Source: an optimization exercise on an open RTL-to-GDS flow (aim: a short achievable clock period and few clock cycles). Production flows keep margins and buffers that such runs may drop. Where RTL was checked, it was by simulation tests only, not by an equivalence proof against the original. The series may have gaps, and a smaller design here may also do less where the tests do not look. The RTL of runs 5, 10 and 11 was laid out without a check of its function.

===== design/flow/config.mk =====
export PLATFORM = sky130hd
export DESIGN_NAME = proj1
export DESIGN_NICKNAME = proj1
export VERILOG_FILES = /design/flow/design.v
export SDC_FILE = /design/flow/constraint.sdc
export NUM_CORES = 4
export LEC_CHECK = 0
export CAP_MARGIN = 20
export CORE_MARGIN = 2
export CORE_UTILIZATION = 40
export SLEW_MARGIN = 20

===== design/flow/constraint.sdc =====
create_clock -name core_clock -period 7.0 [get_ports {Clk}]
set_input_delay 1.4000 -clock core_clock [delete_from_list [all_inputs] [get_ports {Clk}]]
set_output_delay 1.4000 -clock core_clock [all_outputs]
set_load 0.01 [all_outputs]

===== design/flow/design.v =====
module alu(input [15:0]A, input [15:0]B, input [1:0]opALU, output reg [15:0]Rout, input Clk, input Rst, input mulStart, output mulDone);
wire [15:0]Rout_temp;
wire Cout, Done;
assign mulDone = Done;
my8bitmultiplier m1(Rout_temp, Done, Cout, A[7:0], B[7:0], mulStart, Clk, Rst, (1'b0));
always@(*)
begin
case(opALU)
	0:begin
	  Rout = A | B;
	  end
	1:begin
	  Rout = A + B;
	  end
	2:begin
	  Rout = Rout_temp;
	  end
	3:begin
	  Rout = ~A;
	  end
	endcase
end
endmodule
module half_adder(A, B, S, C);
    input A;
    input B;
    output S;
    output C;
     xor x1(S,A,B);  
     and a1(C,A,B);  
 endmodule
module full_adder( A, B, Cin, S, Cout);  
    input A;
    input B;
    input Cin;
    output S;
    output Cout;
    wire Sa1, Ca1, Ca2;    
     half_adder a1(.A(A),.B(B),.S(Sa1),.C(Ca1));  
     half_adder a2(.A(Sa1),.B(Cin),.S(S),.C(Ca2));
     or  o1(Cout,Ca1,Ca2);
 endmodule
module my16bitadder(output [15:0] O, output c, input [15:0] A, B, input S);
	wire Cout0in1, Cout1in2, Cout2in3, Cout3in4, Cout4in5, Cout5in6, Cout6in7, Cout7in8,
 	Cout8in9, Cout9in10, Cout10in11, Cout11in12, Cout12in13, Cout13in14, Cout14in15;
	full_adder Add0 ( A[0], B[0], S, O[0], Cout0in1); 
	full_adder Add1 ( A[1], B[1], Cout0in1, O[1], Cout1in2); 
	full_adder Add2 ( A[2], B[2], Cout1in2, O[2], Cout2in3); 
	full_adder Add3 ( A[3], B[3], Cout2in3, O[3], Cout3in4); 
	full_adder Add4 ( A[4], B[4], Cout3in4, O[4], Cout4in5); 
	full_adder Add5 ( A[5], B[5], Cout4in5, O[5], Cout5in6); 
	full_adder Add6 ( A[6], B[6], Cout5in6, O[6], Cout6in7); 
	full_adder Add7 ( A[7], B[7], Cout6in7, O[7], Cout7in8); 
	full_adder Add8 ( A[8], B[8], Cout7in8, O[8], Cout8in9); 
	full_adder Add9 ( A[9], B[9], Cout8in9, O[9], Cout9in10); 
	full_adder Add10 ( A[10], B[10], Cout9in10, O[10], Cout10in11); 
	full_adder Add11 ( A[11], B[11], Cout10in11, O[11], Cout11in12);
	full_adder Add12 ( A[12], B[12], Cout11in12, O[12], Cout12in13); 
	full_adder Add13 ( A[13], B[13], Cout12in13, O[13], Cout13in14); 
	full_adder Add14 ( A[14], B[14], Cout13in14, O[14], Cout14in15);  
	full_adder Add15 ( A[15], B[15], Cout14in15, O[15], c);
endmodule
module my8bitmultiplier(output reg[15:0] O, output reg Done, output Cout, input [7:0] A, B, input Load,Clk,Reset,Cin);
reg[1:0] state;
reg[15:0] A_reg, B_reg, A_temp, O_reg, B_temp;
wire[15:0] O_temp;
my16bitadder dut1(O_temp, Cout, A_temp, B_temp, Cin);
always@(posedge Clk)
begin
if(Reset)
	begin
	state <= 0;
	Done <= 0;
	end
else
case(state)
	0: if(Load)begin
		A_reg <= {8'b0, A};
		B_reg <= {8'b0, B};
		O_reg <= 0;
		state <= 1;
                Done <= 0;
                O <= 0;
		end
	1: begin
		A_temp <= A_reg; 
		B_temp <= O_reg; 
		if(B_reg == 0) begin
			state <= 3;
			Done <= 1;
			O <= O_reg;
			end
		else begin
			B_reg <= B_reg - 1; 
			state <= 2;
			end
		end
	2: begin
		O_reg <= O_temp;
		state <= 1;
		end
	3: begin
		Done <= 0; 
		state <= 0;
		end
endcase
end
endmodule
module registers(Clk, Rst, PC_reg, PC_next, IR_reg, IR_next, ACC_reg, ACC_next, MDR_reg, MDR_next, MAR_reg, MAR_next, Zflag_reg, Zflag_next);
input wire Clk;
input wire Rst;
output reg [7:0]PC_reg;
input wire [7:0]PC_next;
output reg [15:0]IR_reg;
input wire [15:0]IR_next;
output reg [15:0]ACC_reg;
input wire [15:0]ACC_next;
output reg [15:0]MDR_reg;
input wire [15:0]MDR_next;
output reg [7:0]MAR_reg;
input wire [7:0]MAR_next;
output reg Zflag_reg;
input wire Zflag_next;
always @(posedge Clk)
begin
	if(Rst)
		begin
		PC_reg <= 0;
		IR_reg <= 0;
		ACC_reg <= 0;
		MDR_reg <= 0;
		MAR_reg <= 0;
		Zflag_reg <= 0;
		end
	else
		begin
		PC_reg <= PC_next;
		IR_reg <= IR_next;
		ACC_reg <= ACC_next;
		MDR_reg <= MDR_next;
		MAR_reg <= MAR_next;
		Zflag_reg <= Zflag_next;
		end
	end
endmodule
module datapath(Clk, Rst, muxPC, muxMAR, muxACC, loadMAR, loadPC, loadACC, loadMDR, loadIR, opALU, mulStart, Zflag, mulDone, opcode, MemAddr, MemD, MemQ);
input Clk;
input  Rst;
input  muxPC;
input  muxMAR;
input  muxACC;
input  loadMAR;
input  loadPC;
input  loadACC;
input  loadMDR;
input  loadIR;
input [1:0]opALU; 
input mulStart;
output mulDone;
output reg Zflag;
output reg[7:0]opcode;
output reg[7:0]MemAddr;
output reg[15:0]MemD;
input	[15:0]MemQ;
reg  [7:0]PC_next;
reg  [15:0]IR_next;  
reg  [15:0]ACC_next;  
reg  [15:0]MDR_next;  
reg  [7:0]MAR_next;  
reg Zflag_next;
wire  [7:0]PC_reg;
wire  [15:0]IR_reg;  
wire  [15:0]ACC_reg;  
wire  [15:0]MDR_reg;  
wire  [7:0]MAR_reg;  
wire Zflag_reg;
wire  [15:0]ALU_out;  
registers m1(Clk, Rst, PC_reg, PC_next, IR_reg, IR_next, ACC_reg, ACC_next, MDR_reg, MDR_next, MAR_reg, MAR_next, Zflag_reg, Zflag_next);
alu m2(ACC_reg, MDR_reg, opALU, ALU_out, Clk, Rst, mulStart, mulDone);
always @(*)
begin
if(loadPC)
	begin
	PC_next = muxPC ? IR_reg[15:8] : (1 + PC_reg);
	end
else
	begin
	PC_next = PC_reg;
	end
if(loadIR)
	begin
	IR_next = MDR_reg;
	end
else
	begin
	IR_next = IR_reg;
	end
if(loadACC)
	begin
	ACC_next = muxACC ? MDR_reg : ALU_out; 
	end
else
	begin
	ACC_next = ACC_reg;
	end
if(loadMDR)
	begin
	MDR_next = MemQ;
	end
else
	begin
	MDR_next = MDR_reg;
	end
if(loadMAR)
	begin
	MAR_next = muxMAR ? IR_reg[15:8] : PC_reg;
	end
else
	begin
	MAR_next = MAR_reg;
	end
if(ACC_reg == 0)						 
	begin
	Zflag_next = 0;
	end
else
	begin
	Zflag_next = 1;
	end
Zflag = (ACC_reg == 0);
opcode=IR_reg[7:0];
MemAddr = MAR_reg;
MemD = ACC_reg;
end
endmodule
module ctr(Clk, Rst, Zflag, opcode, mulDone, muxPC, muxMAR, muxACC, loadMAR, loadPC, loadACC, loadMDR, loadIR, opALU, MemRW, mulStart);
input Clk;
input Rst;
input Zflag;
input [7:0]opcode;
input mulDone;
output reg muxPC;
output reg muxMAR;
output reg muxACC;
output reg loadMAR;
output reg loadPC;
output reg loadACC;
output reg loadMDR;
output reg loadIR;
output reg [1:0]opALU;
output reg MemRW;
output reg mulStart;
reg [3:0] cur_state;
reg [3:0] next_state;
parameter op_add=8'b001;
parameter op_or= 8'b010;
parameter op_jump=8'b011;
parameter op_jumpz=8'b100;
parameter op_load=8'b101;
parameter op_store=8'b110;
parameter op_mull=8'b1001;
parameter op_neg=8'b1010;
always @(posedge Clk)
begin
	if(Rst)
		begin
		cur_state <= 4'b0000;
		end
	else
		begin
		cur_state <= next_state;
		end
end
always@(*)  
begin
	case(cur_state)
	4'b0000:			 
		next_state = 4'b0001;
	4'b0001:			 
		next_state = 4'b0010;
	4'b0010:			 
		next_state = 4'b0011;
	4'b0011:			 
		begin
		case(opcode)
		op_add:
			next_state = 4'b0100;
		op_or:
			next_state = 4'b0110;
		op_jump:
			next_state = 4'b1111;
		op_jumpz:
			begin
			if(Zflag)
				begin
				next_state = 4'b1111;
				end
			else
				begin
				next_state = 4'b0000;
				end
			end
		op_load:
			next_state = 4'b1100;
		op_store:
			next_state = 4'b1110;
		op_mull:
			next_state = 4'b1000;
		op_neg:
			next_state = 4'b1010;
		default:			 
			next_state = 4'b0000;
		endcase
		end
	4'b0100:			 
		next_state = 4'b0101;
	4'b0101:			 
		next_state = 4'b0000;
	4'b0110:			 
		next_state = 4'b0111;
	4'b0111:			 
		next_state = 4'b0000;
	4'b1000:			 
		next_state = 4'b1001;
	4'b1001:			 
		next_state = mulDone ? 4'b0000 : 4'b1001;
	4'b1010:			 
		next_state = 4'b1011;
	4'b1011:			 
		next_state = 4'b0000;
	4'b1100:			 
		next_state = 4'b1101;
	4'b1101:			 
		next_state = 4'b0000;
	4'b1110:			 
		next_state = 4'b0000;
	4'b1111:			 
		next_state = 4'b0000;
	endcase
end
always@(*)
begin
mulStart = 0;
muxPC = 0; 
muxMAR = 0; 
muxACC = 0; 
loadMAR = 0; 
loadPC = 0; 
loadACC = 0; 
loadMDR = 0; 
loadIR = 0; 
opALU = 0; 
MemRW = 0; 
case(cur_state)
	4'b0000:		 
		begin
		muxPC = 0; 
		muxMAR = 0; 
		muxACC = 0; 
		loadMAR = 1; 
		loadPC = 1; 
		loadACC = 0; 
		loadMDR = 0; 
		loadIR = 0; 
		opALU = 0; 
		MemRW = 0; 
		end
	4'b0001:		 
		begin
		muxPC = 0; 
		muxMAR = 0; 
		muxACC = 0; 
		loadMAR = 0; 
		loadPC = 0; 
		loadACC = 0; 
		loadMDR = 1; 
		loadIR = 0; 
		opALU = 0; 
		MemRW = 0; 
		end
	4'b0010:		 
		begin
		muxPC = 0; 
		muxMAR = 0; 
		muxACC = 0; 
		loadMAR = 0; 
		loadPC = 0; 
		loadACC = 0; 
		loadMDR = 0; 
		loadIR = 1; 
		opALU = 0; 
		MemRW = 0; 
		end
	4'b0011:		 
		begin
		muxPC = 0; 
		muxMAR = 1; 
		muxACC = 0; 
		loadMAR = 1; 
		loadPC = 0; 
		loadACC = 0; 
		loadMDR = 0; 
		loadIR = 0; 
		opALU = 0; 
		MemRW = 0; 
		end
	4'b0100:		 
		begin
		muxPC = 0; 
		muxMAR = 0; 
		muxACC = 0; 
		loadMAR = 0; 
		loadPC = 0; 
		loadACC = 0; 
		loadMDR = 1; 
		loadIR = 0; 
		opALU = 0; 
		MemRW = 0; 
		end
	4'b0101:		 
		begin
		muxPC = 0; 
		muxMAR = 0; 
		muxACC = 0; 
		loadMAR = 0; 
		loadPC = 0; 
		loadACC = 1; 
		loadMDR = 0; 
		loadIR = 0; 
		opALU = 1; 
		MemRW = 0; 
		end
	4'b0110:		 
		begin
		muxPC = 0; 
		muxMAR = 0; 
		muxACC = 0; 
		loadMAR = 0; 
		loadPC = 0; 
		loadACC = 0; 
		loadMDR = 1; 
		loadIR = 0; 
		opALU = 0; 
		MemRW = 0; 
		end
	4'b0111:		 
		begin
		muxPC = 0; 
		muxMAR = 0; 
		muxACC = 0; 
		loadMAR = 0; 
		loadPC = 0; 
		loadACC = 1; 
		loadMDR = 0; 
		loadIR = 0; 
		opALU = 0; 
		MemRW = 0; 
		end
	4'b1000:		 
		begin
		muxPC = 0; 
		muxMAR = 0; 
		muxACC = 0; 
		loadMAR = 0; 
		loadPC = 0; 
		loadACC = 0; 
		loadMDR = 1; 
		loadIR = 0; 
		opALU = 0; 
		MemRW = 0; 
		end
	4'b1001:		 
		begin
		muxPC = 0; 
		muxMAR = 0; 
		muxACC = 0; 
		loadMAR = 0; 
		loadPC = 0; 
		loadACC = mulDone; 
		loadMDR = 0; 
		loadIR = 0; 
		opALU = 2; 
		MemRW = 0; 
		mulStart = 1;
		end
	4'b1010:		 
		begin
		muxPC = 0; 
		muxMAR = 0; 
		muxACC = 0; 
		loadMAR = 0; 
		loadPC = 0; 
		loadACC = 0; 
		loadMDR = 1; 
		loadIR = 0; 
		opALU = 0; 
		MemRW = 0; 
		end
	4'b1011:		 
		begin
		muxPC = 0; 
		muxMAR = 0; 
		muxACC = 0; 
		loadMAR = 0; 
		loadPC = 0; 
		loadACC = 1; 
		loadMDR = 0; 
		loadIR = 0; 
		opALU = 3; 
		MemRW = 0; 
		end
	4'b1100:		 
		begin
		muxPC = 0; 
		muxMAR = 0; 
		muxACC = 0; 
		loadMAR = 0; 
		loadPC = 0; 
		loadACC = 0; 
		loadMDR = 1; 
		loadIR = 0; 
		opALU = 0; 
		MemRW = 0; 
		end
	4'b1101:		 
		begin
		muxPC = 0; 
		muxMAR = 0; 
		muxACC = 1; 
		loadMAR = 0; 
		loadPC = 0; 
		loadACC = 1; 
		loadMDR = 0; 
		loadIR = 0; 
		opALU = 0; 
		MemRW = 0; 
		end
	4'b1110:		 
		begin
		muxPC = 0; 
		muxMAR = 0; 
		muxACC = 0; 
		loadMAR = 0; 
		loadPC = 0; 
		loadACC = 0; 
		loadMDR = 0; 
		loadIR = 0; 
		opALU = 0; 
		MemRW = 1; 
		end
	4'b1111:		 
		begin
		muxPC = 1; 
		muxMAR = 0; 
		muxACC = 0; 
		loadMAR = 0; 
		loadPC = 1; 
		loadACC = 0; 
		loadMDR = 0; 
		loadIR = 0; 
		opALU = 0; 
		MemRW = 0; 
		end
	endcase
end
endmodule
module proj1(Clk, Rst, MemQ_IO, MemRW_IO, MemAddr_IO,  MemD_IO);
input Clk;
input Rst;
input [15:0]MemQ_IO;
output MemRW_IO;
output [7:0]MemAddr_IO;
output [15:0]MemD_IO;
wire [7:0]opcode;
wire [7:0]MemAddr;
wire [15:0]MemD;
wire [15:0]MemQ;
wire Zflag, muxPC, muxMAR, muxACC, loadMAR, loadPC, loadACC, loadMDR, loadIR, MemRW;
wire [1:0]opALU;
wire mulStart, mulDone;
ctr cont1(Clk, Rst, Zflag, opcode, mulDone, muxPC, muxMAR, muxACC, loadMAR, loadPC, loadACC, loadMDR, loadIR, opALU, MemRW, mulStart);
datapath data1(Clk, Rst, muxPC, muxMAR, muxACC, loadMAR, loadPC, loadACC, loadMDR, loadIR, opALU, mulStart, Zflag, mulDone, opcode, MemAddr, MemD, MemQ);
assign MemQ = MemQ_IO;
assign MemAddr_IO = MemAddr;
assign MemD_IO = MemD;
assign MemRW_IO = MemRW;
endmodule

===== design/flow/run.sh =====
#!/bin/bash
# synth_recipe.tcl (not shown) runs the flow's synth.tcl, then flattens the netlist and writes it again
# the make line also repeats each setting of config.mk as NAME=value (left out here)
make -C /OpenROAD-flow-scripts/flow DESIGN_CONFIG=/design/flow/config.mk WORK_HOME=/design/flow/orfs CLKGATE_MAP_FILE= SYNTH_SCRIPT=/design/flow/synth_recipe.tcl finish

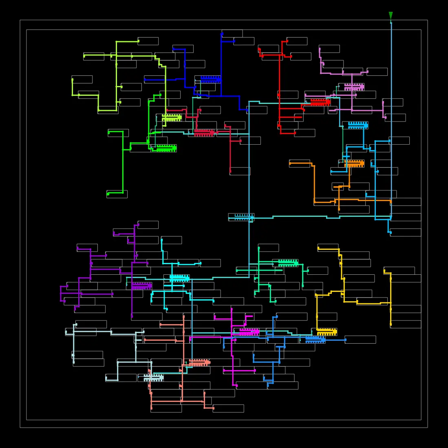
run_1/clock_tree.png
CTS HTree Levels: 4
clk sinks: 151
Num CTS Buffers: 17
num sequential: 151
clock root cell: clkbuf_16

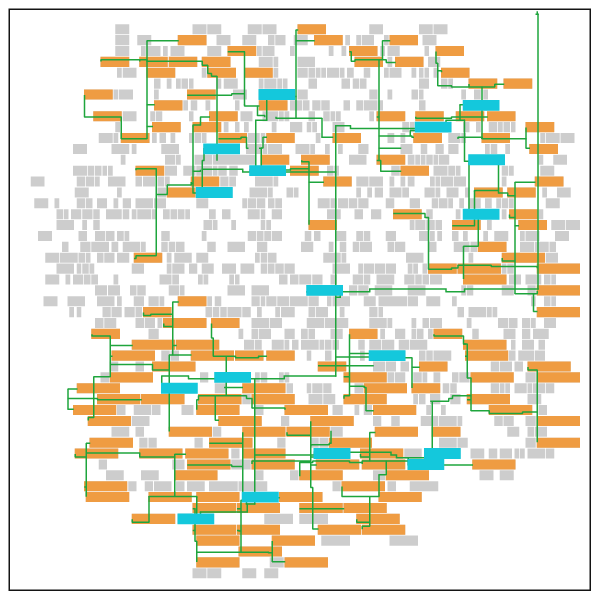
run_1/clk_routes.png
(4 px per micron)
legend:
  cyan:
    item: clock drivers
    count: 17
  orange:
    item: flip-flops
    count: 151
  green:
    item: clock wires
    length: 1,890 microns
routed clock nets: 18
flops lie: widely spread
clk_skew: 0.00985 ns

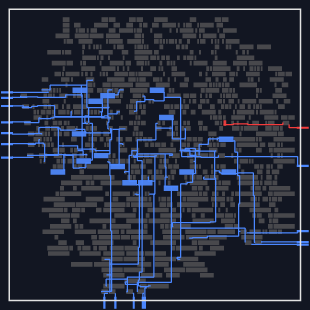
run_1/io_fan.png
(2 px per micron)
legend:
  blue:
    port: `MemD_IO`
    direction: output
    end_cells: 16
    buffers: 16
    wire: 1,770 microns
  red:
    port: `MemRW_IO`
    direction: output
    end_cells: 1
    buffers: 1
    wire: 37.5 microns
Top Ports: 43
port buffer count: 42

==> results.yml, run 1 <==
critical_path:
  crit_arrival_ns: 5.93
  cp_common_cell: "ha_1"
  rr_worst_depth: 17
  critPathSlowestCell: "fa_1"
  cp.buffers_inverters: 0
  r2r_slack_ns: 1.26
  cp.depth: 17
status:
  status: "timing/DRC/antenna clean"
detailed_routing:
  dr.pass1.iters: 5
  drtIter0Drc: 422
  route.detailed.drc: 0
  final_antenna_net_count: 0
  wl_met2_microns: 8670
  wl_met1_microns: 9350
hold_path:
  hold_path.class: "reg -> reg"
  holdPathEnd: "data1.m2.m1.A_temp[4]$_DFFE_PP_"
clocking:
  clock_tree.buffer_depth: 2
synthesis:
  synth_top_family_by_area: "simple AND/OR/NAND/NOR gates"
  synth_xor_area_share_pct: 2.21
  synth_nets: 882
  synth-edff-count: 80
  synth_fa_ha_area_share_pct: 9.11
sta:
  rsz0062_at_grt: "false"
final_layout:
  num-nonclk-buffers: 54
  nonClkBufAreaFrac_pct: 5.48
  nFillCells: 1850
  register_area_sq_um: 3820
placed_design:
  place.gp.congestion: 0.816
die:
  die_h_microns: 145
  row_count: 51
global_route:
  grt_use_met2_pct: 29.1
  grt_busiest_layer: "met2"
Testbench counts for the RTL of run 1, summed over its fixed seeds: cycles 101,271.
run_1/placement_by_type.png
(3 px per micron)
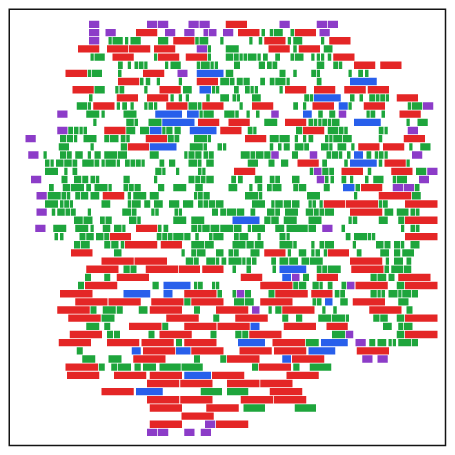

## Run 2: what changed since run 1
==> design/flow/design.v (replaced) <==
module proj1(Clk, Rst, MemQ_IO, MemRW_IO, MemAddr_IO, MemD_IO);
input Clk;
input Rst;
input [15:0] MemQ_IO;
output MemRW_IO;
output [7:0] MemAddr_IO;
output [15:0] MemD_IO;
reg [7:0]  pc;         
reg [7:0]  addr;       
reg        we;         
reg        opc;        
reg [15:0] acc;
reg [15:0] mdr;        
reg m_add, m_or, m_ld, m_mul;
reg x_add, x_or, x_ld, x_mul, x_neg;
reg [191:0] mt;       
assign MemAddr_IO = addr;
assign MemRW_IO = we;
assign MemD_IO = acc;
wire [11:0] t_lo = mt[12*mdr[3:0] +: 12];
wire [11:0] t_hi = mt[12*mdr[7:4] +: 12];
wire [15:0] prod = {t_lo[11:4] + t_hi, t_lo[3:0]};
wire [15:0] sum = acc + mdr;
wire idle = ~(x_add | x_or | x_ld | x_mul | x_neg);
wire [15:0] acc_nx = ({16{x_add}} & sum) | ({16{x_or}} & (acc | mdr)) | ({16{x_ld}} & mdr) |
                     ({16{x_mul}} & prod) | ({16{x_neg}} & ~acc) | ({16{idle}} & acc);
wire [15:0] cz = {acc[14:0] | mdr[14:0], 1'b0};
wire add_z = ((acc ^ mdr) == cz);
wire z = (idle & (acc == 16'd0)) | (x_neg & (acc == 16'hFFFF)) | (x_ld & (mdr == 16'd0)) |
         (x_or & ((acc | mdr) == 16'd0)) | (x_mul & ((acc[7:0] == 8'd0) | (mdr[7:0] == 8'd0))) |
         (x_add & add_z);
wire [7:0] op = MemQ_IO[7:0];
wire [7:0] a  = MemQ_IO[15:8];
wire hi0    = (op[7:4] == 4'd0);
wire d_add  = hi0 & (op[3:0] == 4'd1);
wire d_or   = hi0 & (op[3:0] == 4'd2);
wire d_jmp  = hi0 & (op[3:0] == 4'd3);
wire d_jz   = hi0 & (op[3:0] == 4'd4);
wire d_ld   = hi0 & (op[3:0] == 4'd5);
wire d_st   = hi0 & (op[3:0] == 4'd6);
wire d_mul  = hi0 & (op[3:0] == 4'd9);
wire d_neg  = hi0 & (op[3:0] == 4'd10);
wire d_mem  = d_add | d_or | d_ld | d_mul;
wire take   = d_jmp | (d_jz & z);
wire [7:0] pc1 = pc + 8'd1;
wire fetch  = ~opc & ~we;
integer j;
always @(posedge Clk) begin
	mdr <= MemQ_IO;
	for (j = 0; j < 16; j = j + 1)
		mt[12*j +: 12] <= acc[7:0] * j;
	m_add <= d_add;
	m_or  <= d_or;
	m_ld  <= d_ld;
	m_mul <= d_mul;
	if (Rst) begin
		pc <= 8'd0;
		addr <= 8'd0;
		we <= 1'b0;
		opc <= 1'b0;
		acc <= 16'd0;
		{x_add, x_or, x_ld, x_mul, x_neg} <= 5'd0;
	end else begin
		acc <= acc_nx;
		if (fetch) begin
			pc <= take ? a : pc1;
			addr <= (d_mem | d_st | take) ? a : pc1;
			opc <= d_mem;
			we <= d_st;
			{x_add, x_or, x_ld, x_mul, x_neg} <= {4'd0, d_neg};
		end else begin
			addr <= pc;
			opc <= 1'b0;
			we <= 1'b0;
			{x_add, x_or, x_ld, x_mul, x_neg} <= opc ? {m_add, m_or, m_ld, m_mul, 1'b0} : 5'd0;
		end
	end
end
endmodule
--- a/design/flow/config.mk
+++ b/design/flow/config.mk
@@ -5,7 +5,10 @@
 export SDC_FILE = /design/flow/constraint.sdc
 export NUM_CORES = 4
 export LEC_CHECK = 0
+export ABC_CLOCK_PERIOD_IN_PS = 2000
 export CAP_MARGIN = 20
 export CORE_MARGIN = 2
 export CORE_UTILIZATION = 40
+export SETUP_SLACK_MARGIN = 5
 export SLEW_MARGIN = 20
+export TNS_END_PERCENT = 100
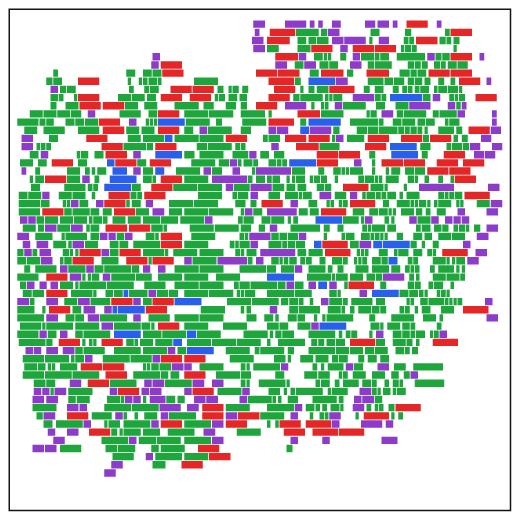
run_2/placement_by_type.png
(3 px per micron)
legend:
  green:
    class: combinational and other logic
    cells: 899
    share_of_their_area: 62%
  red:
    class: sequential cells
    cells: 130
    share_of_their_area: 18%
  purple:
    class: remaining buffers and delay cells
    cells: 226
    share_of_their_area: 15%
  blue:
    class: clock drivers and dummy loads
    cells: 32
    share_of_their_area: 4.1%
final instance area: 14,900 sq um
fraction of area in registers: 18.0%
row cnt: 59
final core area utilization: 57.5%
Core Region: 26,000 sq um

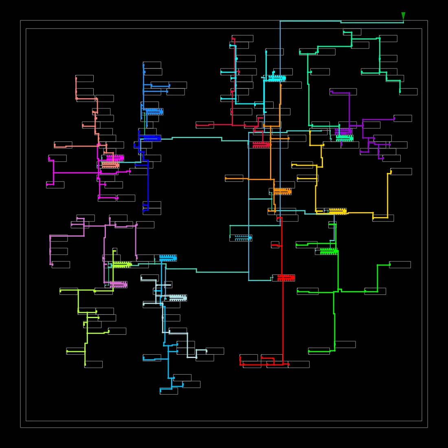
run_2/clock_tree.png
clk sinks: 130
num sequential: 130

==> results.yml, run 2 <==
synthesis:
  synth_fa_ha_area_share_pct: 20.2
  synth_xor_area_share_pct: 6.46
  synth_top_family_by_area: "adder cells"
  synth-edff-count: 0
  synth_nets: 1237
final_layout:
  register_area_sq_um: 2690
  nFillCells: 2150
  num-nonclk-buffers: 226
clocking:
  cts_made_buffers: 17
  htreeDepth: 4
  clock_tree.buffer_depth: 2
die:
  die_h_microns: 167
  io_pins: 43
status:
  status: "timing/DRC/antenna clean"
critical_path:
  crit_arrival_ns: 3.81
  cp_common_cell: "mux4_2"
  cp.buffers_inverters: 2
  critPathSlowestCell: "mux4_2"
  cp.depth: 12
  rr_worst_depth: 12
global_route:
  grt_use_met2_pct: 43.6
  grt_busiest_layer: "met2"
hold_path:
  hold_path.class: "reg -> reg"
  holdPathEnd: "x_mul$_SDFF_PP0_"
detailed_routing:
  wl_met2_microns: 18200
  drtIter0Drc: 865
sta:
  rsz0062_at_grt: "true"
  clock_skew_ns: 0.00971
Testbench counts for the RTL of run 2, summed over its fixed seeds: cycles 14,256.
run_2/sizes.png
(3 px per micron)
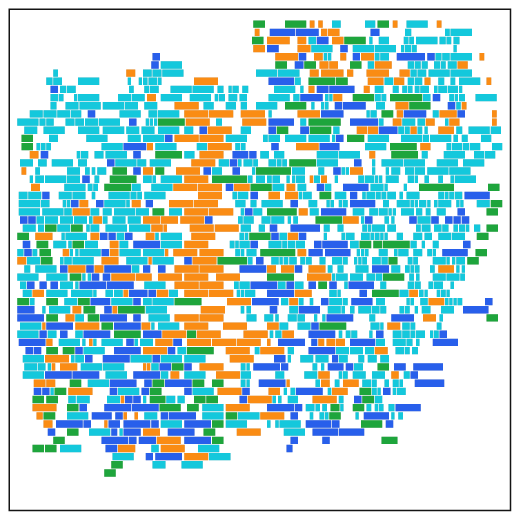

## Run 3: what changed since run 2
==> design/flow/config.mk (replaced) <==
export PLATFORM = sky130hd
export DESIGN_NAME = proj1
export DESIGN_NICKNAME = proj1
export VERILOG_FILES = /design/flow/design.v
export SDC_FILE = /design/flow/constraint.sdc
export NUM_CORES = 4
export LEC_CHECK = 0
export ABC_CLOCK_PERIOD_IN_PS = 2500
export CAP_MARGIN = 20
export CORE_MARGIN = 2
export CORE_UTILIZATION = 40
export SETUP_SLACK_MARGIN = 4.5
export SLEW_MARGIN = 20
export TNS_END_PERCENT = 100
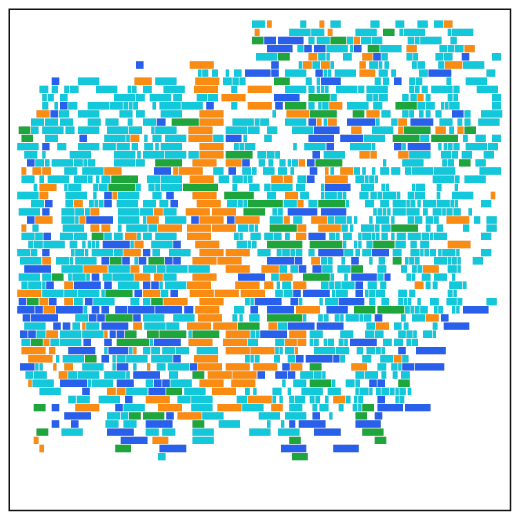
run_3/sizes.png
(3 px per micron)
legend:
  orange:
    size: _2 cells
    cells: 182
  blue:
    size: _3 and _4 cells
    cells: 181
  cyan:
    size: _0 and _1 cells
    cells: 802
  green:
    size: _6 and larger
    cells: 73
final instance area: 14,100 sq um
bufs w/o clock: 179

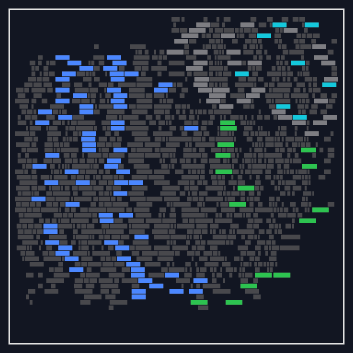
run_3/flops_by_reg.png
(2 px per micron) Other sequential cells in the stronger grey, the rest of the logic in the fainter grey.
legend:
  green:
    netlist_name: `acc`
    placed_flops: 16
  blue:
    netlist_name: `mt`
    placed_flops: 71
  cyan:
    netlist_name: `pc`
    placed_flops: 8
    where: top right
fraction of area in registers: 18.9%
final core area utilization: 54.4%

==> results.yml, run 3 <==
status:
  status: "timing/DRC/antenna clean"
synthesis:
  synth_fa_ha_area_share_pct: 20.2
  synth_xor_area_share_pct: 6.46
  synth_nets: 1237
critical_path:
  cp.buffers_inverters: 2
  rr_worst_depth: 13
  worst_r2r_endpoint: "acc[10]$_SDFF_PP0_"
  crit_arrival_ns: 3.74
  worstSetupStartpointType: "register"
  critPathSlowestCell: "mux4_2"
  cp.depth: 13
  cp_common_cell: "mux4_2"
  r2r_slack_ns: 3.58
final_layout:
  register_area_sq_um: 2680
  seq_cells: 130
global_route:
  grt_busiest_layer: "met2"
  grt_use_met2_pct: 40.6
sta:
  clock_skew_ns: 0.0102
  rsz0062_at_grt: "true"
hold_path:
  holdPathEnd: "x_ld$_SDFF_PP0_"
  hold_path.class: "reg -> reg"
clocking:
  post_cts_resized: 185
  cts_made_buffers: 17
  insertion_delay_ns: 0.43
  clock_tree.buffer_depth: 2
  cts_hold_buf: 0
  htreeDepth: 4
die:
  core_sq_um: 26000
  row_count: 59
  die_h_microns: 167
  io_pins: 43
detailed_routing:
  wl_met2_microns: 16500
run_3/clk_routes.png
(3 px per micron)
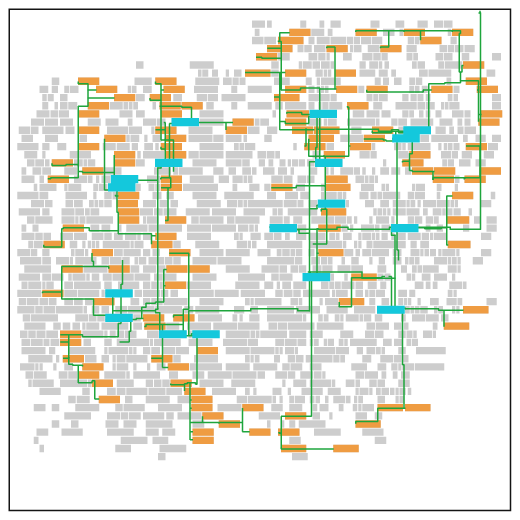

## Run 4: what changed since run 3
==> design/flow/config.mk (replaced) <==
export PLATFORM = sky130hd
export DESIGN_NAME = proj1
export DESIGN_NICKNAME = proj1
export VERILOG_FILES = /design/flow/design.v
export SDC_FILE = /design/flow/constraint.sdc
export NUM_CORES = 4
export LEC_CHECK = 0
export CAP_MARGIN = 20
export CORE_MARGIN = 2
export CORE_UTILIZATION = 40
export SLEW_MARGIN = 20
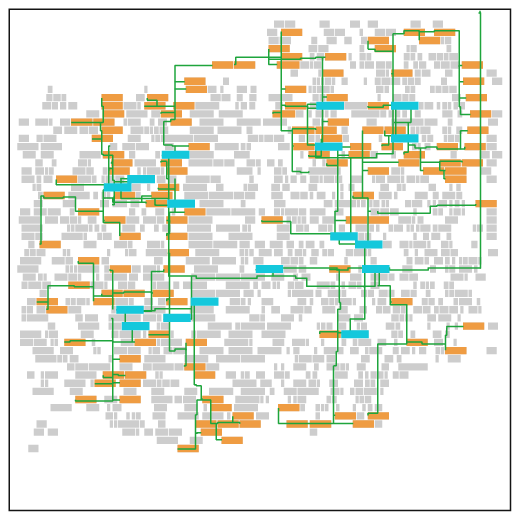
run_4/clk_routes.png
(3 px per micron)
legend:
  cyan:
    item: clock drivers
    count: 17
  orange:
    item: flip-flops
    count: 130
  green:
    item: clock wires
    length: 2,000 microns
routed clock nets: 18

==> results.yml, run 4 <==
status:
  status: "timing/DRC/antenna clean"
critical_path:
  critPathSlowestCell: "nor2_1"
  cp.depth: 16
  cp.buffers_inverters: 3
  worstSetupStartpointType: "register"
  r2r_slack_ns: 2.75
  crit_arrival_ns: 4.56
  worst_r2r_endpoint: "acc[14]$_SDFF_PP0_"
global_route:
  grt_use_met2_pct: 35.5
  grt_busiest_layer: "met2"
synthesis:
  synth_nets: 1237
  synth_xor_area_share_pct: 6.46
die:
  row_count: 59
  io_pins: 43
final_layout:
  finish.utilization_pct: 45.8
  num-nonclk-buffers: 57
  seq_area_share_pct: 21.9
  seq_cells: 130
  largest_reg_flops: 71
  fin_area_sq_um: 11900
clocking:
  clock_tree.buffer_depth: 2
  post_cts_resized: 0
  htreeDepth: 4
  cts_made_buffers: 17
  insertion_delay_ns: 0.43
hold_path:
  holdPathEnd: "x_add$_SDFF_PP0_"
  hold_path.class: "reg -> reg"
detailed_routing:
  wl_met2_microns: 14000
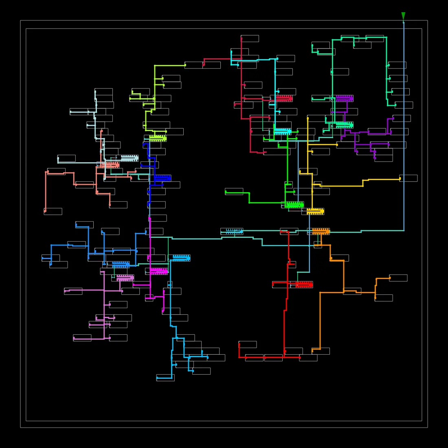
run_4/clock_tree.png

run_4/flops_by_reg.png
(2 px per micron) Other sequential cells in the stronger grey, the rest of the logic in the fainter grey.
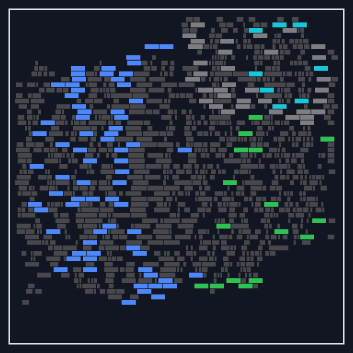

## Run 5: files that changed since run 4, shown whole
==> design/flow/design.v <==
module proj1(Clk, Rst, MemQ_IO, MemRW_IO, MemAddr_IO, MemD_IO);
input Clk;
input Rst;
input [15:0] MemQ_IO;
output MemRW_IO;
output [7:0] MemAddr_IO;
output [15:0] MemD_IO;
localparam CACHE = 0;    
localparam NE = 8;       
reg [7:0]  pc;         
reg [7:0]  addr;       
reg        we;         
reg        opc;        
reg [15:0] acc;
reg [15:0] mdr;        
reg m_add, m_or, m_ld, m_mul;
reg x_add, x_or, x_ld, x_mul, x_neg;
reg x_m;               
reg [11:0] pp_lo, pp_hi;   
reg [8*NE-1:0]  c_tag;
reg [16*NE-1:0] c_dat;
reg [NE-1:0] c_val;
reg [NE-1:0] c_sel;    
reg        c_hit;
reg [NE-1:0] c_sel_st;  
reg [NE-1:0] c_ptr;    
assign MemAddr_IO = addr;
assign MemRW_IO = we;
assign MemD_IO = acc;
integer k;
reg [15:0] opnd;
always @(*) begin
	opnd = {16{x_m}} & mdr;
	for (k = 0; k < NE; k = k + 1)
		opnd = opnd | ({16{c_sel[k]}} & c_dat[16*k +: 16]);
end
wire [15:0] prod = {pp_lo[11:4] + pp_hi, pp_lo[3:0]};
wire [15:0] sum = acc + opnd;
wire idle = ~(x_add | x_or | x_ld | x_mul | x_neg);
wire [15:0] acc_nx = ({16{x_add}} & sum) | ({16{x_or}} & (acc | opnd)) | ({16{x_ld}} & opnd) |
                     ({16{x_mul}} & prod) | ({16{x_neg}} & ~acc) | ({16{idle}} & acc);
wire [15:0] cz = {acc[14:0] | opnd[14:0], 1'b0};
wire add_z = ((acc ^ opnd) == cz);
wire z = (idle & (acc == 16'd0)) | (x_neg & (acc == 16'hFFFF)) | (x_ld & (opnd == 16'd0)) |
         (x_or & ((acc | opnd) == 16'd0)) | (x_mul & ((pp_lo == 12'd0) & (pp_hi == 12'd0))) |
         (x_add & add_z);
reg [11:0] mt [0:15];
reg [15:0] nlo, nhi;
reg [11:0] plo, phi;
always @(*) begin
	for (k = 0; k < 16; k = k + 1) begin
		mt[k] = acc[7:0] * k;
		nlo[k] = (MemQ_IO[3:0] == k);
		nhi[k] = (MemQ_IO[7:4] == k);
	end
	plo = 12'd0;
	phi = 12'd0;
	for (k = 1; k < 16; k = k + 1) begin
		plo = plo | ({12{nlo[k]}} & mt[k]);
		phi = phi | ({12{nhi[k]}} & mt[k]);
	end
end
wire [7:0] op = MemQ_IO[7:0];
wire [7:0] a  = MemQ_IO[15:8];
wire hi0    = (op[7:4] == 4'd0);
wire d_add  = hi0 & (op[3:0] == 4'd1);
wire d_or   = hi0 & (op[3:0] == 4'd2);
wire d_jmp  = hi0 & (op[3:0] == 4'd3);
wire d_jz   = hi0 & (op[3:0] == 4'd4);
wire d_ld   = hi0 & (op[3:0] == 4'd5);
wire d_st   = hi0 & (op[3:0] == 4'd6);
wire d_mul  = hi0 & (op[3:0] == 4'd9);
wire d_neg  = hi0 & (op[3:0] == 4'd10);
wire [7:0] pc1 = pc + 8'd1;
wire fetch  = ~opc & ~we;
reg [NE-1:0] hitv;
always @(*)
	for (k = 0; k < NE; k = k + 1)
		hitv[k] = (CACHE != 0) & c_val[k] & (c_tag[8*k +: 8] == a);
wire hit = |hitv;
wire d_hit  = (d_add | d_or | d_ld) & hit;
wire d_miss = ((d_add | d_or | d_ld) & ~hit) | d_mul;
wire take   = d_jmp | (d_jz & z);
wire sel_a  = d_miss | d_st | take;
always @(posedge Clk) begin
	mdr <= MemQ_IO;
	pp_lo <= plo;
	pp_hi <= phi;
	m_add <= d_add;
	m_or  <= d_or;
	m_ld  <= d_ld;
	m_mul <= d_mul;
	c_sel <= (fetch & d_hit) ? hitv : {NE{1'b0}};
	c_hit <= hit;
	for (k = 0; k < NE; k = k + 1) begin
		if (opc & ~c_hit & c_ptr[k]) begin
			c_tag[8*k +: 8] <= addr;
			c_dat[16*k +: 16] <= MemQ_IO;
		end
		if (we & (c_hit ? c_sel_st[k] : c_ptr[k])) begin
			c_tag[8*k +: 8] <= addr;
			c_dat[16*k +: 16] <= acc;
		end
	end
	c_sel_st <= hitv;
	if (Rst) begin
		pc <= 8'd0;
		addr <= 8'd0;
		we <= 1'b0;
		opc <= 1'b0;
		acc <= 16'd0;
		{x_add, x_or, x_ld, x_mul, x_neg} <= 5'd0;
		x_m <= 1'b0;
		c_val <= {NE{1'b0}};
		c_ptr <= {{(NE-1){1'b0}}, 1'b1};
	end else begin
		acc <= acc_nx;
		if ((opc | we) & ~c_hit) begin
			c_val <= c_val | c_ptr;
			c_ptr <= {c_ptr[NE-2:0], c_ptr[NE-1]};
		end
		if (fetch) begin
			pc <= take ? a : pc1;
			addr <= sel_a ? a : pc1;
			opc <= d_miss;
			we <= d_st;
			{x_add, x_or, x_ld, x_mul, x_neg} <= {d_add & hit, d_or & hit, d_ld & hit, 1'b0, d_neg};
			x_m <= 1'b0;
		end else begin
			addr <= pc;
			opc <= 1'b0;
			we <= 1'b0;
			{x_add, x_or, x_ld, x_mul, x_neg} <= opc ? {m_add, m_or, m_ld, m_mul, 1'b0} : 5'd0;
			x_m <= opc;
		end
	end
end
endmodule
==> design/flow/config.mk <==
export PLATFORM = sky130hd
export DESIGN_NAME = proj1
export DESIGN_NICKNAME = proj1
export VERILOG_FILES = /design/flow/design.v
export SDC_FILE = /design/flow/constraint.sdc
export NUM_CORES = 4
export LEC_CHECK = 0
export ABC_CLOCK_PERIOD_IN_PS = 2500
export CAP_MARGIN = 20
export CORE_MARGIN = 2
export CORE_UTILIZATION = 40
export SETUP_SLACK_MARGIN = 4.6
export SLEW_MARGIN = 20
export TNS_END_PERCENT = 100
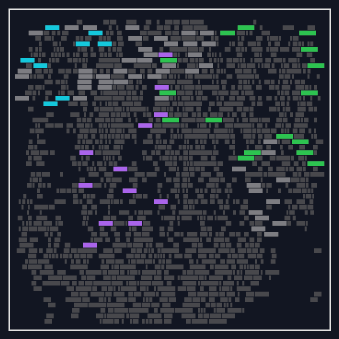
run_5/flops_by_reg.png
(2 px per micron) Other sequential cells in the stronger grey, the rest of the logic in the fainter grey.
legend:
  purple:
    netlist_name: `pp_lo`
    placed_flops: 12
  green:
    netlist_name: `acc`
    placed_flops: 16
  cyan:
    netlist_name: `pc`
    placed_flops: 8
    where: top left
not coloured: 48
fraction of area in registers: 12.9%
final core area utilization: 57.4%

==> results.yml, run 5 <==
final_layout:
  fin_area_sq_um: 13600
  num-nonclk-buffers: 210
die:
  io_pins: 43
  row_count: 56
detailed_routing:
  wl_met2_microns: 18300
critical_path:
  r2r_slack_ns: 3.14
  critPathSlowestCell: "fa_1"
  worst_r2r_endpoint: "pp_hi[11]$_DFF_P_"
  cp.buffers_inverters: 8
  cp.depth: 18
  worstSetupStartpointType: "register"
status:
  status: "timing/DRC/antenna clean"
clocking:
  insertion_delay_ns: 0.36
  path_clk_slew_ns: 0.07
  htreeDepth: 3
  post_cts_resized: 271
  clock_tree.buffer_depth: 2
  cts_made_buffers: 9
hold_path:
  holdPathEnd: "x_mul$_SDFF_PP0_"
global_route:
  grt_busiest_layer: "met2"
  grt_use_met2_pct: 49.1
synthesis:
  synth_xor_area_share_pct: 7.13
  synth_nets: 1396
placed_design:
  dpl.hpwl_microns: 29000
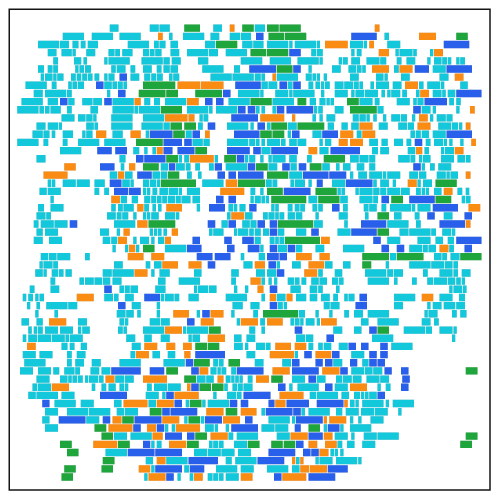
run_5/sizes.png
(3 px per micron)
legend:
  orange:
    size: _2 cells
    cells: 143
  blue:
    size: _3 and _4 cells
    cells: 193
  green:
    size: _6 and larger
    cells: 91
  cyan:
    size: _0 and _1 cells
    cells: 972
synth-to-layout area growth: 39.8%
Worst Setup Slack, final: 3.14 ns

run_5/clock_tree.png
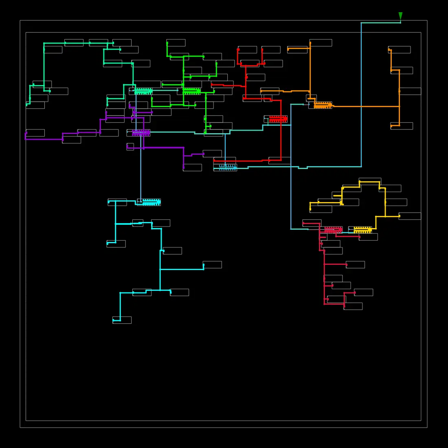

## Run 6: what changed since run 5
--- a/design/flow/design.v
+++ b/design/flow/design.v
@@ -5,7 +5,7 @@
 output MemRW_IO;
 output [7:0] MemAddr_IO;
 output [15:0] MemD_IO;
-localparam CACHE = 0;    
+localparam CACHE = 1;    
 localparam NE = 8;       
 reg [7:0]  pc;         
 reg [7:0]  addr;       
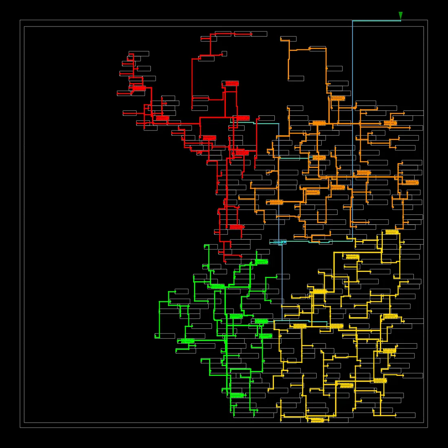
run_6/clock_tree.png
num sequential: 309
clk sinks: 309
Num CTS Buffers: 34
CTS HTree Levels: 2

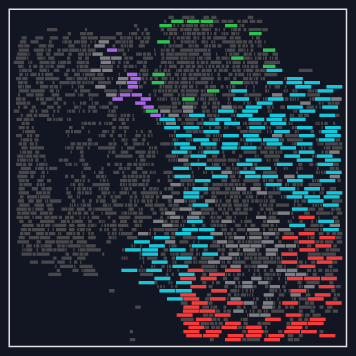
run_6/flops_by_reg.png
(1.5 px per micron) Other sequential cells in the stronger grey, the rest of the logic in the fainter grey.
legend:
  red:
    netlist_name: `c_tag`
    placed_flops: 64
  purple:
    netlist_name: `pp_lo`
    placed_flops: 12
  cyan:
    netlist_name: `c_dat`
    placed_flops: 128
  green:
    netlist_name: `acc`
    placed_flops: 16
    where: top middle
not coloured: 89
fraction of area in registers: 32.3%
FF+latch area: 8230 sq um

==> results.yml, run 6 <==
critical_path:
  cp.depth: 15
  worst_r2r_endpoint: "pp_lo[7]$_DFF_P_"
  cp.buffers_inverters: 4
  critPathSlowestCell: "fa_1"
  r2r_slack_ns: 3.26
status:
  status: "timing/DRC/antenna clean"
synthesis:
  synth_xor_area_share_pct: 6.48
  muxShareOfSynthArea_pct: 2.32
clocking:
  clock_tree.buffer_depth: 3
  path_clk_slew_ns: 0.06
  post_cts_resized: 523
  insertion_delay_ns: 0.54
detailed_routing:
  wl_met2_microns: 36400
final_layout:
  layout_common_cells: "253 x nand2_1, 192 x edfxtp_1, 166 x o21ai_0"
  fin_area_sq_um: 25500
  num-nonclk-buffers: 263
  syn2layout_area_growth_pct: 31.6
  finish.utilization_pct: 53.3
die:
  io_pins: 43
global_route:
  grt_use_met2_pct: 50.1
sta:
  layout_setup_ws_ns: 3.26
Testbench counts for the RTL of run 6, summed over its fixed seeds: cycles 12,651.
## Run 7: what changed since run 6
--- a/design/flow/config.mk
+++ b/design/flow/config.mk
@@ -5,7 +5,7 @@
 export SDC_FILE = /design/flow/constraint.sdc
 export NUM_CORES = 4
 export LEC_CHECK = 0
-export ABC_CLOCK_PERIOD_IN_PS = 2500
+export ABC_CLOCK_PERIOD_IN_PS = 300
 export CAP_MARGIN = 20
 export CORE_MARGIN = 2
 export CORE_UTILIZATION = 40
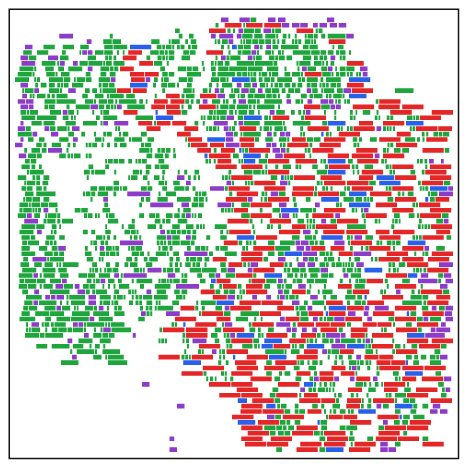
run_7/placement_by_type.png
(2 px per micron)
legend:
  red:
    class: sequential cells
    cells: 309
    share_of_their_area: 33%
  green:
    class: combinational and other logic
    cells: 1,593
    share_of_their_area: 51%
  purple:
    class: remaining buffers and delay cells
    cells: 263
    share_of_their_area: 11%
  blue:
    class: clock drivers and dummy loads
    cells: 62
    share_of_their_area: 4.8%
Core Region: 47,700 sq um
final instance area: 25,500 sq um

==> results.yml, run 7 <==
status:
  status: "timing/DRC/antenna clean"
clocking:
  insertion_delay_ns: 0.54
  clock_sinks: 309
  htreeDepth: 2
  clock_tree.buffer_depth: 3
  post_cts_resized: 523
  cts_tree: "yes"
  cts_hold_buf: 0
  cts_made_buffers: 34
  path_clk_slew_ns: 0.06
critical_path:
  worstSetupStartpointType: "register"
  cp.buffers_inverters: 4
  r2r_slack_ns: 3.26
  worstSetupEndpointType: "register"
  worst_r2r_endpoint: "pp_lo[7]$_DFF_P_"
  critPathSlowestCell: "fa_1"
  worstSetupEndpoint: "pp_lo[7]$_DFF_P_"
  cp.depth: 15
  cp_top_family: "adder cells"
  slowest_delay_ns: 0.60
global_route:
  grt_usage_pct: 30.3
  grt_use_met2_pct: 50.1
  overflow: 0
  grt_max_degree: 51
die:
  start_util_pct: 40.5
  io_pins: 43
hold_path:
  min_from: "m_ld$_DFF_P_"
  hold_path.class: "reg -> reg"
  holdPathEnd: "x_ld$_SDFF_PP0_"
detailed_routing:
  vias: 17500
  top_layer: "met4"
  wl_met2_microns: 36400
synthesis:
  synth-edff-count: 192
  synth_xor_area_share_pct: 6.48
  netlist.area_leader.share_pct: 29.8
  muxShareOfSynthArea_pct: 2.32
  synth.most_common_cell: "nand2_1"
  yosys.area.top_type: "edfxtp_1"
placed_design:
  dpl.hpwl_microns: 48400
final_layout:
  largest_reg_flops: 128
  layout_common_cells: "253 x nand2_1, 192 x edfxtp_1, 166 x o21ai_0"
  multi_input_area_sq_um: 12100
  drive_gt1_share_pct: 29.1
  finish.utilization_pct: 53.3
  seq_cells: 309
  seq_area_share_pct: 32.3
  register_area_sq_um: 8230
  multi_input_area_share_pct: 47.4
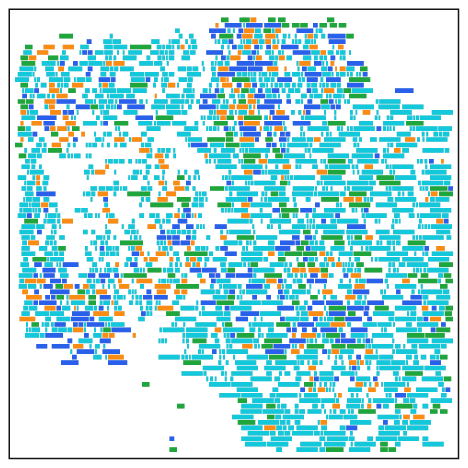
run_7/sizes.png
(2 px per micron)
legend:
  green:
    size: _6 and larger
    cells: 170
  orange:
    size: _2 cells
    cells: 210
  blue:
    size: _3 and _4 cells
    cells: 269
  cyan:
    size: _0 and _1 cells
    cells: 1,578
bufs w/o clock: 263
synth-to-layout area growth: 31.6%
Worst Setup Slack, final: 3.26 ns

## Run 8: what changed since run 7
--- a/design/flow/config.mk
+++ b/design/flow/config.mk
@@ -5,7 +5,7 @@
 export SDC_FILE = /design/flow/constraint.sdc
 export NUM_CORES = 4
 export LEC_CHECK = 0
-export ABC_CLOCK_PERIOD_IN_PS = 300
+export ABC_CLOCK_PERIOD_IN_PS = 1000
 export CAP_MARGIN = 20
 export CORE_MARGIN = 2
 export CORE_UTILIZATION = 40
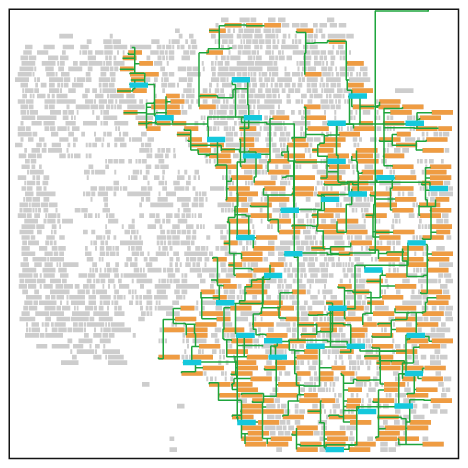
run_8/clk_routes.png
(2 px per micron)
legend:
  green:
    item: clock wires
    length: 3,890 microns
  orange:
    item: flip-flops
    count: 309
  cyan:
    item: clock drivers
    count: 34
routed clock nets: 35
Skew-Pair Late Insertion Delay: 0.54 ns
clk_skew: 0.0289 ns

==> results.yml, run 8 <==
final_layout:
  fin_area_sq_um: 25500
  num-nonclk-buffers: 263
  seq_area_share_pct: 32.3
  register_area_sq_um: 8230
  syn2layout_area_growth_pct: 31.6
  multi_input_area_share_pct: 47.4
  drive_gt1_share_pct: 29.1
  largest_reg_flops: 128
clocking:
  cts_made_buffers: 34
  cts_tree: "yes"
  cts_hold_buf: 0
  post_cts_resized: 523
  path_clk_slew_ns: 0.06
hold_path:
  hold_path.class: "reg -> reg"
  holdPathEnd: "x_ld$_SDFF_PP0_"
synthesis:
  muxShareOfSynthArea_pct: 2.32
  synth.most_common_cell: "nand2_1"
  synth_xor_area_share_pct: 6.48
  synth-edff-count: 192
critical_path:
  worstSetupEndpoint: "pp_lo[7]$_DFF_P_"
  cp.depth: 15
  worstSetupEndpointType: "register"
  cp.buffers_inverters: 4
  slowest_delay_ns: 0.60
  worst_r2r_endpoint: "pp_lo[7]$_DFF_P_"
  r2r_slack_ns: 3.26
detailed_routing:
  top_layer: "met4"
  vias: 17500
  wl_met2_microns: 36400
global_route:
  grt_max_degree: 51
  overflow: 0
  grt_usage_pct: 30.3
  grt_use_met2_pct: 50.1
status:
  status: "timing/DRC/antenna clean"
die:
  core_sq_um: 47700
## Run 9: what changed since run 8
--- a/design/flow/design.v
+++ b/design/flow/design.v
@@ -7,6 +7,7 @@
 output [15:0] MemD_IO;
 localparam CACHE = 1;    
 localparam NE = 8;       
+localparam NI = 16;      
 reg [7:0]  pc;         
 reg [7:0]  addr;       
 reg        we;         
@@ -24,6 +25,12 @@
 reg        c_hit;
 reg [NE-1:0] c_sel_st;  
 reg [NE-1:0] c_ptr;    
+reg [8*NI-1:0]  i_tag;
+reg [16*NI-1:0] i_dat;
+reg [NI-1:0] i_val;
+reg [NI-1:0] i_ptr;    
+reg [15:0] iword;      
+reg        fi;         
 assign MemAddr_IO = addr;
 assign MemRW_IO = we;
 assign MemD_IO = acc;
@@ -60,8 +67,22 @@
 		phi = phi | ({12{nhi[k]}} & mt[k]);
 	end
 end
-wire [7:0] op = MemQ_IO[7:0];
-wire [7:0] a  = MemQ_IO[15:8];
+wire [7:0] pc1 = pc + 8'd1;
+reg [NI-1:0] ih1, ih0, isn;
+reg [15:0] iw1;
+always @(*) begin
+	iw1 = 16'd0;
+	for (k = 0; k < NI; k = k + 1) begin
+		ih1[k] = i_val[k] & (i_tag[8*k +: 8] == pc1);    
+		ih0[k] = i_val[k] & (i_tag[8*k +: 8] == pc);     
+		isn[k] = i_val[k] & (i_tag[8*k +: 8] == addr);   
+		iw1 = iw1 | ({16{ih1[k]}} & i_dat[16*k +: 16]);
+	end
+end
+wire ifill = ~opc & ~we & ~(|ih0);    
+wire [15:0] instr = fi ? iword : MemQ_IO;
+wire [7:0] op = instr[7:0];
+wire [7:0] a  = instr[15:8];
 wire hi0    = (op[7:4] == 4'd0);
 wire d_add  = hi0 & (op[3:0] == 4'd1);
 wire d_or   = hi0 & (op[3:0] == 4'd2);
@@ -71,12 +92,11 @@
 wire d_st   = hi0 & (op[3:0] == 4'd6);
 wire d_mul  = hi0 & (op[3:0] == 4'd9);
 wire d_neg  = hi0 & (op[3:0] == 4'd10);
-wire [7:0] pc1 = pc + 8'd1;
-wire fetch  = ~opc & ~we;
+wire fetch  = ~opc & (~we | fi);
 reg [NE-1:0] hitv;
 always @(*)
 	for (k = 0; k < NE; k = k + 1)
-		hitv[k] = (CACHE != 0) & c_val[k] & (c_tag[8*k +: 8] == a);
+		hitv[k] = (CACHE != 0) & c_val[k] & (c_tag[8*k +: 8] == a) & ~(we & ~c_hit & c_ptr[k]);
 wire hit = |hitv;
 wire d_hit  = (d_add | d_or | d_ld) & hit;
 wire d_miss = ((d_add | d_or | d_ld) & ~hit) | d_mul;
@@ -103,7 +123,16 @@
 		end
 	end
 	c_sel_st <= hitv;
+	iword <= iw1;
+	for (k = 0; k < NI; k = k + 1)
+		if (ifill & i_ptr[k]) begin
+			i_tag[8*k +: 8] <= pc;
+			i_dat[16*k +: 16] <= MemQ_IO;
+		end
 	if (Rst) begin
+		i_val <= {NI{1'b0}};
+		i_ptr <= {{(NI-1){1'b0}}, 1'b1};
+		fi <= 1'b0;
 		pc <= 8'd0;
 		addr <= 8'd0;
 		we <= 1'b0;
@@ -115,6 +144,11 @@
 		c_ptr <= {{(NE-1){1'b0}}, 1'b1};
 	end else begin
 		acc <= acc_nx;
+		if (ifill) begin
+			i_val <= i_val | i_ptr;
+			i_ptr <= {i_ptr[NI-2:0], i_ptr[NI-1]};
+		end else if (we)
+			i_val <= i_val & ~isn;
 		if ((opc | we) & ~c_hit) begin
 			c_val <= c_val | c_ptr;
 			c_ptr <= {c_ptr[NE-2:0], c_ptr[NE-1]};
@@ -124,12 +158,14 @@
 			addr <= sel_a ? a : pc1;
 			opc <= d_miss;
 			we <= d_st;
+			fi <= d_st & (|ih1);
 			{x_add, x_or, x_ld, x_mul, x_neg} <= {d_add & hit, d_or & hit, d_ld & hit, 1'b0, d_neg};
 			x_m <= 1'b0;
 		end else begin
 			addr <= pc;
 			opc <= 1'b0;
 			we <= 1'b0;
+			fi <= 1'b0;
 			{x_add, x_or, x_ld, x_mul, x_neg} <= opc ? {m_add, m_or, m_ld, m_mul, 1'b0} : 5'd0;
 			x_m <= opc;
 		end
--- a/design/flow/config.mk
+++ b/design/flow/config.mk
@@ -5,7 +5,7 @@
 export SDC_FILE = /design/flow/constraint.sdc
 export NUM_CORES = 4
 export LEC_CHECK = 0
-export ABC_CLOCK_PERIOD_IN_PS = 1000
+export ABC_CLOCK_PERIOD_IN_PS = 2500
 export CAP_MARGIN = 20
 export CORE_MARGIN = 2
 export CORE_UTILIZATION = 40
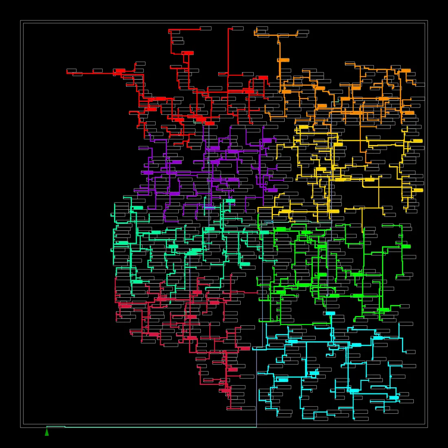
run_9/clock_tree.png
Num CTS Buffers: 79
clk sinks: 742
CTS HTree Levels: 3
num sequential: 742

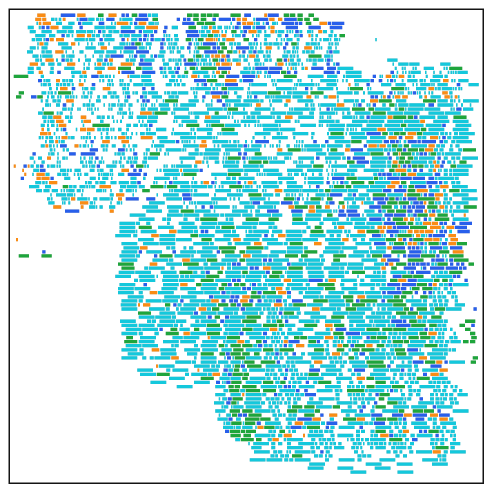
run_9/sizes.png
(1.5 px per micron)
legend:
  green:
    size: _6 and larger
    cells: 406
  orange:
    size: _2 cells
    cells: 284
  blue:
    size: _3 and _4 cells
    cells: 481
  cyan:
    size: _0 and _1 cells
    cells: 2,691
bufs w/o clock: 564
Worst Setup Slack, final: 3.31 ns
synth-to-layout area growth: 33.6%
final instance area: 51,700 sq um

==> results.yml, run 9 <==
final_layout:
  largest_reg_flops: 256
  register_area_sq_um: 20800
  largestClassByArea: "registers"
  multi_input_area_share_pct: 37.3
  inv_count: 118
  seq_area_share_pct: 40.2
  multi_input_area_sq_um: 19300
  drive_gt1_share_pct: 30.3
global_route:
  grt_usage_pct: 29.5
  overflow: 0
  grt_max_degree: 62
  grt_use_met2_pct: 44.5
critical_path:
  cp.depth: 15
  cp_max_fo: 4
  worstSetupStartpointType: "register"
  worst_r2r_endpoint: "pp_hi[11]$_DFF_P_"
  cp.buffers_inverters: 3
  r2r_slack_ns: 3.31
  slowest_delay_ns: 0.56
  crit_arrival_ns: 4.13
  worstSetupEndpointType: "register"
  worstSetupEndpoint: "pp_hi[11]$_DFF_P_"
synthesis:
  synth.most_common_cell: "edfxtp_1"
  synth_fa_ha_area_share_pct: 5.52
  muxShareOfSynthArea_pct: 1.92
  ys_warn_count: 2
  synth_seq_cells: 742
  synth_xor_area_share_pct: 12.0
  async_reset_ff_share_pct: 0
  synth-edff-count: 576
clocking:
  clock_tree.buffer_depth: 3
  cts_hold_buf: 0
  cts_tree: "yes"
  path_clk_slew_ns: 0.06
  insertion_delay_ns: 0.64
  post_cts_resized: 682
sta:
  hold_ws_ns: 0.456
  clock_skew_ns: 0.0307
die:
  taps: 1276
  core_sq_um: 96300
detailed_routing:
  final_antenna_net_count: 0
  top_layer: "met5"
  wl_met2_microns: 66400
  vias: 31600
placed_design:
  dpl.hpwl_microns: 73900
  dp_slack_ns: 1.76
hold_path:
  holdPathEnd: "x_add$_SDFF_PP0_"
  hold_path.class: "reg -> reg"
status:
  status: "timing/DRC/antenna clean"
Testbench counts for the RTL of run 9, summed over its fixed seeds: cycles 11,485.
run_9/clk_routes.png
(2 px per micron)
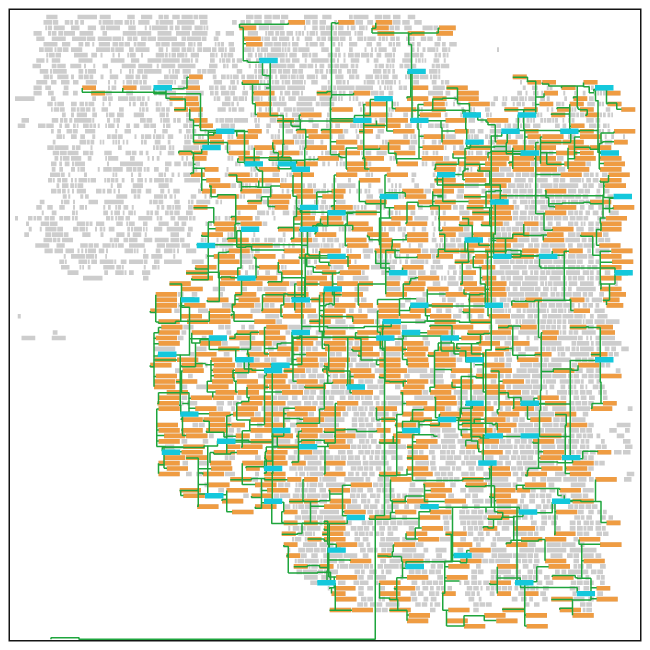

## Run 10: files that changed since run 9, shown whole
==> design/flow/design.v <==
module proj1(Clk, Rst, MemQ_IO, MemRW_IO, MemAddr_IO, MemD_IO);
input Clk;
input Rst;
input [15:0] MemQ_IO;
output MemRW_IO;
output [7:0] MemAddr_IO;
output [15:0] MemD_IO;
localparam NE = 8;       
localparam CACHE = 1;    
integer k;
reg [7:0]  addr;       
reg        we;         
reg        bf;         
reg        bo;         
reg [7:0]  npc;        
reg [15:0] iq0, iq1, iq2;
reg [1:0]  qn;         
reg e1_add, e1_or, e1_ld, e1_mul, e1_neg, e1_st, e1_jz, e1_hit;
reg [NE-1:0] e1_sel;
reg [7:0]  e1_a;
reg x_add, x_or, x_ld, x_mul, x_neg;
reg [15:0] od;         
reg x_mul2;
reg [11:0] pp_lo, pp_hi;
reg [15:0] acc;
reg [8*NE-1:0]  c_tag;
reg [16*NE-1:0] c_dat;
reg [NE-1:0] c_val;
reg [NE-1:0] c_ptr;    
assign MemAddr_IO = addr;
assign MemRW_IO = we;
assign MemD_IO = acc;
wire [15:0] prod = {pp_lo[11:4] + pp_hi, pp_lo[3:0]};
wire [15:0] sum = acc + od;
wire idle = ~(x_add | x_or | x_ld | x_neg | x_mul2);
wire [15:0] acc_nx = ({16{x_add}} & sum) | ({16{x_or}} & (acc | od)) | ({16{x_ld}} & od) |
                     ({16{x_mul2}} & prod) | ({16{x_neg}} & ~acc) | ({16{idle}} & acc);
reg [11:0] mt [0:15];
reg [11:0] plo, phi;
always @(*) begin
	plo = 12'd0;
	phi = 12'd0;
	for (k = 1; k < 16; k = k + 1) begin
		mt[k] = acc[7:0] * k;
		plo = plo | ({12{od[3:0] == k}} & mt[k]);
		phi = phi | ({12{od[7:4] == k}} & mt[k]);
	end
end
wire [15:0] cz = {acc[14:0] | od[14:0], 1'b0};
wire add_z = ((acc ^ od) == cz);
wire z = (idle & ~x_mul & (acc == 16'd0)) | (x_neg & (acc == 16'hFFFF)) | (x_ld & (od == 16'd0)) |
         (x_or & ((acc | od) == 16'd0)) | (x_add & add_z) |
         (x_mul & ((acc[7:0] == 8'd0) | (od[7:0] == 8'd0))) |
         (x_mul2 & (pp_lo == 12'd0) & (pp_hi == 12'd0));
wire redir = e1_jz & z;
reg [NE-1:0] s_hit;
reg [15:0] c_rd;
always @(*) begin
	c_rd = 16'd0;
	for (k = 0; k < NE; k = k + 1) begin
		s_hit[k] = c_val[k] & (c_tag[8*k +: 8] == addr);
		c_rd = c_rd | ({16{e1_sel[k]}} & c_dat[16*k +: 16]);
	end
end
wire c_alloc = bo | (we & ~(|s_hit));
wire [7:0] op = iq0[7:0];
wire [7:0] a  = iq0[15:8];
wire hi0    = (op[7:4] == 4'd0);
wire d_add  = hi0 & (op[3:0] == 4'd1);
wire d_or   = hi0 & (op[3:0] == 4'd2);
wire d_jz   = hi0 & (op[3:0] == 4'd4);
wire d_ld   = hi0 & (op[3:0] == 4'd5);
wire d_st   = hi0 & (op[3:0] == 4'd6);
wire d_mul  = hi0 & (op[3:0] == 4'd9);
wire d_neg  = hi0 & (op[3:0] == 4'd10);
wire d_mem  = d_add | d_or | d_ld | d_mul;
reg [NE-1:0] hitv;
always @(*)
	for (k = 0; k < NE; k = k + 1)
		hitv[k] = (CACHE != 0) & c_val[k] & (c_tag[8*k +: 8] == a) & ~(c_alloc & c_ptr[k]);
wire hit = |hitv;
wire blocked = (e1_st & (d_mem | d_st)) | (e1_mul & ~d_jz);
wire dec = (qn != 2'd0) & ~blocked & ~redir;
wire d_o = dec & d_mem & ~hit;      
wire        jmp_in = bf & (MemQ_IO[7:0] == 8'd3);    
wire [7:0]  ja     = MemQ_IO[15:8];
wire [7:0]  ja1    = ja + 8'd1;
wire [7:0]  npc1   = npc + 8'd1;
wire [7:0]  ra1    = e1_a + 8'd1;
wire        enq    = bf & ~redir & ~jmp_in;
wire [2:0]  qn_after = {1'b0, qn} - {2'b0, dec} + {2'b0, bf};
wire        may_fetch = (qn_after <= 3'd2) | redir;
wire        n_st  = e1_st;                  
wire        n_o   = ~n_st & d_o;
wire        n_f   = ~n_st & ~n_o & may_fetch;
always @(posedge Clk) begin
	if (Rst | redir) begin
		qn <= 2'd0;
	end else begin
		case ({dec, enq})
		2'b10: begin iq0 <= iq1; iq1 <= iq2; qn <= qn - 2'd1; end
		2'b01: begin
			if (qn == 2'd0) iq0 <= MemQ_IO;
			if (qn == 2'd1) iq1 <= MemQ_IO;
			if (qn == 2'd2) iq2 <= MemQ_IO;
			qn <= qn + 2'd1;
		end
		2'b11: begin
			iq0 <= (qn == 2'd1) ? MemQ_IO : iq1;
			iq1 <= (qn == 2'd2) ? MemQ_IO : iq2;
			iq2 <= MemQ_IO;
		end
		default: ;
		endcase
	end
	e1_a <= a;
	e1_sel <= hitv;
	e1_hit <= hit;
	if (Rst) begin
		{e1_add, e1_or, e1_ld, e1_mul, e1_neg, e1_st, e1_jz} <= 7'd0;
	end else begin
		{e1_add, e1_or, e1_ld, e1_mul, e1_neg, e1_st, e1_jz} <=
			{7{dec}} & {d_add, d_or, d_ld, d_mul, d_neg, d_st, d_jz};
	end
	od <= e1_hit ? c_rd : MemQ_IO;
	pp_lo <= plo;
	pp_hi <= phi;
	if (Rst) begin
		{x_add, x_or, x_ld, x_mul, x_neg, x_mul2} <= 6'd0;
		acc <= 16'd0;
	end else begin
		{x_add, x_or, x_ld, x_mul, x_neg} <= {e1_add, e1_or, e1_ld, e1_mul, e1_neg};
		x_mul2 <= x_mul;
		acc <= acc_nx;
	end
	if (Rst) begin
		addr <= 8'd0;
		npc <= 8'd1;
		we <= 1'b0;
		bo <= 1'b0;
		bf <= 1'b1;
	end else begin
		we <= n_st;
		bo <= n_o;
		bf <= n_f;
		if (n_st)
			addr <= e1_a;
		else if (n_o)
			addr <= a;
		else if (redir)
			addr <= e1_a;
		else if (jmp_in)
			addr <= ja;
		else
			addr <= npc;
		if (redir)
			npc <= n_f ? ra1 : e1_a;
		else if (jmp_in)
			npc <= n_f ? ja1 : ja;
		else if (n_f)
			npc <= npc1;
	end
	for (k = 0; k < NE; k = k + 1) begin
		if (c_alloc & c_ptr[k]) begin
			c_tag[8*k +: 8] <= addr;
			c_dat[16*k +: 16] <= bo ? MemQ_IO : acc;
		end
		if (we & s_hit[k])
			c_dat[16*k +: 16] <= acc;
	end
	if (Rst) begin
		c_val <= {NE{1'b0}};
		c_ptr <= {{(NE-1){1'b0}}, 1'b1};
	end else if (c_alloc) begin
		c_val <= c_val | c_ptr;
		c_ptr <= {c_ptr[NE-2:0], c_ptr[NE-1]};
	end
end
endmodule
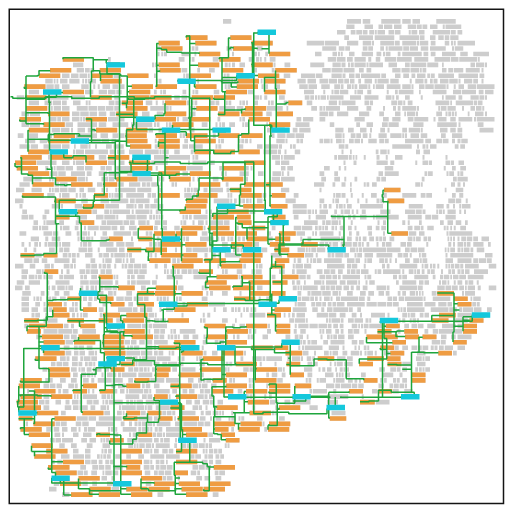
run_10/clk_routes.png
(2 px per micron)
legend:
  cyan:
    item: clock drivers
    count: 43
  green:
    item: clock wires
    length: 5,140 microns
  orange:
    item: flip-flops
    count: 363
routed clock nets: 44
clk_skew: 0.0306 ns
Skew-Pair Late Insertion Delay: 0.60 ns

==> results.yml, run 10 <==
detailed_routing:
  top_layer: "met5"
  vias: 21800
synthesis:
  ys_warn_count: 2
  synth_xor_area_share_pct: 8.27
  async_reset_ff_share_pct: 0
  synth_seq_cells: 363
final_layout:
  seq_area_share_pct: 31.0
  largestClassByArea: "multi-input combinational cells"
  multi_input_area_share_pct: 47.0
  multi_input_area_sq_um: 14900
  drive_gt1_share_pct: 28.7
clocking:
  cts_tree: "yes"
  clock_tree.buffer_depth: 3
  post_cts_resized: 467
  cts_hold_buf: 0
critical_path:
  slowest_delay_ns: 0.49
  worstSetupEndpoint: "npc[2]$_SDFFE_PP0P_"
  worst_r2r_endpoint: "npc[2]$_SDFFE_PP0P_"
  cp.buffers_inverters: 6
status:
  status: "timing/DRC/antenna clean"
sta:
  hold_ws_ns: 0.437
global_route:
  grt_max_degree: 64
  grt_usage_pct: 29.5
placed_design:
  dp_slack_ns: 1.59
  dpl.hpwl_microns: 55800
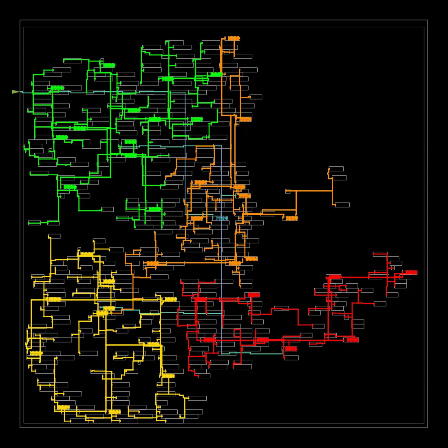
run_10/clock_tree.png
num sequential: 363
clk sinks: 363
Num CTS Buffers: 43
CTS HTree Levels: 2

run_10/sizes.png
(2 px per micron)
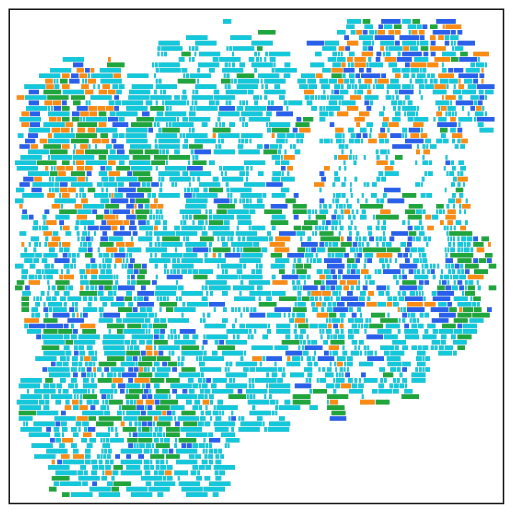

==> run 11: a larger rewrite; changed files in full <==
==> design/flow/design.v <==
module proj1(Clk, Rst, MemQ_IO, MemRW_IO, MemAddr_IO, MemD_IO);
input Clk;
input Rst;
input [15:0] MemQ_IO;
output MemRW_IO;
output [7:0] MemAddr_IO;
output [15:0] MemD_IO;
localparam NE = 8;       
localparam CACHE = 1;    
localparam NI = 16;      
integer k;
reg [7:0]  addr;       
reg        we;         
reg        bf;         
reg        bo;         
reg [7:0]  npc;        
reg [15:0] iq0, iq1, iq2;
reg [1:0]  qn;         
reg e1_add, e1_or, e1_ld, e1_mul, e1_neg, e1_st, e1_jz, e1_hit;
reg [NE-1:0] e1_sel;
reg [7:0]  e1_a;
reg x_add, x_or, x_ld, x_mul, x_neg;
reg [15:0] od;         
reg x_mul2;
reg [11:0] pp_lo, pp_hi;
reg [15:0] acc;
reg [8*NE-1:0]  c_tag;
reg [16*NE-1:0] c_dat;
reg [NE-1:0] c_val;
reg [NE-1:0] c_ptr;    
reg [8*NI-1:0]  i_tag;
reg [16*NI-1:0] i_dat;
reg [NI-1:0] i_val;
reg [NI-1:0] i_ptr;    
assign MemAddr_IO = addr;
assign MemRW_IO = we;
assign MemD_IO = acc;
wire [15:0] prod = {pp_lo[11:4] + pp_hi, pp_lo[3:0]};
wire [15:0] sum = acc + od;
wire idle = ~(x_add | x_or | x_ld | x_neg | x_mul2);
wire [15:0] acc_nx = ({16{x_add}} & sum) | ({16{x_or}} & (acc | od)) | ({16{x_ld}} & od) |
                     ({16{x_mul2}} & prod) | ({16{x_neg}} & ~acc) | ({16{idle}} & acc);
reg [11:0] mt [0:15];
reg [11:0] plo, phi;
always @(*) begin
	plo = 12'd0;
	phi = 12'd0;
	for (k = 1; k < 16; k = k + 1) begin
		mt[k] = acc[7:0] * k;
		plo = plo | ({12{od[3:0] == k}} & mt[k]);
		phi = phi | ({12{od[7:4] == k}} & mt[k]);
	end
end
wire [15:0] cz = {acc[14:0] | od[14:0], 1'b0};
wire add_z = ((acc ^ od) == cz);
wire z = (idle & ~x_mul & (acc == 16'd0)) | (x_neg & (acc == 16'hFFFF)) | (x_ld & (od == 16'd0)) |
         (x_or & ((acc | od) == 16'd0)) | (x_add & add_z) |
         (x_mul & ((acc[7:0] == 8'd0) | (od[7:0] == 8'd0))) |
         (x_mul2 & (pp_lo == 12'd0) & (pp_hi == 12'd0));
reg        redir;
reg [7:0]  jz_a;
reg [NE-1:0] s_hit;
reg [15:0] c_rd;
always @(*) begin
	c_rd = 16'd0;
	for (k = 0; k < NE; k = k + 1) begin
		s_hit[k] = c_val[k] & (c_tag[8*k +: 8] == addr);
		c_rd = c_rd | ({16{e1_sel[k]}} & c_dat[16*k +: 16]);
	end
end
wire c_alloc = bo | (we & ~(|s_hit));
wire c_busy = bo | we;     
wire [7:0] op = iq0[7:0];
wire [7:0] a  = iq0[15:8];
wire hi0    = (op[7:4] == 4'd0);
wire d_add  = hi0 & (op[3:0] == 4'd1);
wire d_or   = hi0 & (op[3:0] == 4'd2);
wire d_jz   = hi0 & (op[3:0] == 4'd4);
wire d_ld   = hi0 & (op[3:0] == 4'd5);
wire d_st   = hi0 & (op[3:0] == 4'd6);
wire d_mul  = hi0 & (op[3:0] == 4'd9);
wire d_neg  = hi0 & (op[3:0] == 4'd10);
wire d_mem  = d_add | d_or | d_ld | d_mul;
reg [NE-1:0] hitv;
always @(*)
	for (k = 0; k < NE; k = k + 1)
		hitv[k] = (CACHE != 0) & c_val[k] & (c_tag[8*k +: 8] == a) & ~(c_busy & c_ptr[k]);
wire hit = |hitv;
wire blocked = (e1_st & d_mem & ~(hit & (a != e1_a))) | (e1_mul & ~d_jz);
wire dec = (qn != 2'd0) & ~blocked & ~redir;
wire d_o = dec & d_mem & ~hit;      
reg [NI-1:0] ih_n, ih_r, ih_a;
reg [15:0] iw;
always @(*) begin
	iw = 16'd0;
	for (k = 0; k < NI; k = k + 1) begin
		ih_n[k] = i_val[k] & (i_tag[8*k +: 8] == npc);     
		ih_r[k] = i_val[k] & (i_tag[8*k +: 8] == jz_a);    
		ih_a[k] = i_val[k] & (i_tag[8*k +: 8] == addr);    
		iw = iw | ({16{ih_n[k]}} & i_dat[16*k +: 16]);
	end
end
wire i_fill = bf & ~(|ih_a);
wire i_jmp = (iw[7:0] == 8'd3);
wire        jmp_in = bf & (MemQ_IO[7:0] == 8'd3);    
wire [7:0]  ja     = MemQ_IO[15:8];
wire [7:0]  ja1    = ja + 8'd1;
wire [7:0]  npc1   = npc + 8'd1;
wire [7:0]  ra1    = jz_a + 8'd1;
wire        ie     = ~bf & (|ih_n) & ~redir & ((qn != 2'd3) | dec);
wire        enq    = (bf & ~redir & ~jmp_in) | (ie & ~i_jmp);
wire [15:0] qw     = bf ? MemQ_IO : iw;
wire        room0  = (qn[1] == 1'b0) | ((qn == 2'd2) & ~bf);    
wire        room1  = (qn != 2'd3) | ~bf;                         
wire        room   = dec ? room1 : room0;
wire        f_hit  = redir ? (|ih_r) : (~jmp_in & (|ih_n));
wire        may_fetch = (room | redir) & ~ie & ~f_hit;
wire        n_st  = e1_st & ~redir;         
wire        n_o   = ~n_st & d_o;
wire        n_f   = ~n_st & ~n_o & may_fetch;
always @(posedge Clk) begin
	if (Rst | redir) begin
		qn <= 2'd0;
	end else begin
		case ({dec, enq})
		2'b10: begin iq0 <= iq1; iq1 <= iq2; qn <= qn - 2'd1; end
		2'b01: begin
			if (qn == 2'd0) iq0 <= qw;
			if (qn == 2'd1) iq1 <= qw;
			if (qn == 2'd2) iq2 <= qw;
			qn <= qn + 2'd1;
		end
		2'b11: begin
			iq0 <= (qn == 2'd1) ? qw : iq1;
			iq1 <= (qn == 2'd2) ? qw : iq2;
			iq2 <= qw;
		end
		default: ;
		endcase
	end
	jz_a <= e1_a;
	if (Rst)
		redir <= 1'b0;
	else
		redir <= e1_jz & z & ~redir;
	e1_a <= a;
	e1_sel <= hitv;
	e1_hit <= hit;
	if (Rst) begin
		{e1_add, e1_or, e1_ld, e1_mul, e1_neg, e1_st, e1_jz} <= 7'd0;
	end else begin
		{e1_add, e1_or, e1_ld, e1_mul, e1_neg, e1_st, e1_jz} <=
			{7{dec}} & {d_add, d_or, d_ld, d_mul, d_neg, d_st, d_jz};
	end
	od <= e1_hit ? c_rd : MemQ_IO;
	pp_lo <= plo;
	pp_hi <= phi;
	if (Rst) begin
		{x_add, x_or, x_ld, x_mul, x_neg, x_mul2} <= 6'd0;
		acc <= 16'd0;
	end else begin
		{x_add, x_or, x_ld, x_mul, x_neg} <= {5{~redir}} & {e1_add, e1_or, e1_ld, e1_mul, e1_neg};
		x_mul2 <= x_mul;
		acc <= acc_nx;
	end
	if (Rst) begin
		addr <= 8'd0;
		npc <= 8'd1;
		we <= 1'b0;
		bo <= 1'b0;
		bf <= 1'b1;
	end else begin
		we <= n_st;
		bo <= n_o;
		bf <= n_f;
		if (n_st)
			addr <= e1_a;
		else if (n_o)
			addr <= a;
		else if (redir)
			addr <= jz_a;
		else if (jmp_in)
			addr <= ja;
		else
			addr <= npc;
		if (redir)
			npc <= n_f ? ra1 : jz_a;
		else if (jmp_in)
			npc <= n_f ? ja1 : ja;
		else if (ie)
			npc <= i_jmp ? iw[15:8] : npc1;
		else if (n_f)
			npc <= npc1;
	end
	for (k = 0; k < NE; k = k + 1) begin
		if (c_alloc & c_ptr[k]) begin
			c_tag[8*k +: 8] <= addr;
			c_dat[16*k +: 16] <= bo ? MemQ_IO : acc;
		end
		if (we & s_hit[k])
			c_dat[16*k +: 16] <= acc;
	end
	for (k = 0; k < NI; k = k + 1)
		if (i_fill & i_ptr[k]) begin
			i_tag[8*k +: 8] <= addr;
			i_dat[16*k +: 16] <= MemQ_IO;
		end
	if (Rst) begin
		i_val <= {NI{1'b0}};
		i_ptr <= {{(NI-1){1'b0}}, 1'b1};
	end else if (i_fill) begin
		i_val <= i_val | i_ptr;
		i_ptr <= {i_ptr[NI-2:0], i_ptr[NI-1]};
	end else if (we)
		i_val <= i_val & ~ih_a;
	if (Rst) begin
		c_val <= {NE{1'b0}};
		c_ptr <= {{(NE-1){1'b0}}, 1'b1};
	end else if (c_alloc) begin
		c_val <= c_val | c_ptr;
		c_ptr <= {c_ptr[NE-2:0], c_ptr[NE-1]};
	end
end
endmodule
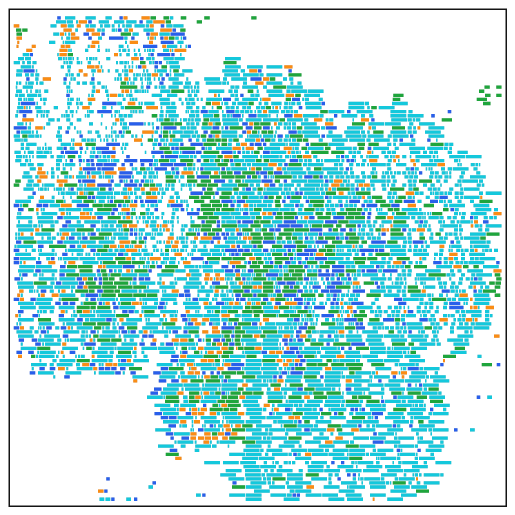
run_11/sizes.png
(1.5 px per micron)
legend:
  orange:
    size: _2 cells
    cells: 380
  blue:
    size: _3 and _4 cells
    cells: 594
  cyan:
    size: _0 and _1 cells
    cells: 2,969
  green:
    size: _6 and larger
    cells: 563
final instance area: 59,800 sq um
bufs w/o clock: 736

==> results.yml, run 11 <==
final_layout:
  layout_common_cells: "624 x edfxtp_1, 426 x xnor2_1, 274 x buf_4"
  largestClassByArea: "multi-input combinational cells"
  instances_no_fill: 5900
  finish.utilization_pct: 56.8
  nFillCells: 8226
  multi_input_area_share_pct: 38.6
  multi_input_area_sq_um: 23100
  seq_area_share_pct: 37.0
  clkCellAreaFrac_pct: 4.36
  drive_gt1_share_pct: 34.1
die:
  io_pins: 43
  row_count: 119
synthesis:
  synth_xor_area_share_pct: 12.7
  synth_seq_cells: 788
  ys_warn_count: 2
  synth-edff-count: 624
  synth_compound_gate_area_share_pct: 12.8
placed_design:
  dpl.hpwl_microns: 89800
  dp_slack_ns: 1.65
critical_path:
  worst_r2r_endpoint: "iq1[13]$_DFFE_PP_"
  cp_data_required_time_ns: 7.43
  cp.buffers_inverters: 8
  slowest_delay_ns: 0.53
  cp.depth: 22
  worstSetupEndpoint: "iq1[13]$_DFFE_PP_"
global_route:
  grt_max_degree: 65
  grt_usage_pct: 31.0
  grt_use_met2_pct: 48.7
  grt_pass1_wl_microns: 246000
clocking:
  post_cts_resized: 803
  insertion_delay_ns: 0.71
  cts_tree: "yes"
  cts_hold_buf: 0
  clock_tree.buffer_depth: 3
  root_buffer: "clkbuf_16"
status:
  status: "timing/DRC/antenna clean"
sta:
  clock_skew_ns: 0.0637
  hold_ws_ns: 0.349
detailed_routing:
  top_layer: "met5"
  vias: 37400
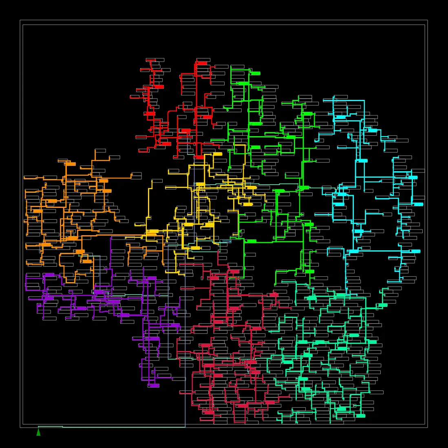
run_11/clock_tree.png
Num CTS Buffers: 85
clk sinks: 788
CTS HTree Levels: 3
num sequential: 788

run_11/flops_by_reg.png
(1 px per micron) Other sequential cells in the stronger grey, the rest of the logic in the fainter grey.
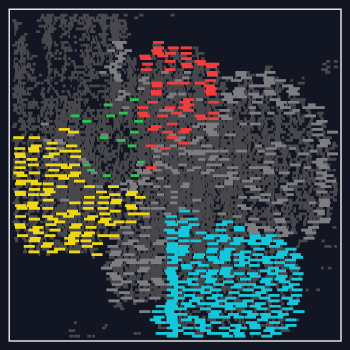

## Run 12: files that changed since run 11, shown whole
==> design/flow/design.v <==
module proj1(Clk, Rst, MemQ_IO, MemRW_IO, MemAddr_IO, MemD_IO);
input Clk;
input Rst;
input [15:0] MemQ_IO;
output MemRW_IO;
output [7:0] MemAddr_IO;
output [15:0] MemD_IO;
localparam NE = 8;       
localparam NI = 16;      
integer k;
function [15:0] pdec;
	input [15:0] w;
	reg hi0;
	begin
		hi0 = (w[7:4] == 4'd0);
		pdec = {w[15:8],
		        hi0 & (w[3:0] == 4'd1), hi0 & (w[3:0] == 4'd2), hi0 & (w[3:0] == 4'd5),
		        hi0 & (w[3:0] == 4'd9), hi0 & (w[3:0] == 4'd10), hi0 & (w[3:0] == 4'd6),
		        hi0 & (w[3:0] == 4'd4), hi0 & (w[3:0] == 4'd3)};
	end
endfunction
function [15:0] add16;
	input [15:0] x, y;
	reg [15:0] g, p, gn, pn;
	integer i, d;
	begin
		g = x & y;
		p = x ^ y;
		for (d = 1; d < 16; d = d * 2) begin
			gn = g;
			pn = p;
			for (i = d; i < 16; i = i + 1) begin
				gn[i] = g[i] | (p[i] & g[i-d]);
				pn[i] = p[i] & p[i-d];
			end
			g = gn;
			p = pn;
		end
		add16 = x ^ y ^ {g[14:0], 1'b0};
	end
endfunction
function [11:0] add12;
	input [11:0] x, y;
	input c;
	reg [12:0] g, p, gn, pn;
	integer i, d;
	begin
		g = {x & y, c};
		p = {x ^ y, 1'b0};
		for (d = 1; d < 13; d = d * 2) begin
			gn = g;
			pn = p;
			for (i = d; i < 13; i = i + 1) begin
				gn[i] = g[i] | (p[i] & g[i-d]);
				pn[i] = p[i] & p[i-d];
			end
			g = gn;
			p = pn;
		end
		add12 = x ^ y ^ g[11:0];
	end
endfunction
reg [7:0]  addr;       
reg        we;         
reg        bf;         
reg        bo;         
reg [7:0]  npc;        
reg [15:0] iq0, iq1, iq2;
reg [1:0]  qn;         
reg e1_add, e1_or, e1_ld, e1_mul, e1_neg, e1_st, e1_jz, e1_hit;
reg [NE-1:0] e1_sel;
reg [7:0]  e1_a;
reg x_add, x_or, x_ld, x_mul, x_neg;
reg [15:0] od;         
reg x_mul2;
reg [179:0] mt;        
reg [15:0] oh_lo, oh_hi;   
reg        mz;         
reg [15:0] acc;
reg        redir;
reg [7:0]  jz_a;
reg [8*NE-1:0]  c_tag;
reg [16*NE-1:0] c_dat;
reg [NE-1:0] c_val;
reg [NE-1:0] c_ptr;    
reg [8*NI-1:0]  i_tag;
reg [16*NI-1:0] i_dat;
reg [NI-1:0] i_val;
reg [NI-1:0] i_ptr;    
assign MemAddr_IO = addr;
assign MemRW_IO = we;
assign MemD_IO = acc;
reg [11:0] plo, phi;
always @(*) begin
	plo = 12'd0;
	phi = 12'd0;
	for (k = 1; k < 16; k = k + 1) begin
		plo = plo | ({12{oh_lo[k]}} & mt[12*(k-1) +: 12]);
		phi = phi | ({12{oh_hi[k]}} & mt[12*(k-1) +: 12]);
	end
end
wire [15:0] prod = {add12({4'd0, plo[11:4]}, phi, 1'b0), plo[3:0]};
wire [15:0] sum = add16(acc, od);
wire idle = ~(x_add | x_or | x_ld | x_neg | x_mul2);
wire [15:0] acc_nx = ({16{x_add}} & sum) | ({16{x_or}} & (acc | od)) | ({16{x_ld}} & od) |
                     ({16{x_mul2}} & prod) | ({16{x_neg}} & ~acc) | ({16{idle}} & acc);
wire [11:0] a1 = {4'd0, acc[7:0]};
wire [11:0] a2 = {a1[10:0], 1'b0};
wire [11:0] a4 = {a1[9:0], 2'b0};
wire [11:0] a8 = {a1[8:0], 3'b0};
wire [11:0] m3 = add12(a2, a1, 1'b0);
wire [11:0] m5 = add12(a4, a1, 1'b0);
wire [11:0] m6 = add12(a4, a2, 1'b0);
wire [11:0] m7 = add12(a8, ~a1, 1'b1);
wire [11:0] m9 = add12(a8, a1, 1'b0);
wire [11:0] m10 = add12(a8, a2, 1'b0);
wire [11:0] m11s = a8 ^ a2 ^ a1;                                    
wire [11:0] m11c = {((a8 & a2) | (a8 & a1) | (a2 & a1)), 1'b0};
wire [11:0] m11 = add12(m11s, m11c[11:0], 1'b0);
wire [11:0] m12 = add12(a8, a4, 1'b0);
wire [11:0] m13s = a8 ^ a4 ^ a1;                                    
wire [11:0] m13c = {((a8 & a4) | (a8 & a1) | (a4 & a1)), 1'b0};
wire [11:0] m13 = add12(m13s, m13c[11:0], 1'b0);
wire [11:0] m14 = add12({a8[10:0], 1'b0}, ~a2, 1'b1);
wire [11:0] m15 = add12({a8[10:0], 1'b0}, ~a1, 1'b1);
wire [179:0] mt_nx = {m15, m14, m13, m12, m11, m10, m9, a8, m7, m6, m5, a4, m3, a2, a1};
wire [15:0] cz = {acc[14:0] | od[14:0], 1'b0};
wire add_z = ((acc ^ od) == cz);
wire mz_nx = (acc[7:0] == 8'd0) | (od[7:0] == 8'd0);
wire z = (idle & ~x_mul & (acc == 16'd0)) | (x_neg & (acc == 16'hFFFF)) | (x_ld & (od == 16'd0)) |
         (x_or & ((acc | od) == 16'd0)) | (x_add & add_z) | (x_mul & mz_nx) | (x_mul2 & mz);
reg [NE-1:0] s_hit;
reg [15:0] c_rd;
always @(*) begin
	c_rd = 16'd0;
	for (k = 0; k < NE; k = k + 1) begin
		s_hit[k] = c_val[k] & (c_tag[8*k +: 8] == addr);
		c_rd = c_rd | ({16{e1_sel[k]}} & c_dat[16*k +: 16]);
	end
end
wire c_alloc = bo | (we & ~(|s_hit));
wire c_busy = bo | we;     
wire [7:0] a = iq0[15:8];
wire d_add = iq0[7];
wire d_or  = iq0[6];
wire d_ld  = iq0[5];
wire d_mul = iq0[4];
wire d_neg = iq0[3];
wire d_st  = iq0[2];
wire d_jz  = iq0[1];
wire d_mem = d_add | d_or | d_ld | d_mul;
reg [NE-1:0] hitv;
always @(*)
	for (k = 0; k < NE; k = k + 1)
		hitv[k] = c_val[k] & (c_tag[8*k +: 8] == a) & ~(c_busy & c_ptr[k]);
wire hit = |hitv;
wire blocked = (e1_st & d_mem & ~(hit & (a != e1_a))) | (e1_mul & ~d_jz);
wire dec = (qn != 2'd0) & ~blocked & ~redir;
wire d_o = dec & d_mem & ~hit;      
reg [NI-1:0] ih_n, ih_r, ih_a;
reg [15:0] iw;
always @(*) begin
	iw = 16'd0;
	for (k = 0; k < NI; k = k + 1) begin
		ih_n[k] = i_val[k] & (i_tag[8*k +: 8] == npc);     
		ih_r[k] = i_val[k] & (i_tag[8*k +: 8] == jz_a);    
		ih_a[k] = i_val[k] & (i_tag[8*k +: 8] == addr);    
		iw = iw | ({16{ih_n[k]}} & i_dat[16*k +: 16]);
	end
end
wire i_fill = bf & ~(|ih_a);
wire i_jmp = iw[0];
wire [15:0] pq     = pdec(MemQ_IO);
wire        jmp_in = bf & pq[0];           
wire [7:0]  ja     = pq[15:8];
wire [7:0]  ja1    = ja + 8'd1;
wire [7:0]  npc1   = npc + 8'd1;
wire [7:0]  ra1    = jz_a + 8'd1;
wire        ie     = ~bf & (|ih_n) & ~redir & ((qn != 2'd3) | dec);
wire        enq    = (bf & ~redir & ~jmp_in) | (ie & ~i_jmp);
wire [15:0] qw     = bf ? pq : iw;
wire        room0  = (qn[1] == 1'b0) | ((qn == 2'd2) & ~bf);    
wire        room1  = (qn != 2'd3) | ~bf;                         
wire        room   = dec ? room1 : room0;
wire        f_hit  = redir ? (|ih_r) : (~jmp_in & (|ih_n));
wire        may_fetch = (room | redir) & ~ie & ~f_hit;
wire        n_st  = e1_st & ~redir;         
wire        n_o   = ~n_st & d_o;
wire        n_f   = ~n_st & ~n_o & may_fetch;
always @(posedge Clk) begin
	if (dec) begin
		iq0 <= (qn == 2'd1) ? qw : iq1;
		iq1 <= (qn == 2'd2) ? qw : iq2;
		iq2 <= qw;
	end else begin
		if (qn == 2'd0) iq0 <= qw;
		if (qn == 2'd1) iq1 <= qw;
		if (qn == 2'd2) iq2 <= qw;
	end
	if (Rst | redir)
		qn <= 2'd0;
	else
		case ({dec, enq})
		2'b10: qn <= (qn == 2'd1) ? 2'd0 : (qn == 2'd2) ? 2'd1 : 2'd2;
		2'b01: qn <= (qn == 2'd0) ? 2'd1 : (qn == 2'd1) ? 2'd2 : 2'd3;
		default: ;
		endcase
	jz_a <= e1_a;
	if (Rst)
		redir <= 1'b0;
	else
		redir <= e1_jz & z & ~redir;
	e1_a <= a;
	e1_sel <= hitv;
	e1_hit <= hit;
	if (Rst) begin
		{e1_add, e1_or, e1_ld, e1_mul, e1_neg, e1_st, e1_jz} <= 7'd0;
	end else begin
		{e1_add, e1_or, e1_ld, e1_mul, e1_neg, e1_st, e1_jz} <=
			{7{dec}} & {d_add, d_or, d_ld, d_mul, d_neg, d_st, d_jz};
	end
	od <= e1_hit ? c_rd : MemQ_IO;
	mt <= mt_nx;
	mz <= mz_nx;
	for (k = 0; k < 16; k = k + 1) begin
		oh_lo[k] <= (od[3:0] == k);
		oh_hi[k] <= (od[7:4] == k);
	end
	if (Rst) begin
		{x_add, x_or, x_ld, x_mul, x_neg, x_mul2} <= 6'd0;
		acc <= 16'd0;
	end else begin
		{x_add, x_or, x_ld, x_mul, x_neg} <= {5{~redir}} & {e1_add, e1_or, e1_ld, e1_mul, e1_neg};
		x_mul2 <= x_mul;
		acc <= acc_nx;
	end
	if (Rst) begin
		addr <= 8'd0;
		npc <= 8'd1;
		we <= 1'b0;
		bo <= 1'b0;
		bf <= 1'b1;
	end else begin
		we <= n_st;
		bo <= n_o;
		bf <= n_f;
		if (n_st)
			addr <= e1_a;
		else if (n_o)
			addr <= a;
		else if (redir)
			addr <= jz_a;
		else if (jmp_in)
			addr <= ja;
		else
			addr <= npc;
		if (redir)
			npc <= n_f ? ra1 : jz_a;
		else if (jmp_in)
			npc <= n_f ? ja1 : ja;
		else if (ie)
			npc <= i_jmp ? iw[15:8] : npc1;
		else if (n_f)
			npc <= npc1;
	end
	for (k = 0; k < NE; k = k + 1) begin
		if (c_alloc & c_ptr[k]) begin
			c_tag[8*k +: 8] <= addr;
			c_dat[16*k +: 16] <= bo ? MemQ_IO : acc;
		end
		if (we & s_hit[k])
			c_dat[16*k +: 16] <= acc;
	end
	if (Rst) begin
		c_val <= {NE{1'b0}};
		c_ptr <= {{(NE-1){1'b0}}, 1'b1};
	end else if (c_alloc) begin
		c_val <= c_val | c_ptr;
		c_ptr <= {c_ptr[NE-2:0], c_ptr[NE-1]};
	end
	for (k = 0; k < NI; k = k + 1)
		if (i_fill & i_ptr[k]) begin
			i_tag[8*k +: 8] <= addr;
			i_dat[16*k +: 16] <= pq;
		end
	if (Rst) begin
		i_val <= {NI{1'b0}};
		i_ptr <= {{(NI-1){1'b0}}, 1'b1};
	end else if (i_fill) begin
		i_val <= i_val | i_ptr;
		i_ptr <= {i_ptr[NI-2:0], i_ptr[NI-1]};
	end else if (we)
		i_val <= i_val & ~ih_a;
end
endmodule
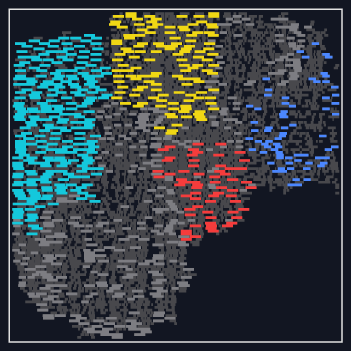
run_12/flops_by_reg.png
(1 px per micron) Other sequential cells in the stronger grey, the rest of the logic in the fainter grey.
legend:
  cyan:
    netlist_name: `i_dat`
    placed_flops: 256
  yellow:
    netlist_name: `c_dat`
    placed_flops: 128
    where: top middle
  blue:
    netlist_name: `mt`
    placed_flops: 72
  red:
    netlist_name: `c_tag`
    placed_flops: 64
    where: middle
not coloured: 344
final core area utilization: 56.2%
FF+latch area: 23,400 sq um

==> results.yml, run 12 <==
global_route:
  grt_pass1_wl_microns: 234000
  grt_usage_pct: 28.8
  grt_max_degree: 55
synthesis:
  ys_warn_count: 1
  synth_compound_gate_area_share_pct: 13.2
  synth_xor_area_share_pct: 12.5
final_layout:
  layout_common_cells: "591 x edfxtp_1, 373 x xnor2_1, 259 x buf_4"
  clkCellAreaFrac_pct: 5.66
  largestClassByArea: "registers"
  drive_gt1_share_pct: 35.4
  seq_cells: 864
  seq_area_share_pct: 39.0
  multi_input_area_share_pct: 37.0
clocking:
  clock_tree.buffer_depth: 3
  root_buffer: "clkbuf_16"
  insertion_delay_ns: 0.73
  htreeDepth: 3
  cts_made_buffers: 97
  cts_hold_buf: 0
status:
  status: "timing/DRC/antenna clean"
critical_path:
  slowest_delay_ns: 0.42
  worst_r2r_endpoint: "npc[5]$_SDFFE_PP0P_"
  cp.depth: 15
  cp_data_required_time_ns: 7.61
  cp.buffers_inverters: 5
placed_design:
  dp_slack_ns: 2.10
sta:
  hold_ws_ns: 0.372
detailed_routing:
  top_layer: "met5"
Testbench counts for the RTL of run 12, summed over its fixed seeds: cycles 12,374.
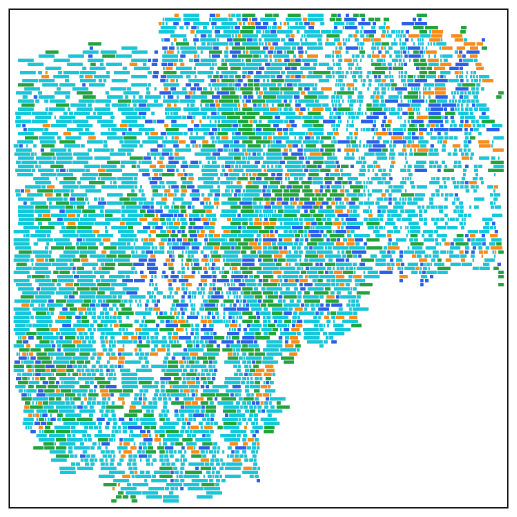
run_12/sizes.png
(1.5 px per micron)
legend:
  cyan:
    size: _0 and _1 cells
    cells: 2,828
  orange:
    size: _2 cells
    cells: 387
  blue:
    size: _3 and _4 cells
    cells: 607
  green:
    size: _6 and larger
    cells: 557
synth-to-layout area growth: 39.8%
Worst Setup Slack, final: 3.66 ns
final instance area: 60,000 sq um

==> port drivers added, routing unchanged <==
Ports are ideal in the flow. The routed layouts listed here were re-timed in OpenROAD.
Step 1: set_driving_cell puts a clkbuf_16 on Clk and a buf_2 on each other input, an assumption about the parent block.
Step 2 times the ports against the registers' clock, not the clock port: input delays grow and output delays shrink by t, the midpoint of the rising clock arrivals with the driver on.
a / b / c = no drivers / after step 1 / after step 2; a / b = the first two.
run | shift t [ns] | setup slack, ns | worst register clock-pin slew, ns
run 1 | 0.469 | 1.260 / 1.260 / 1.260 | 0.07 / 0.07
run 2 | 0.482 | 3.514 / 3.514 / 3.514 | 0.07 / 0.07
run 3 | 0.476 | 3.584 / 3.584 / 3.584 | 0.07 / 0.07
run 4 | 0.475 | 2.752 / 2.752 / 2.752 | 0.07 / 0.07
run 5 | 0.403 | 3.144 / 3.144 / 3.144 | 0.08 / 0.08
run 6 | 0.581 | 3.260 / 3.260 / 2.939 | 0.07 / 0.07
run 7 | 0.581 | 3.260 / 3.260 / 2.939 | 0.07 / 0.07
run 8 | 0.581 | 3.260 / 3.260 / 2.939 | 0.07 / 0.07
run 9 | 0.691 | 3.313 / 3.313 / 3.043 | 0.07 / 0.07
run 10 | 0.644 | 2.747 / 2.747 / 2.747 | 0.07 / 0.07
run 11 | 0.742 | 3.069 / 3.069 / 2.794 | 0.07 / 0.07
run 12 | 0.758 | 3.664 / 3.664 / 3.151 | 0.08 / 0.08
After both steps every run listed still meets setup and hold. The setup slack of run 12, which loses most, moves by 0.000 ns with the drivers and by -0.513 ns with both steps.
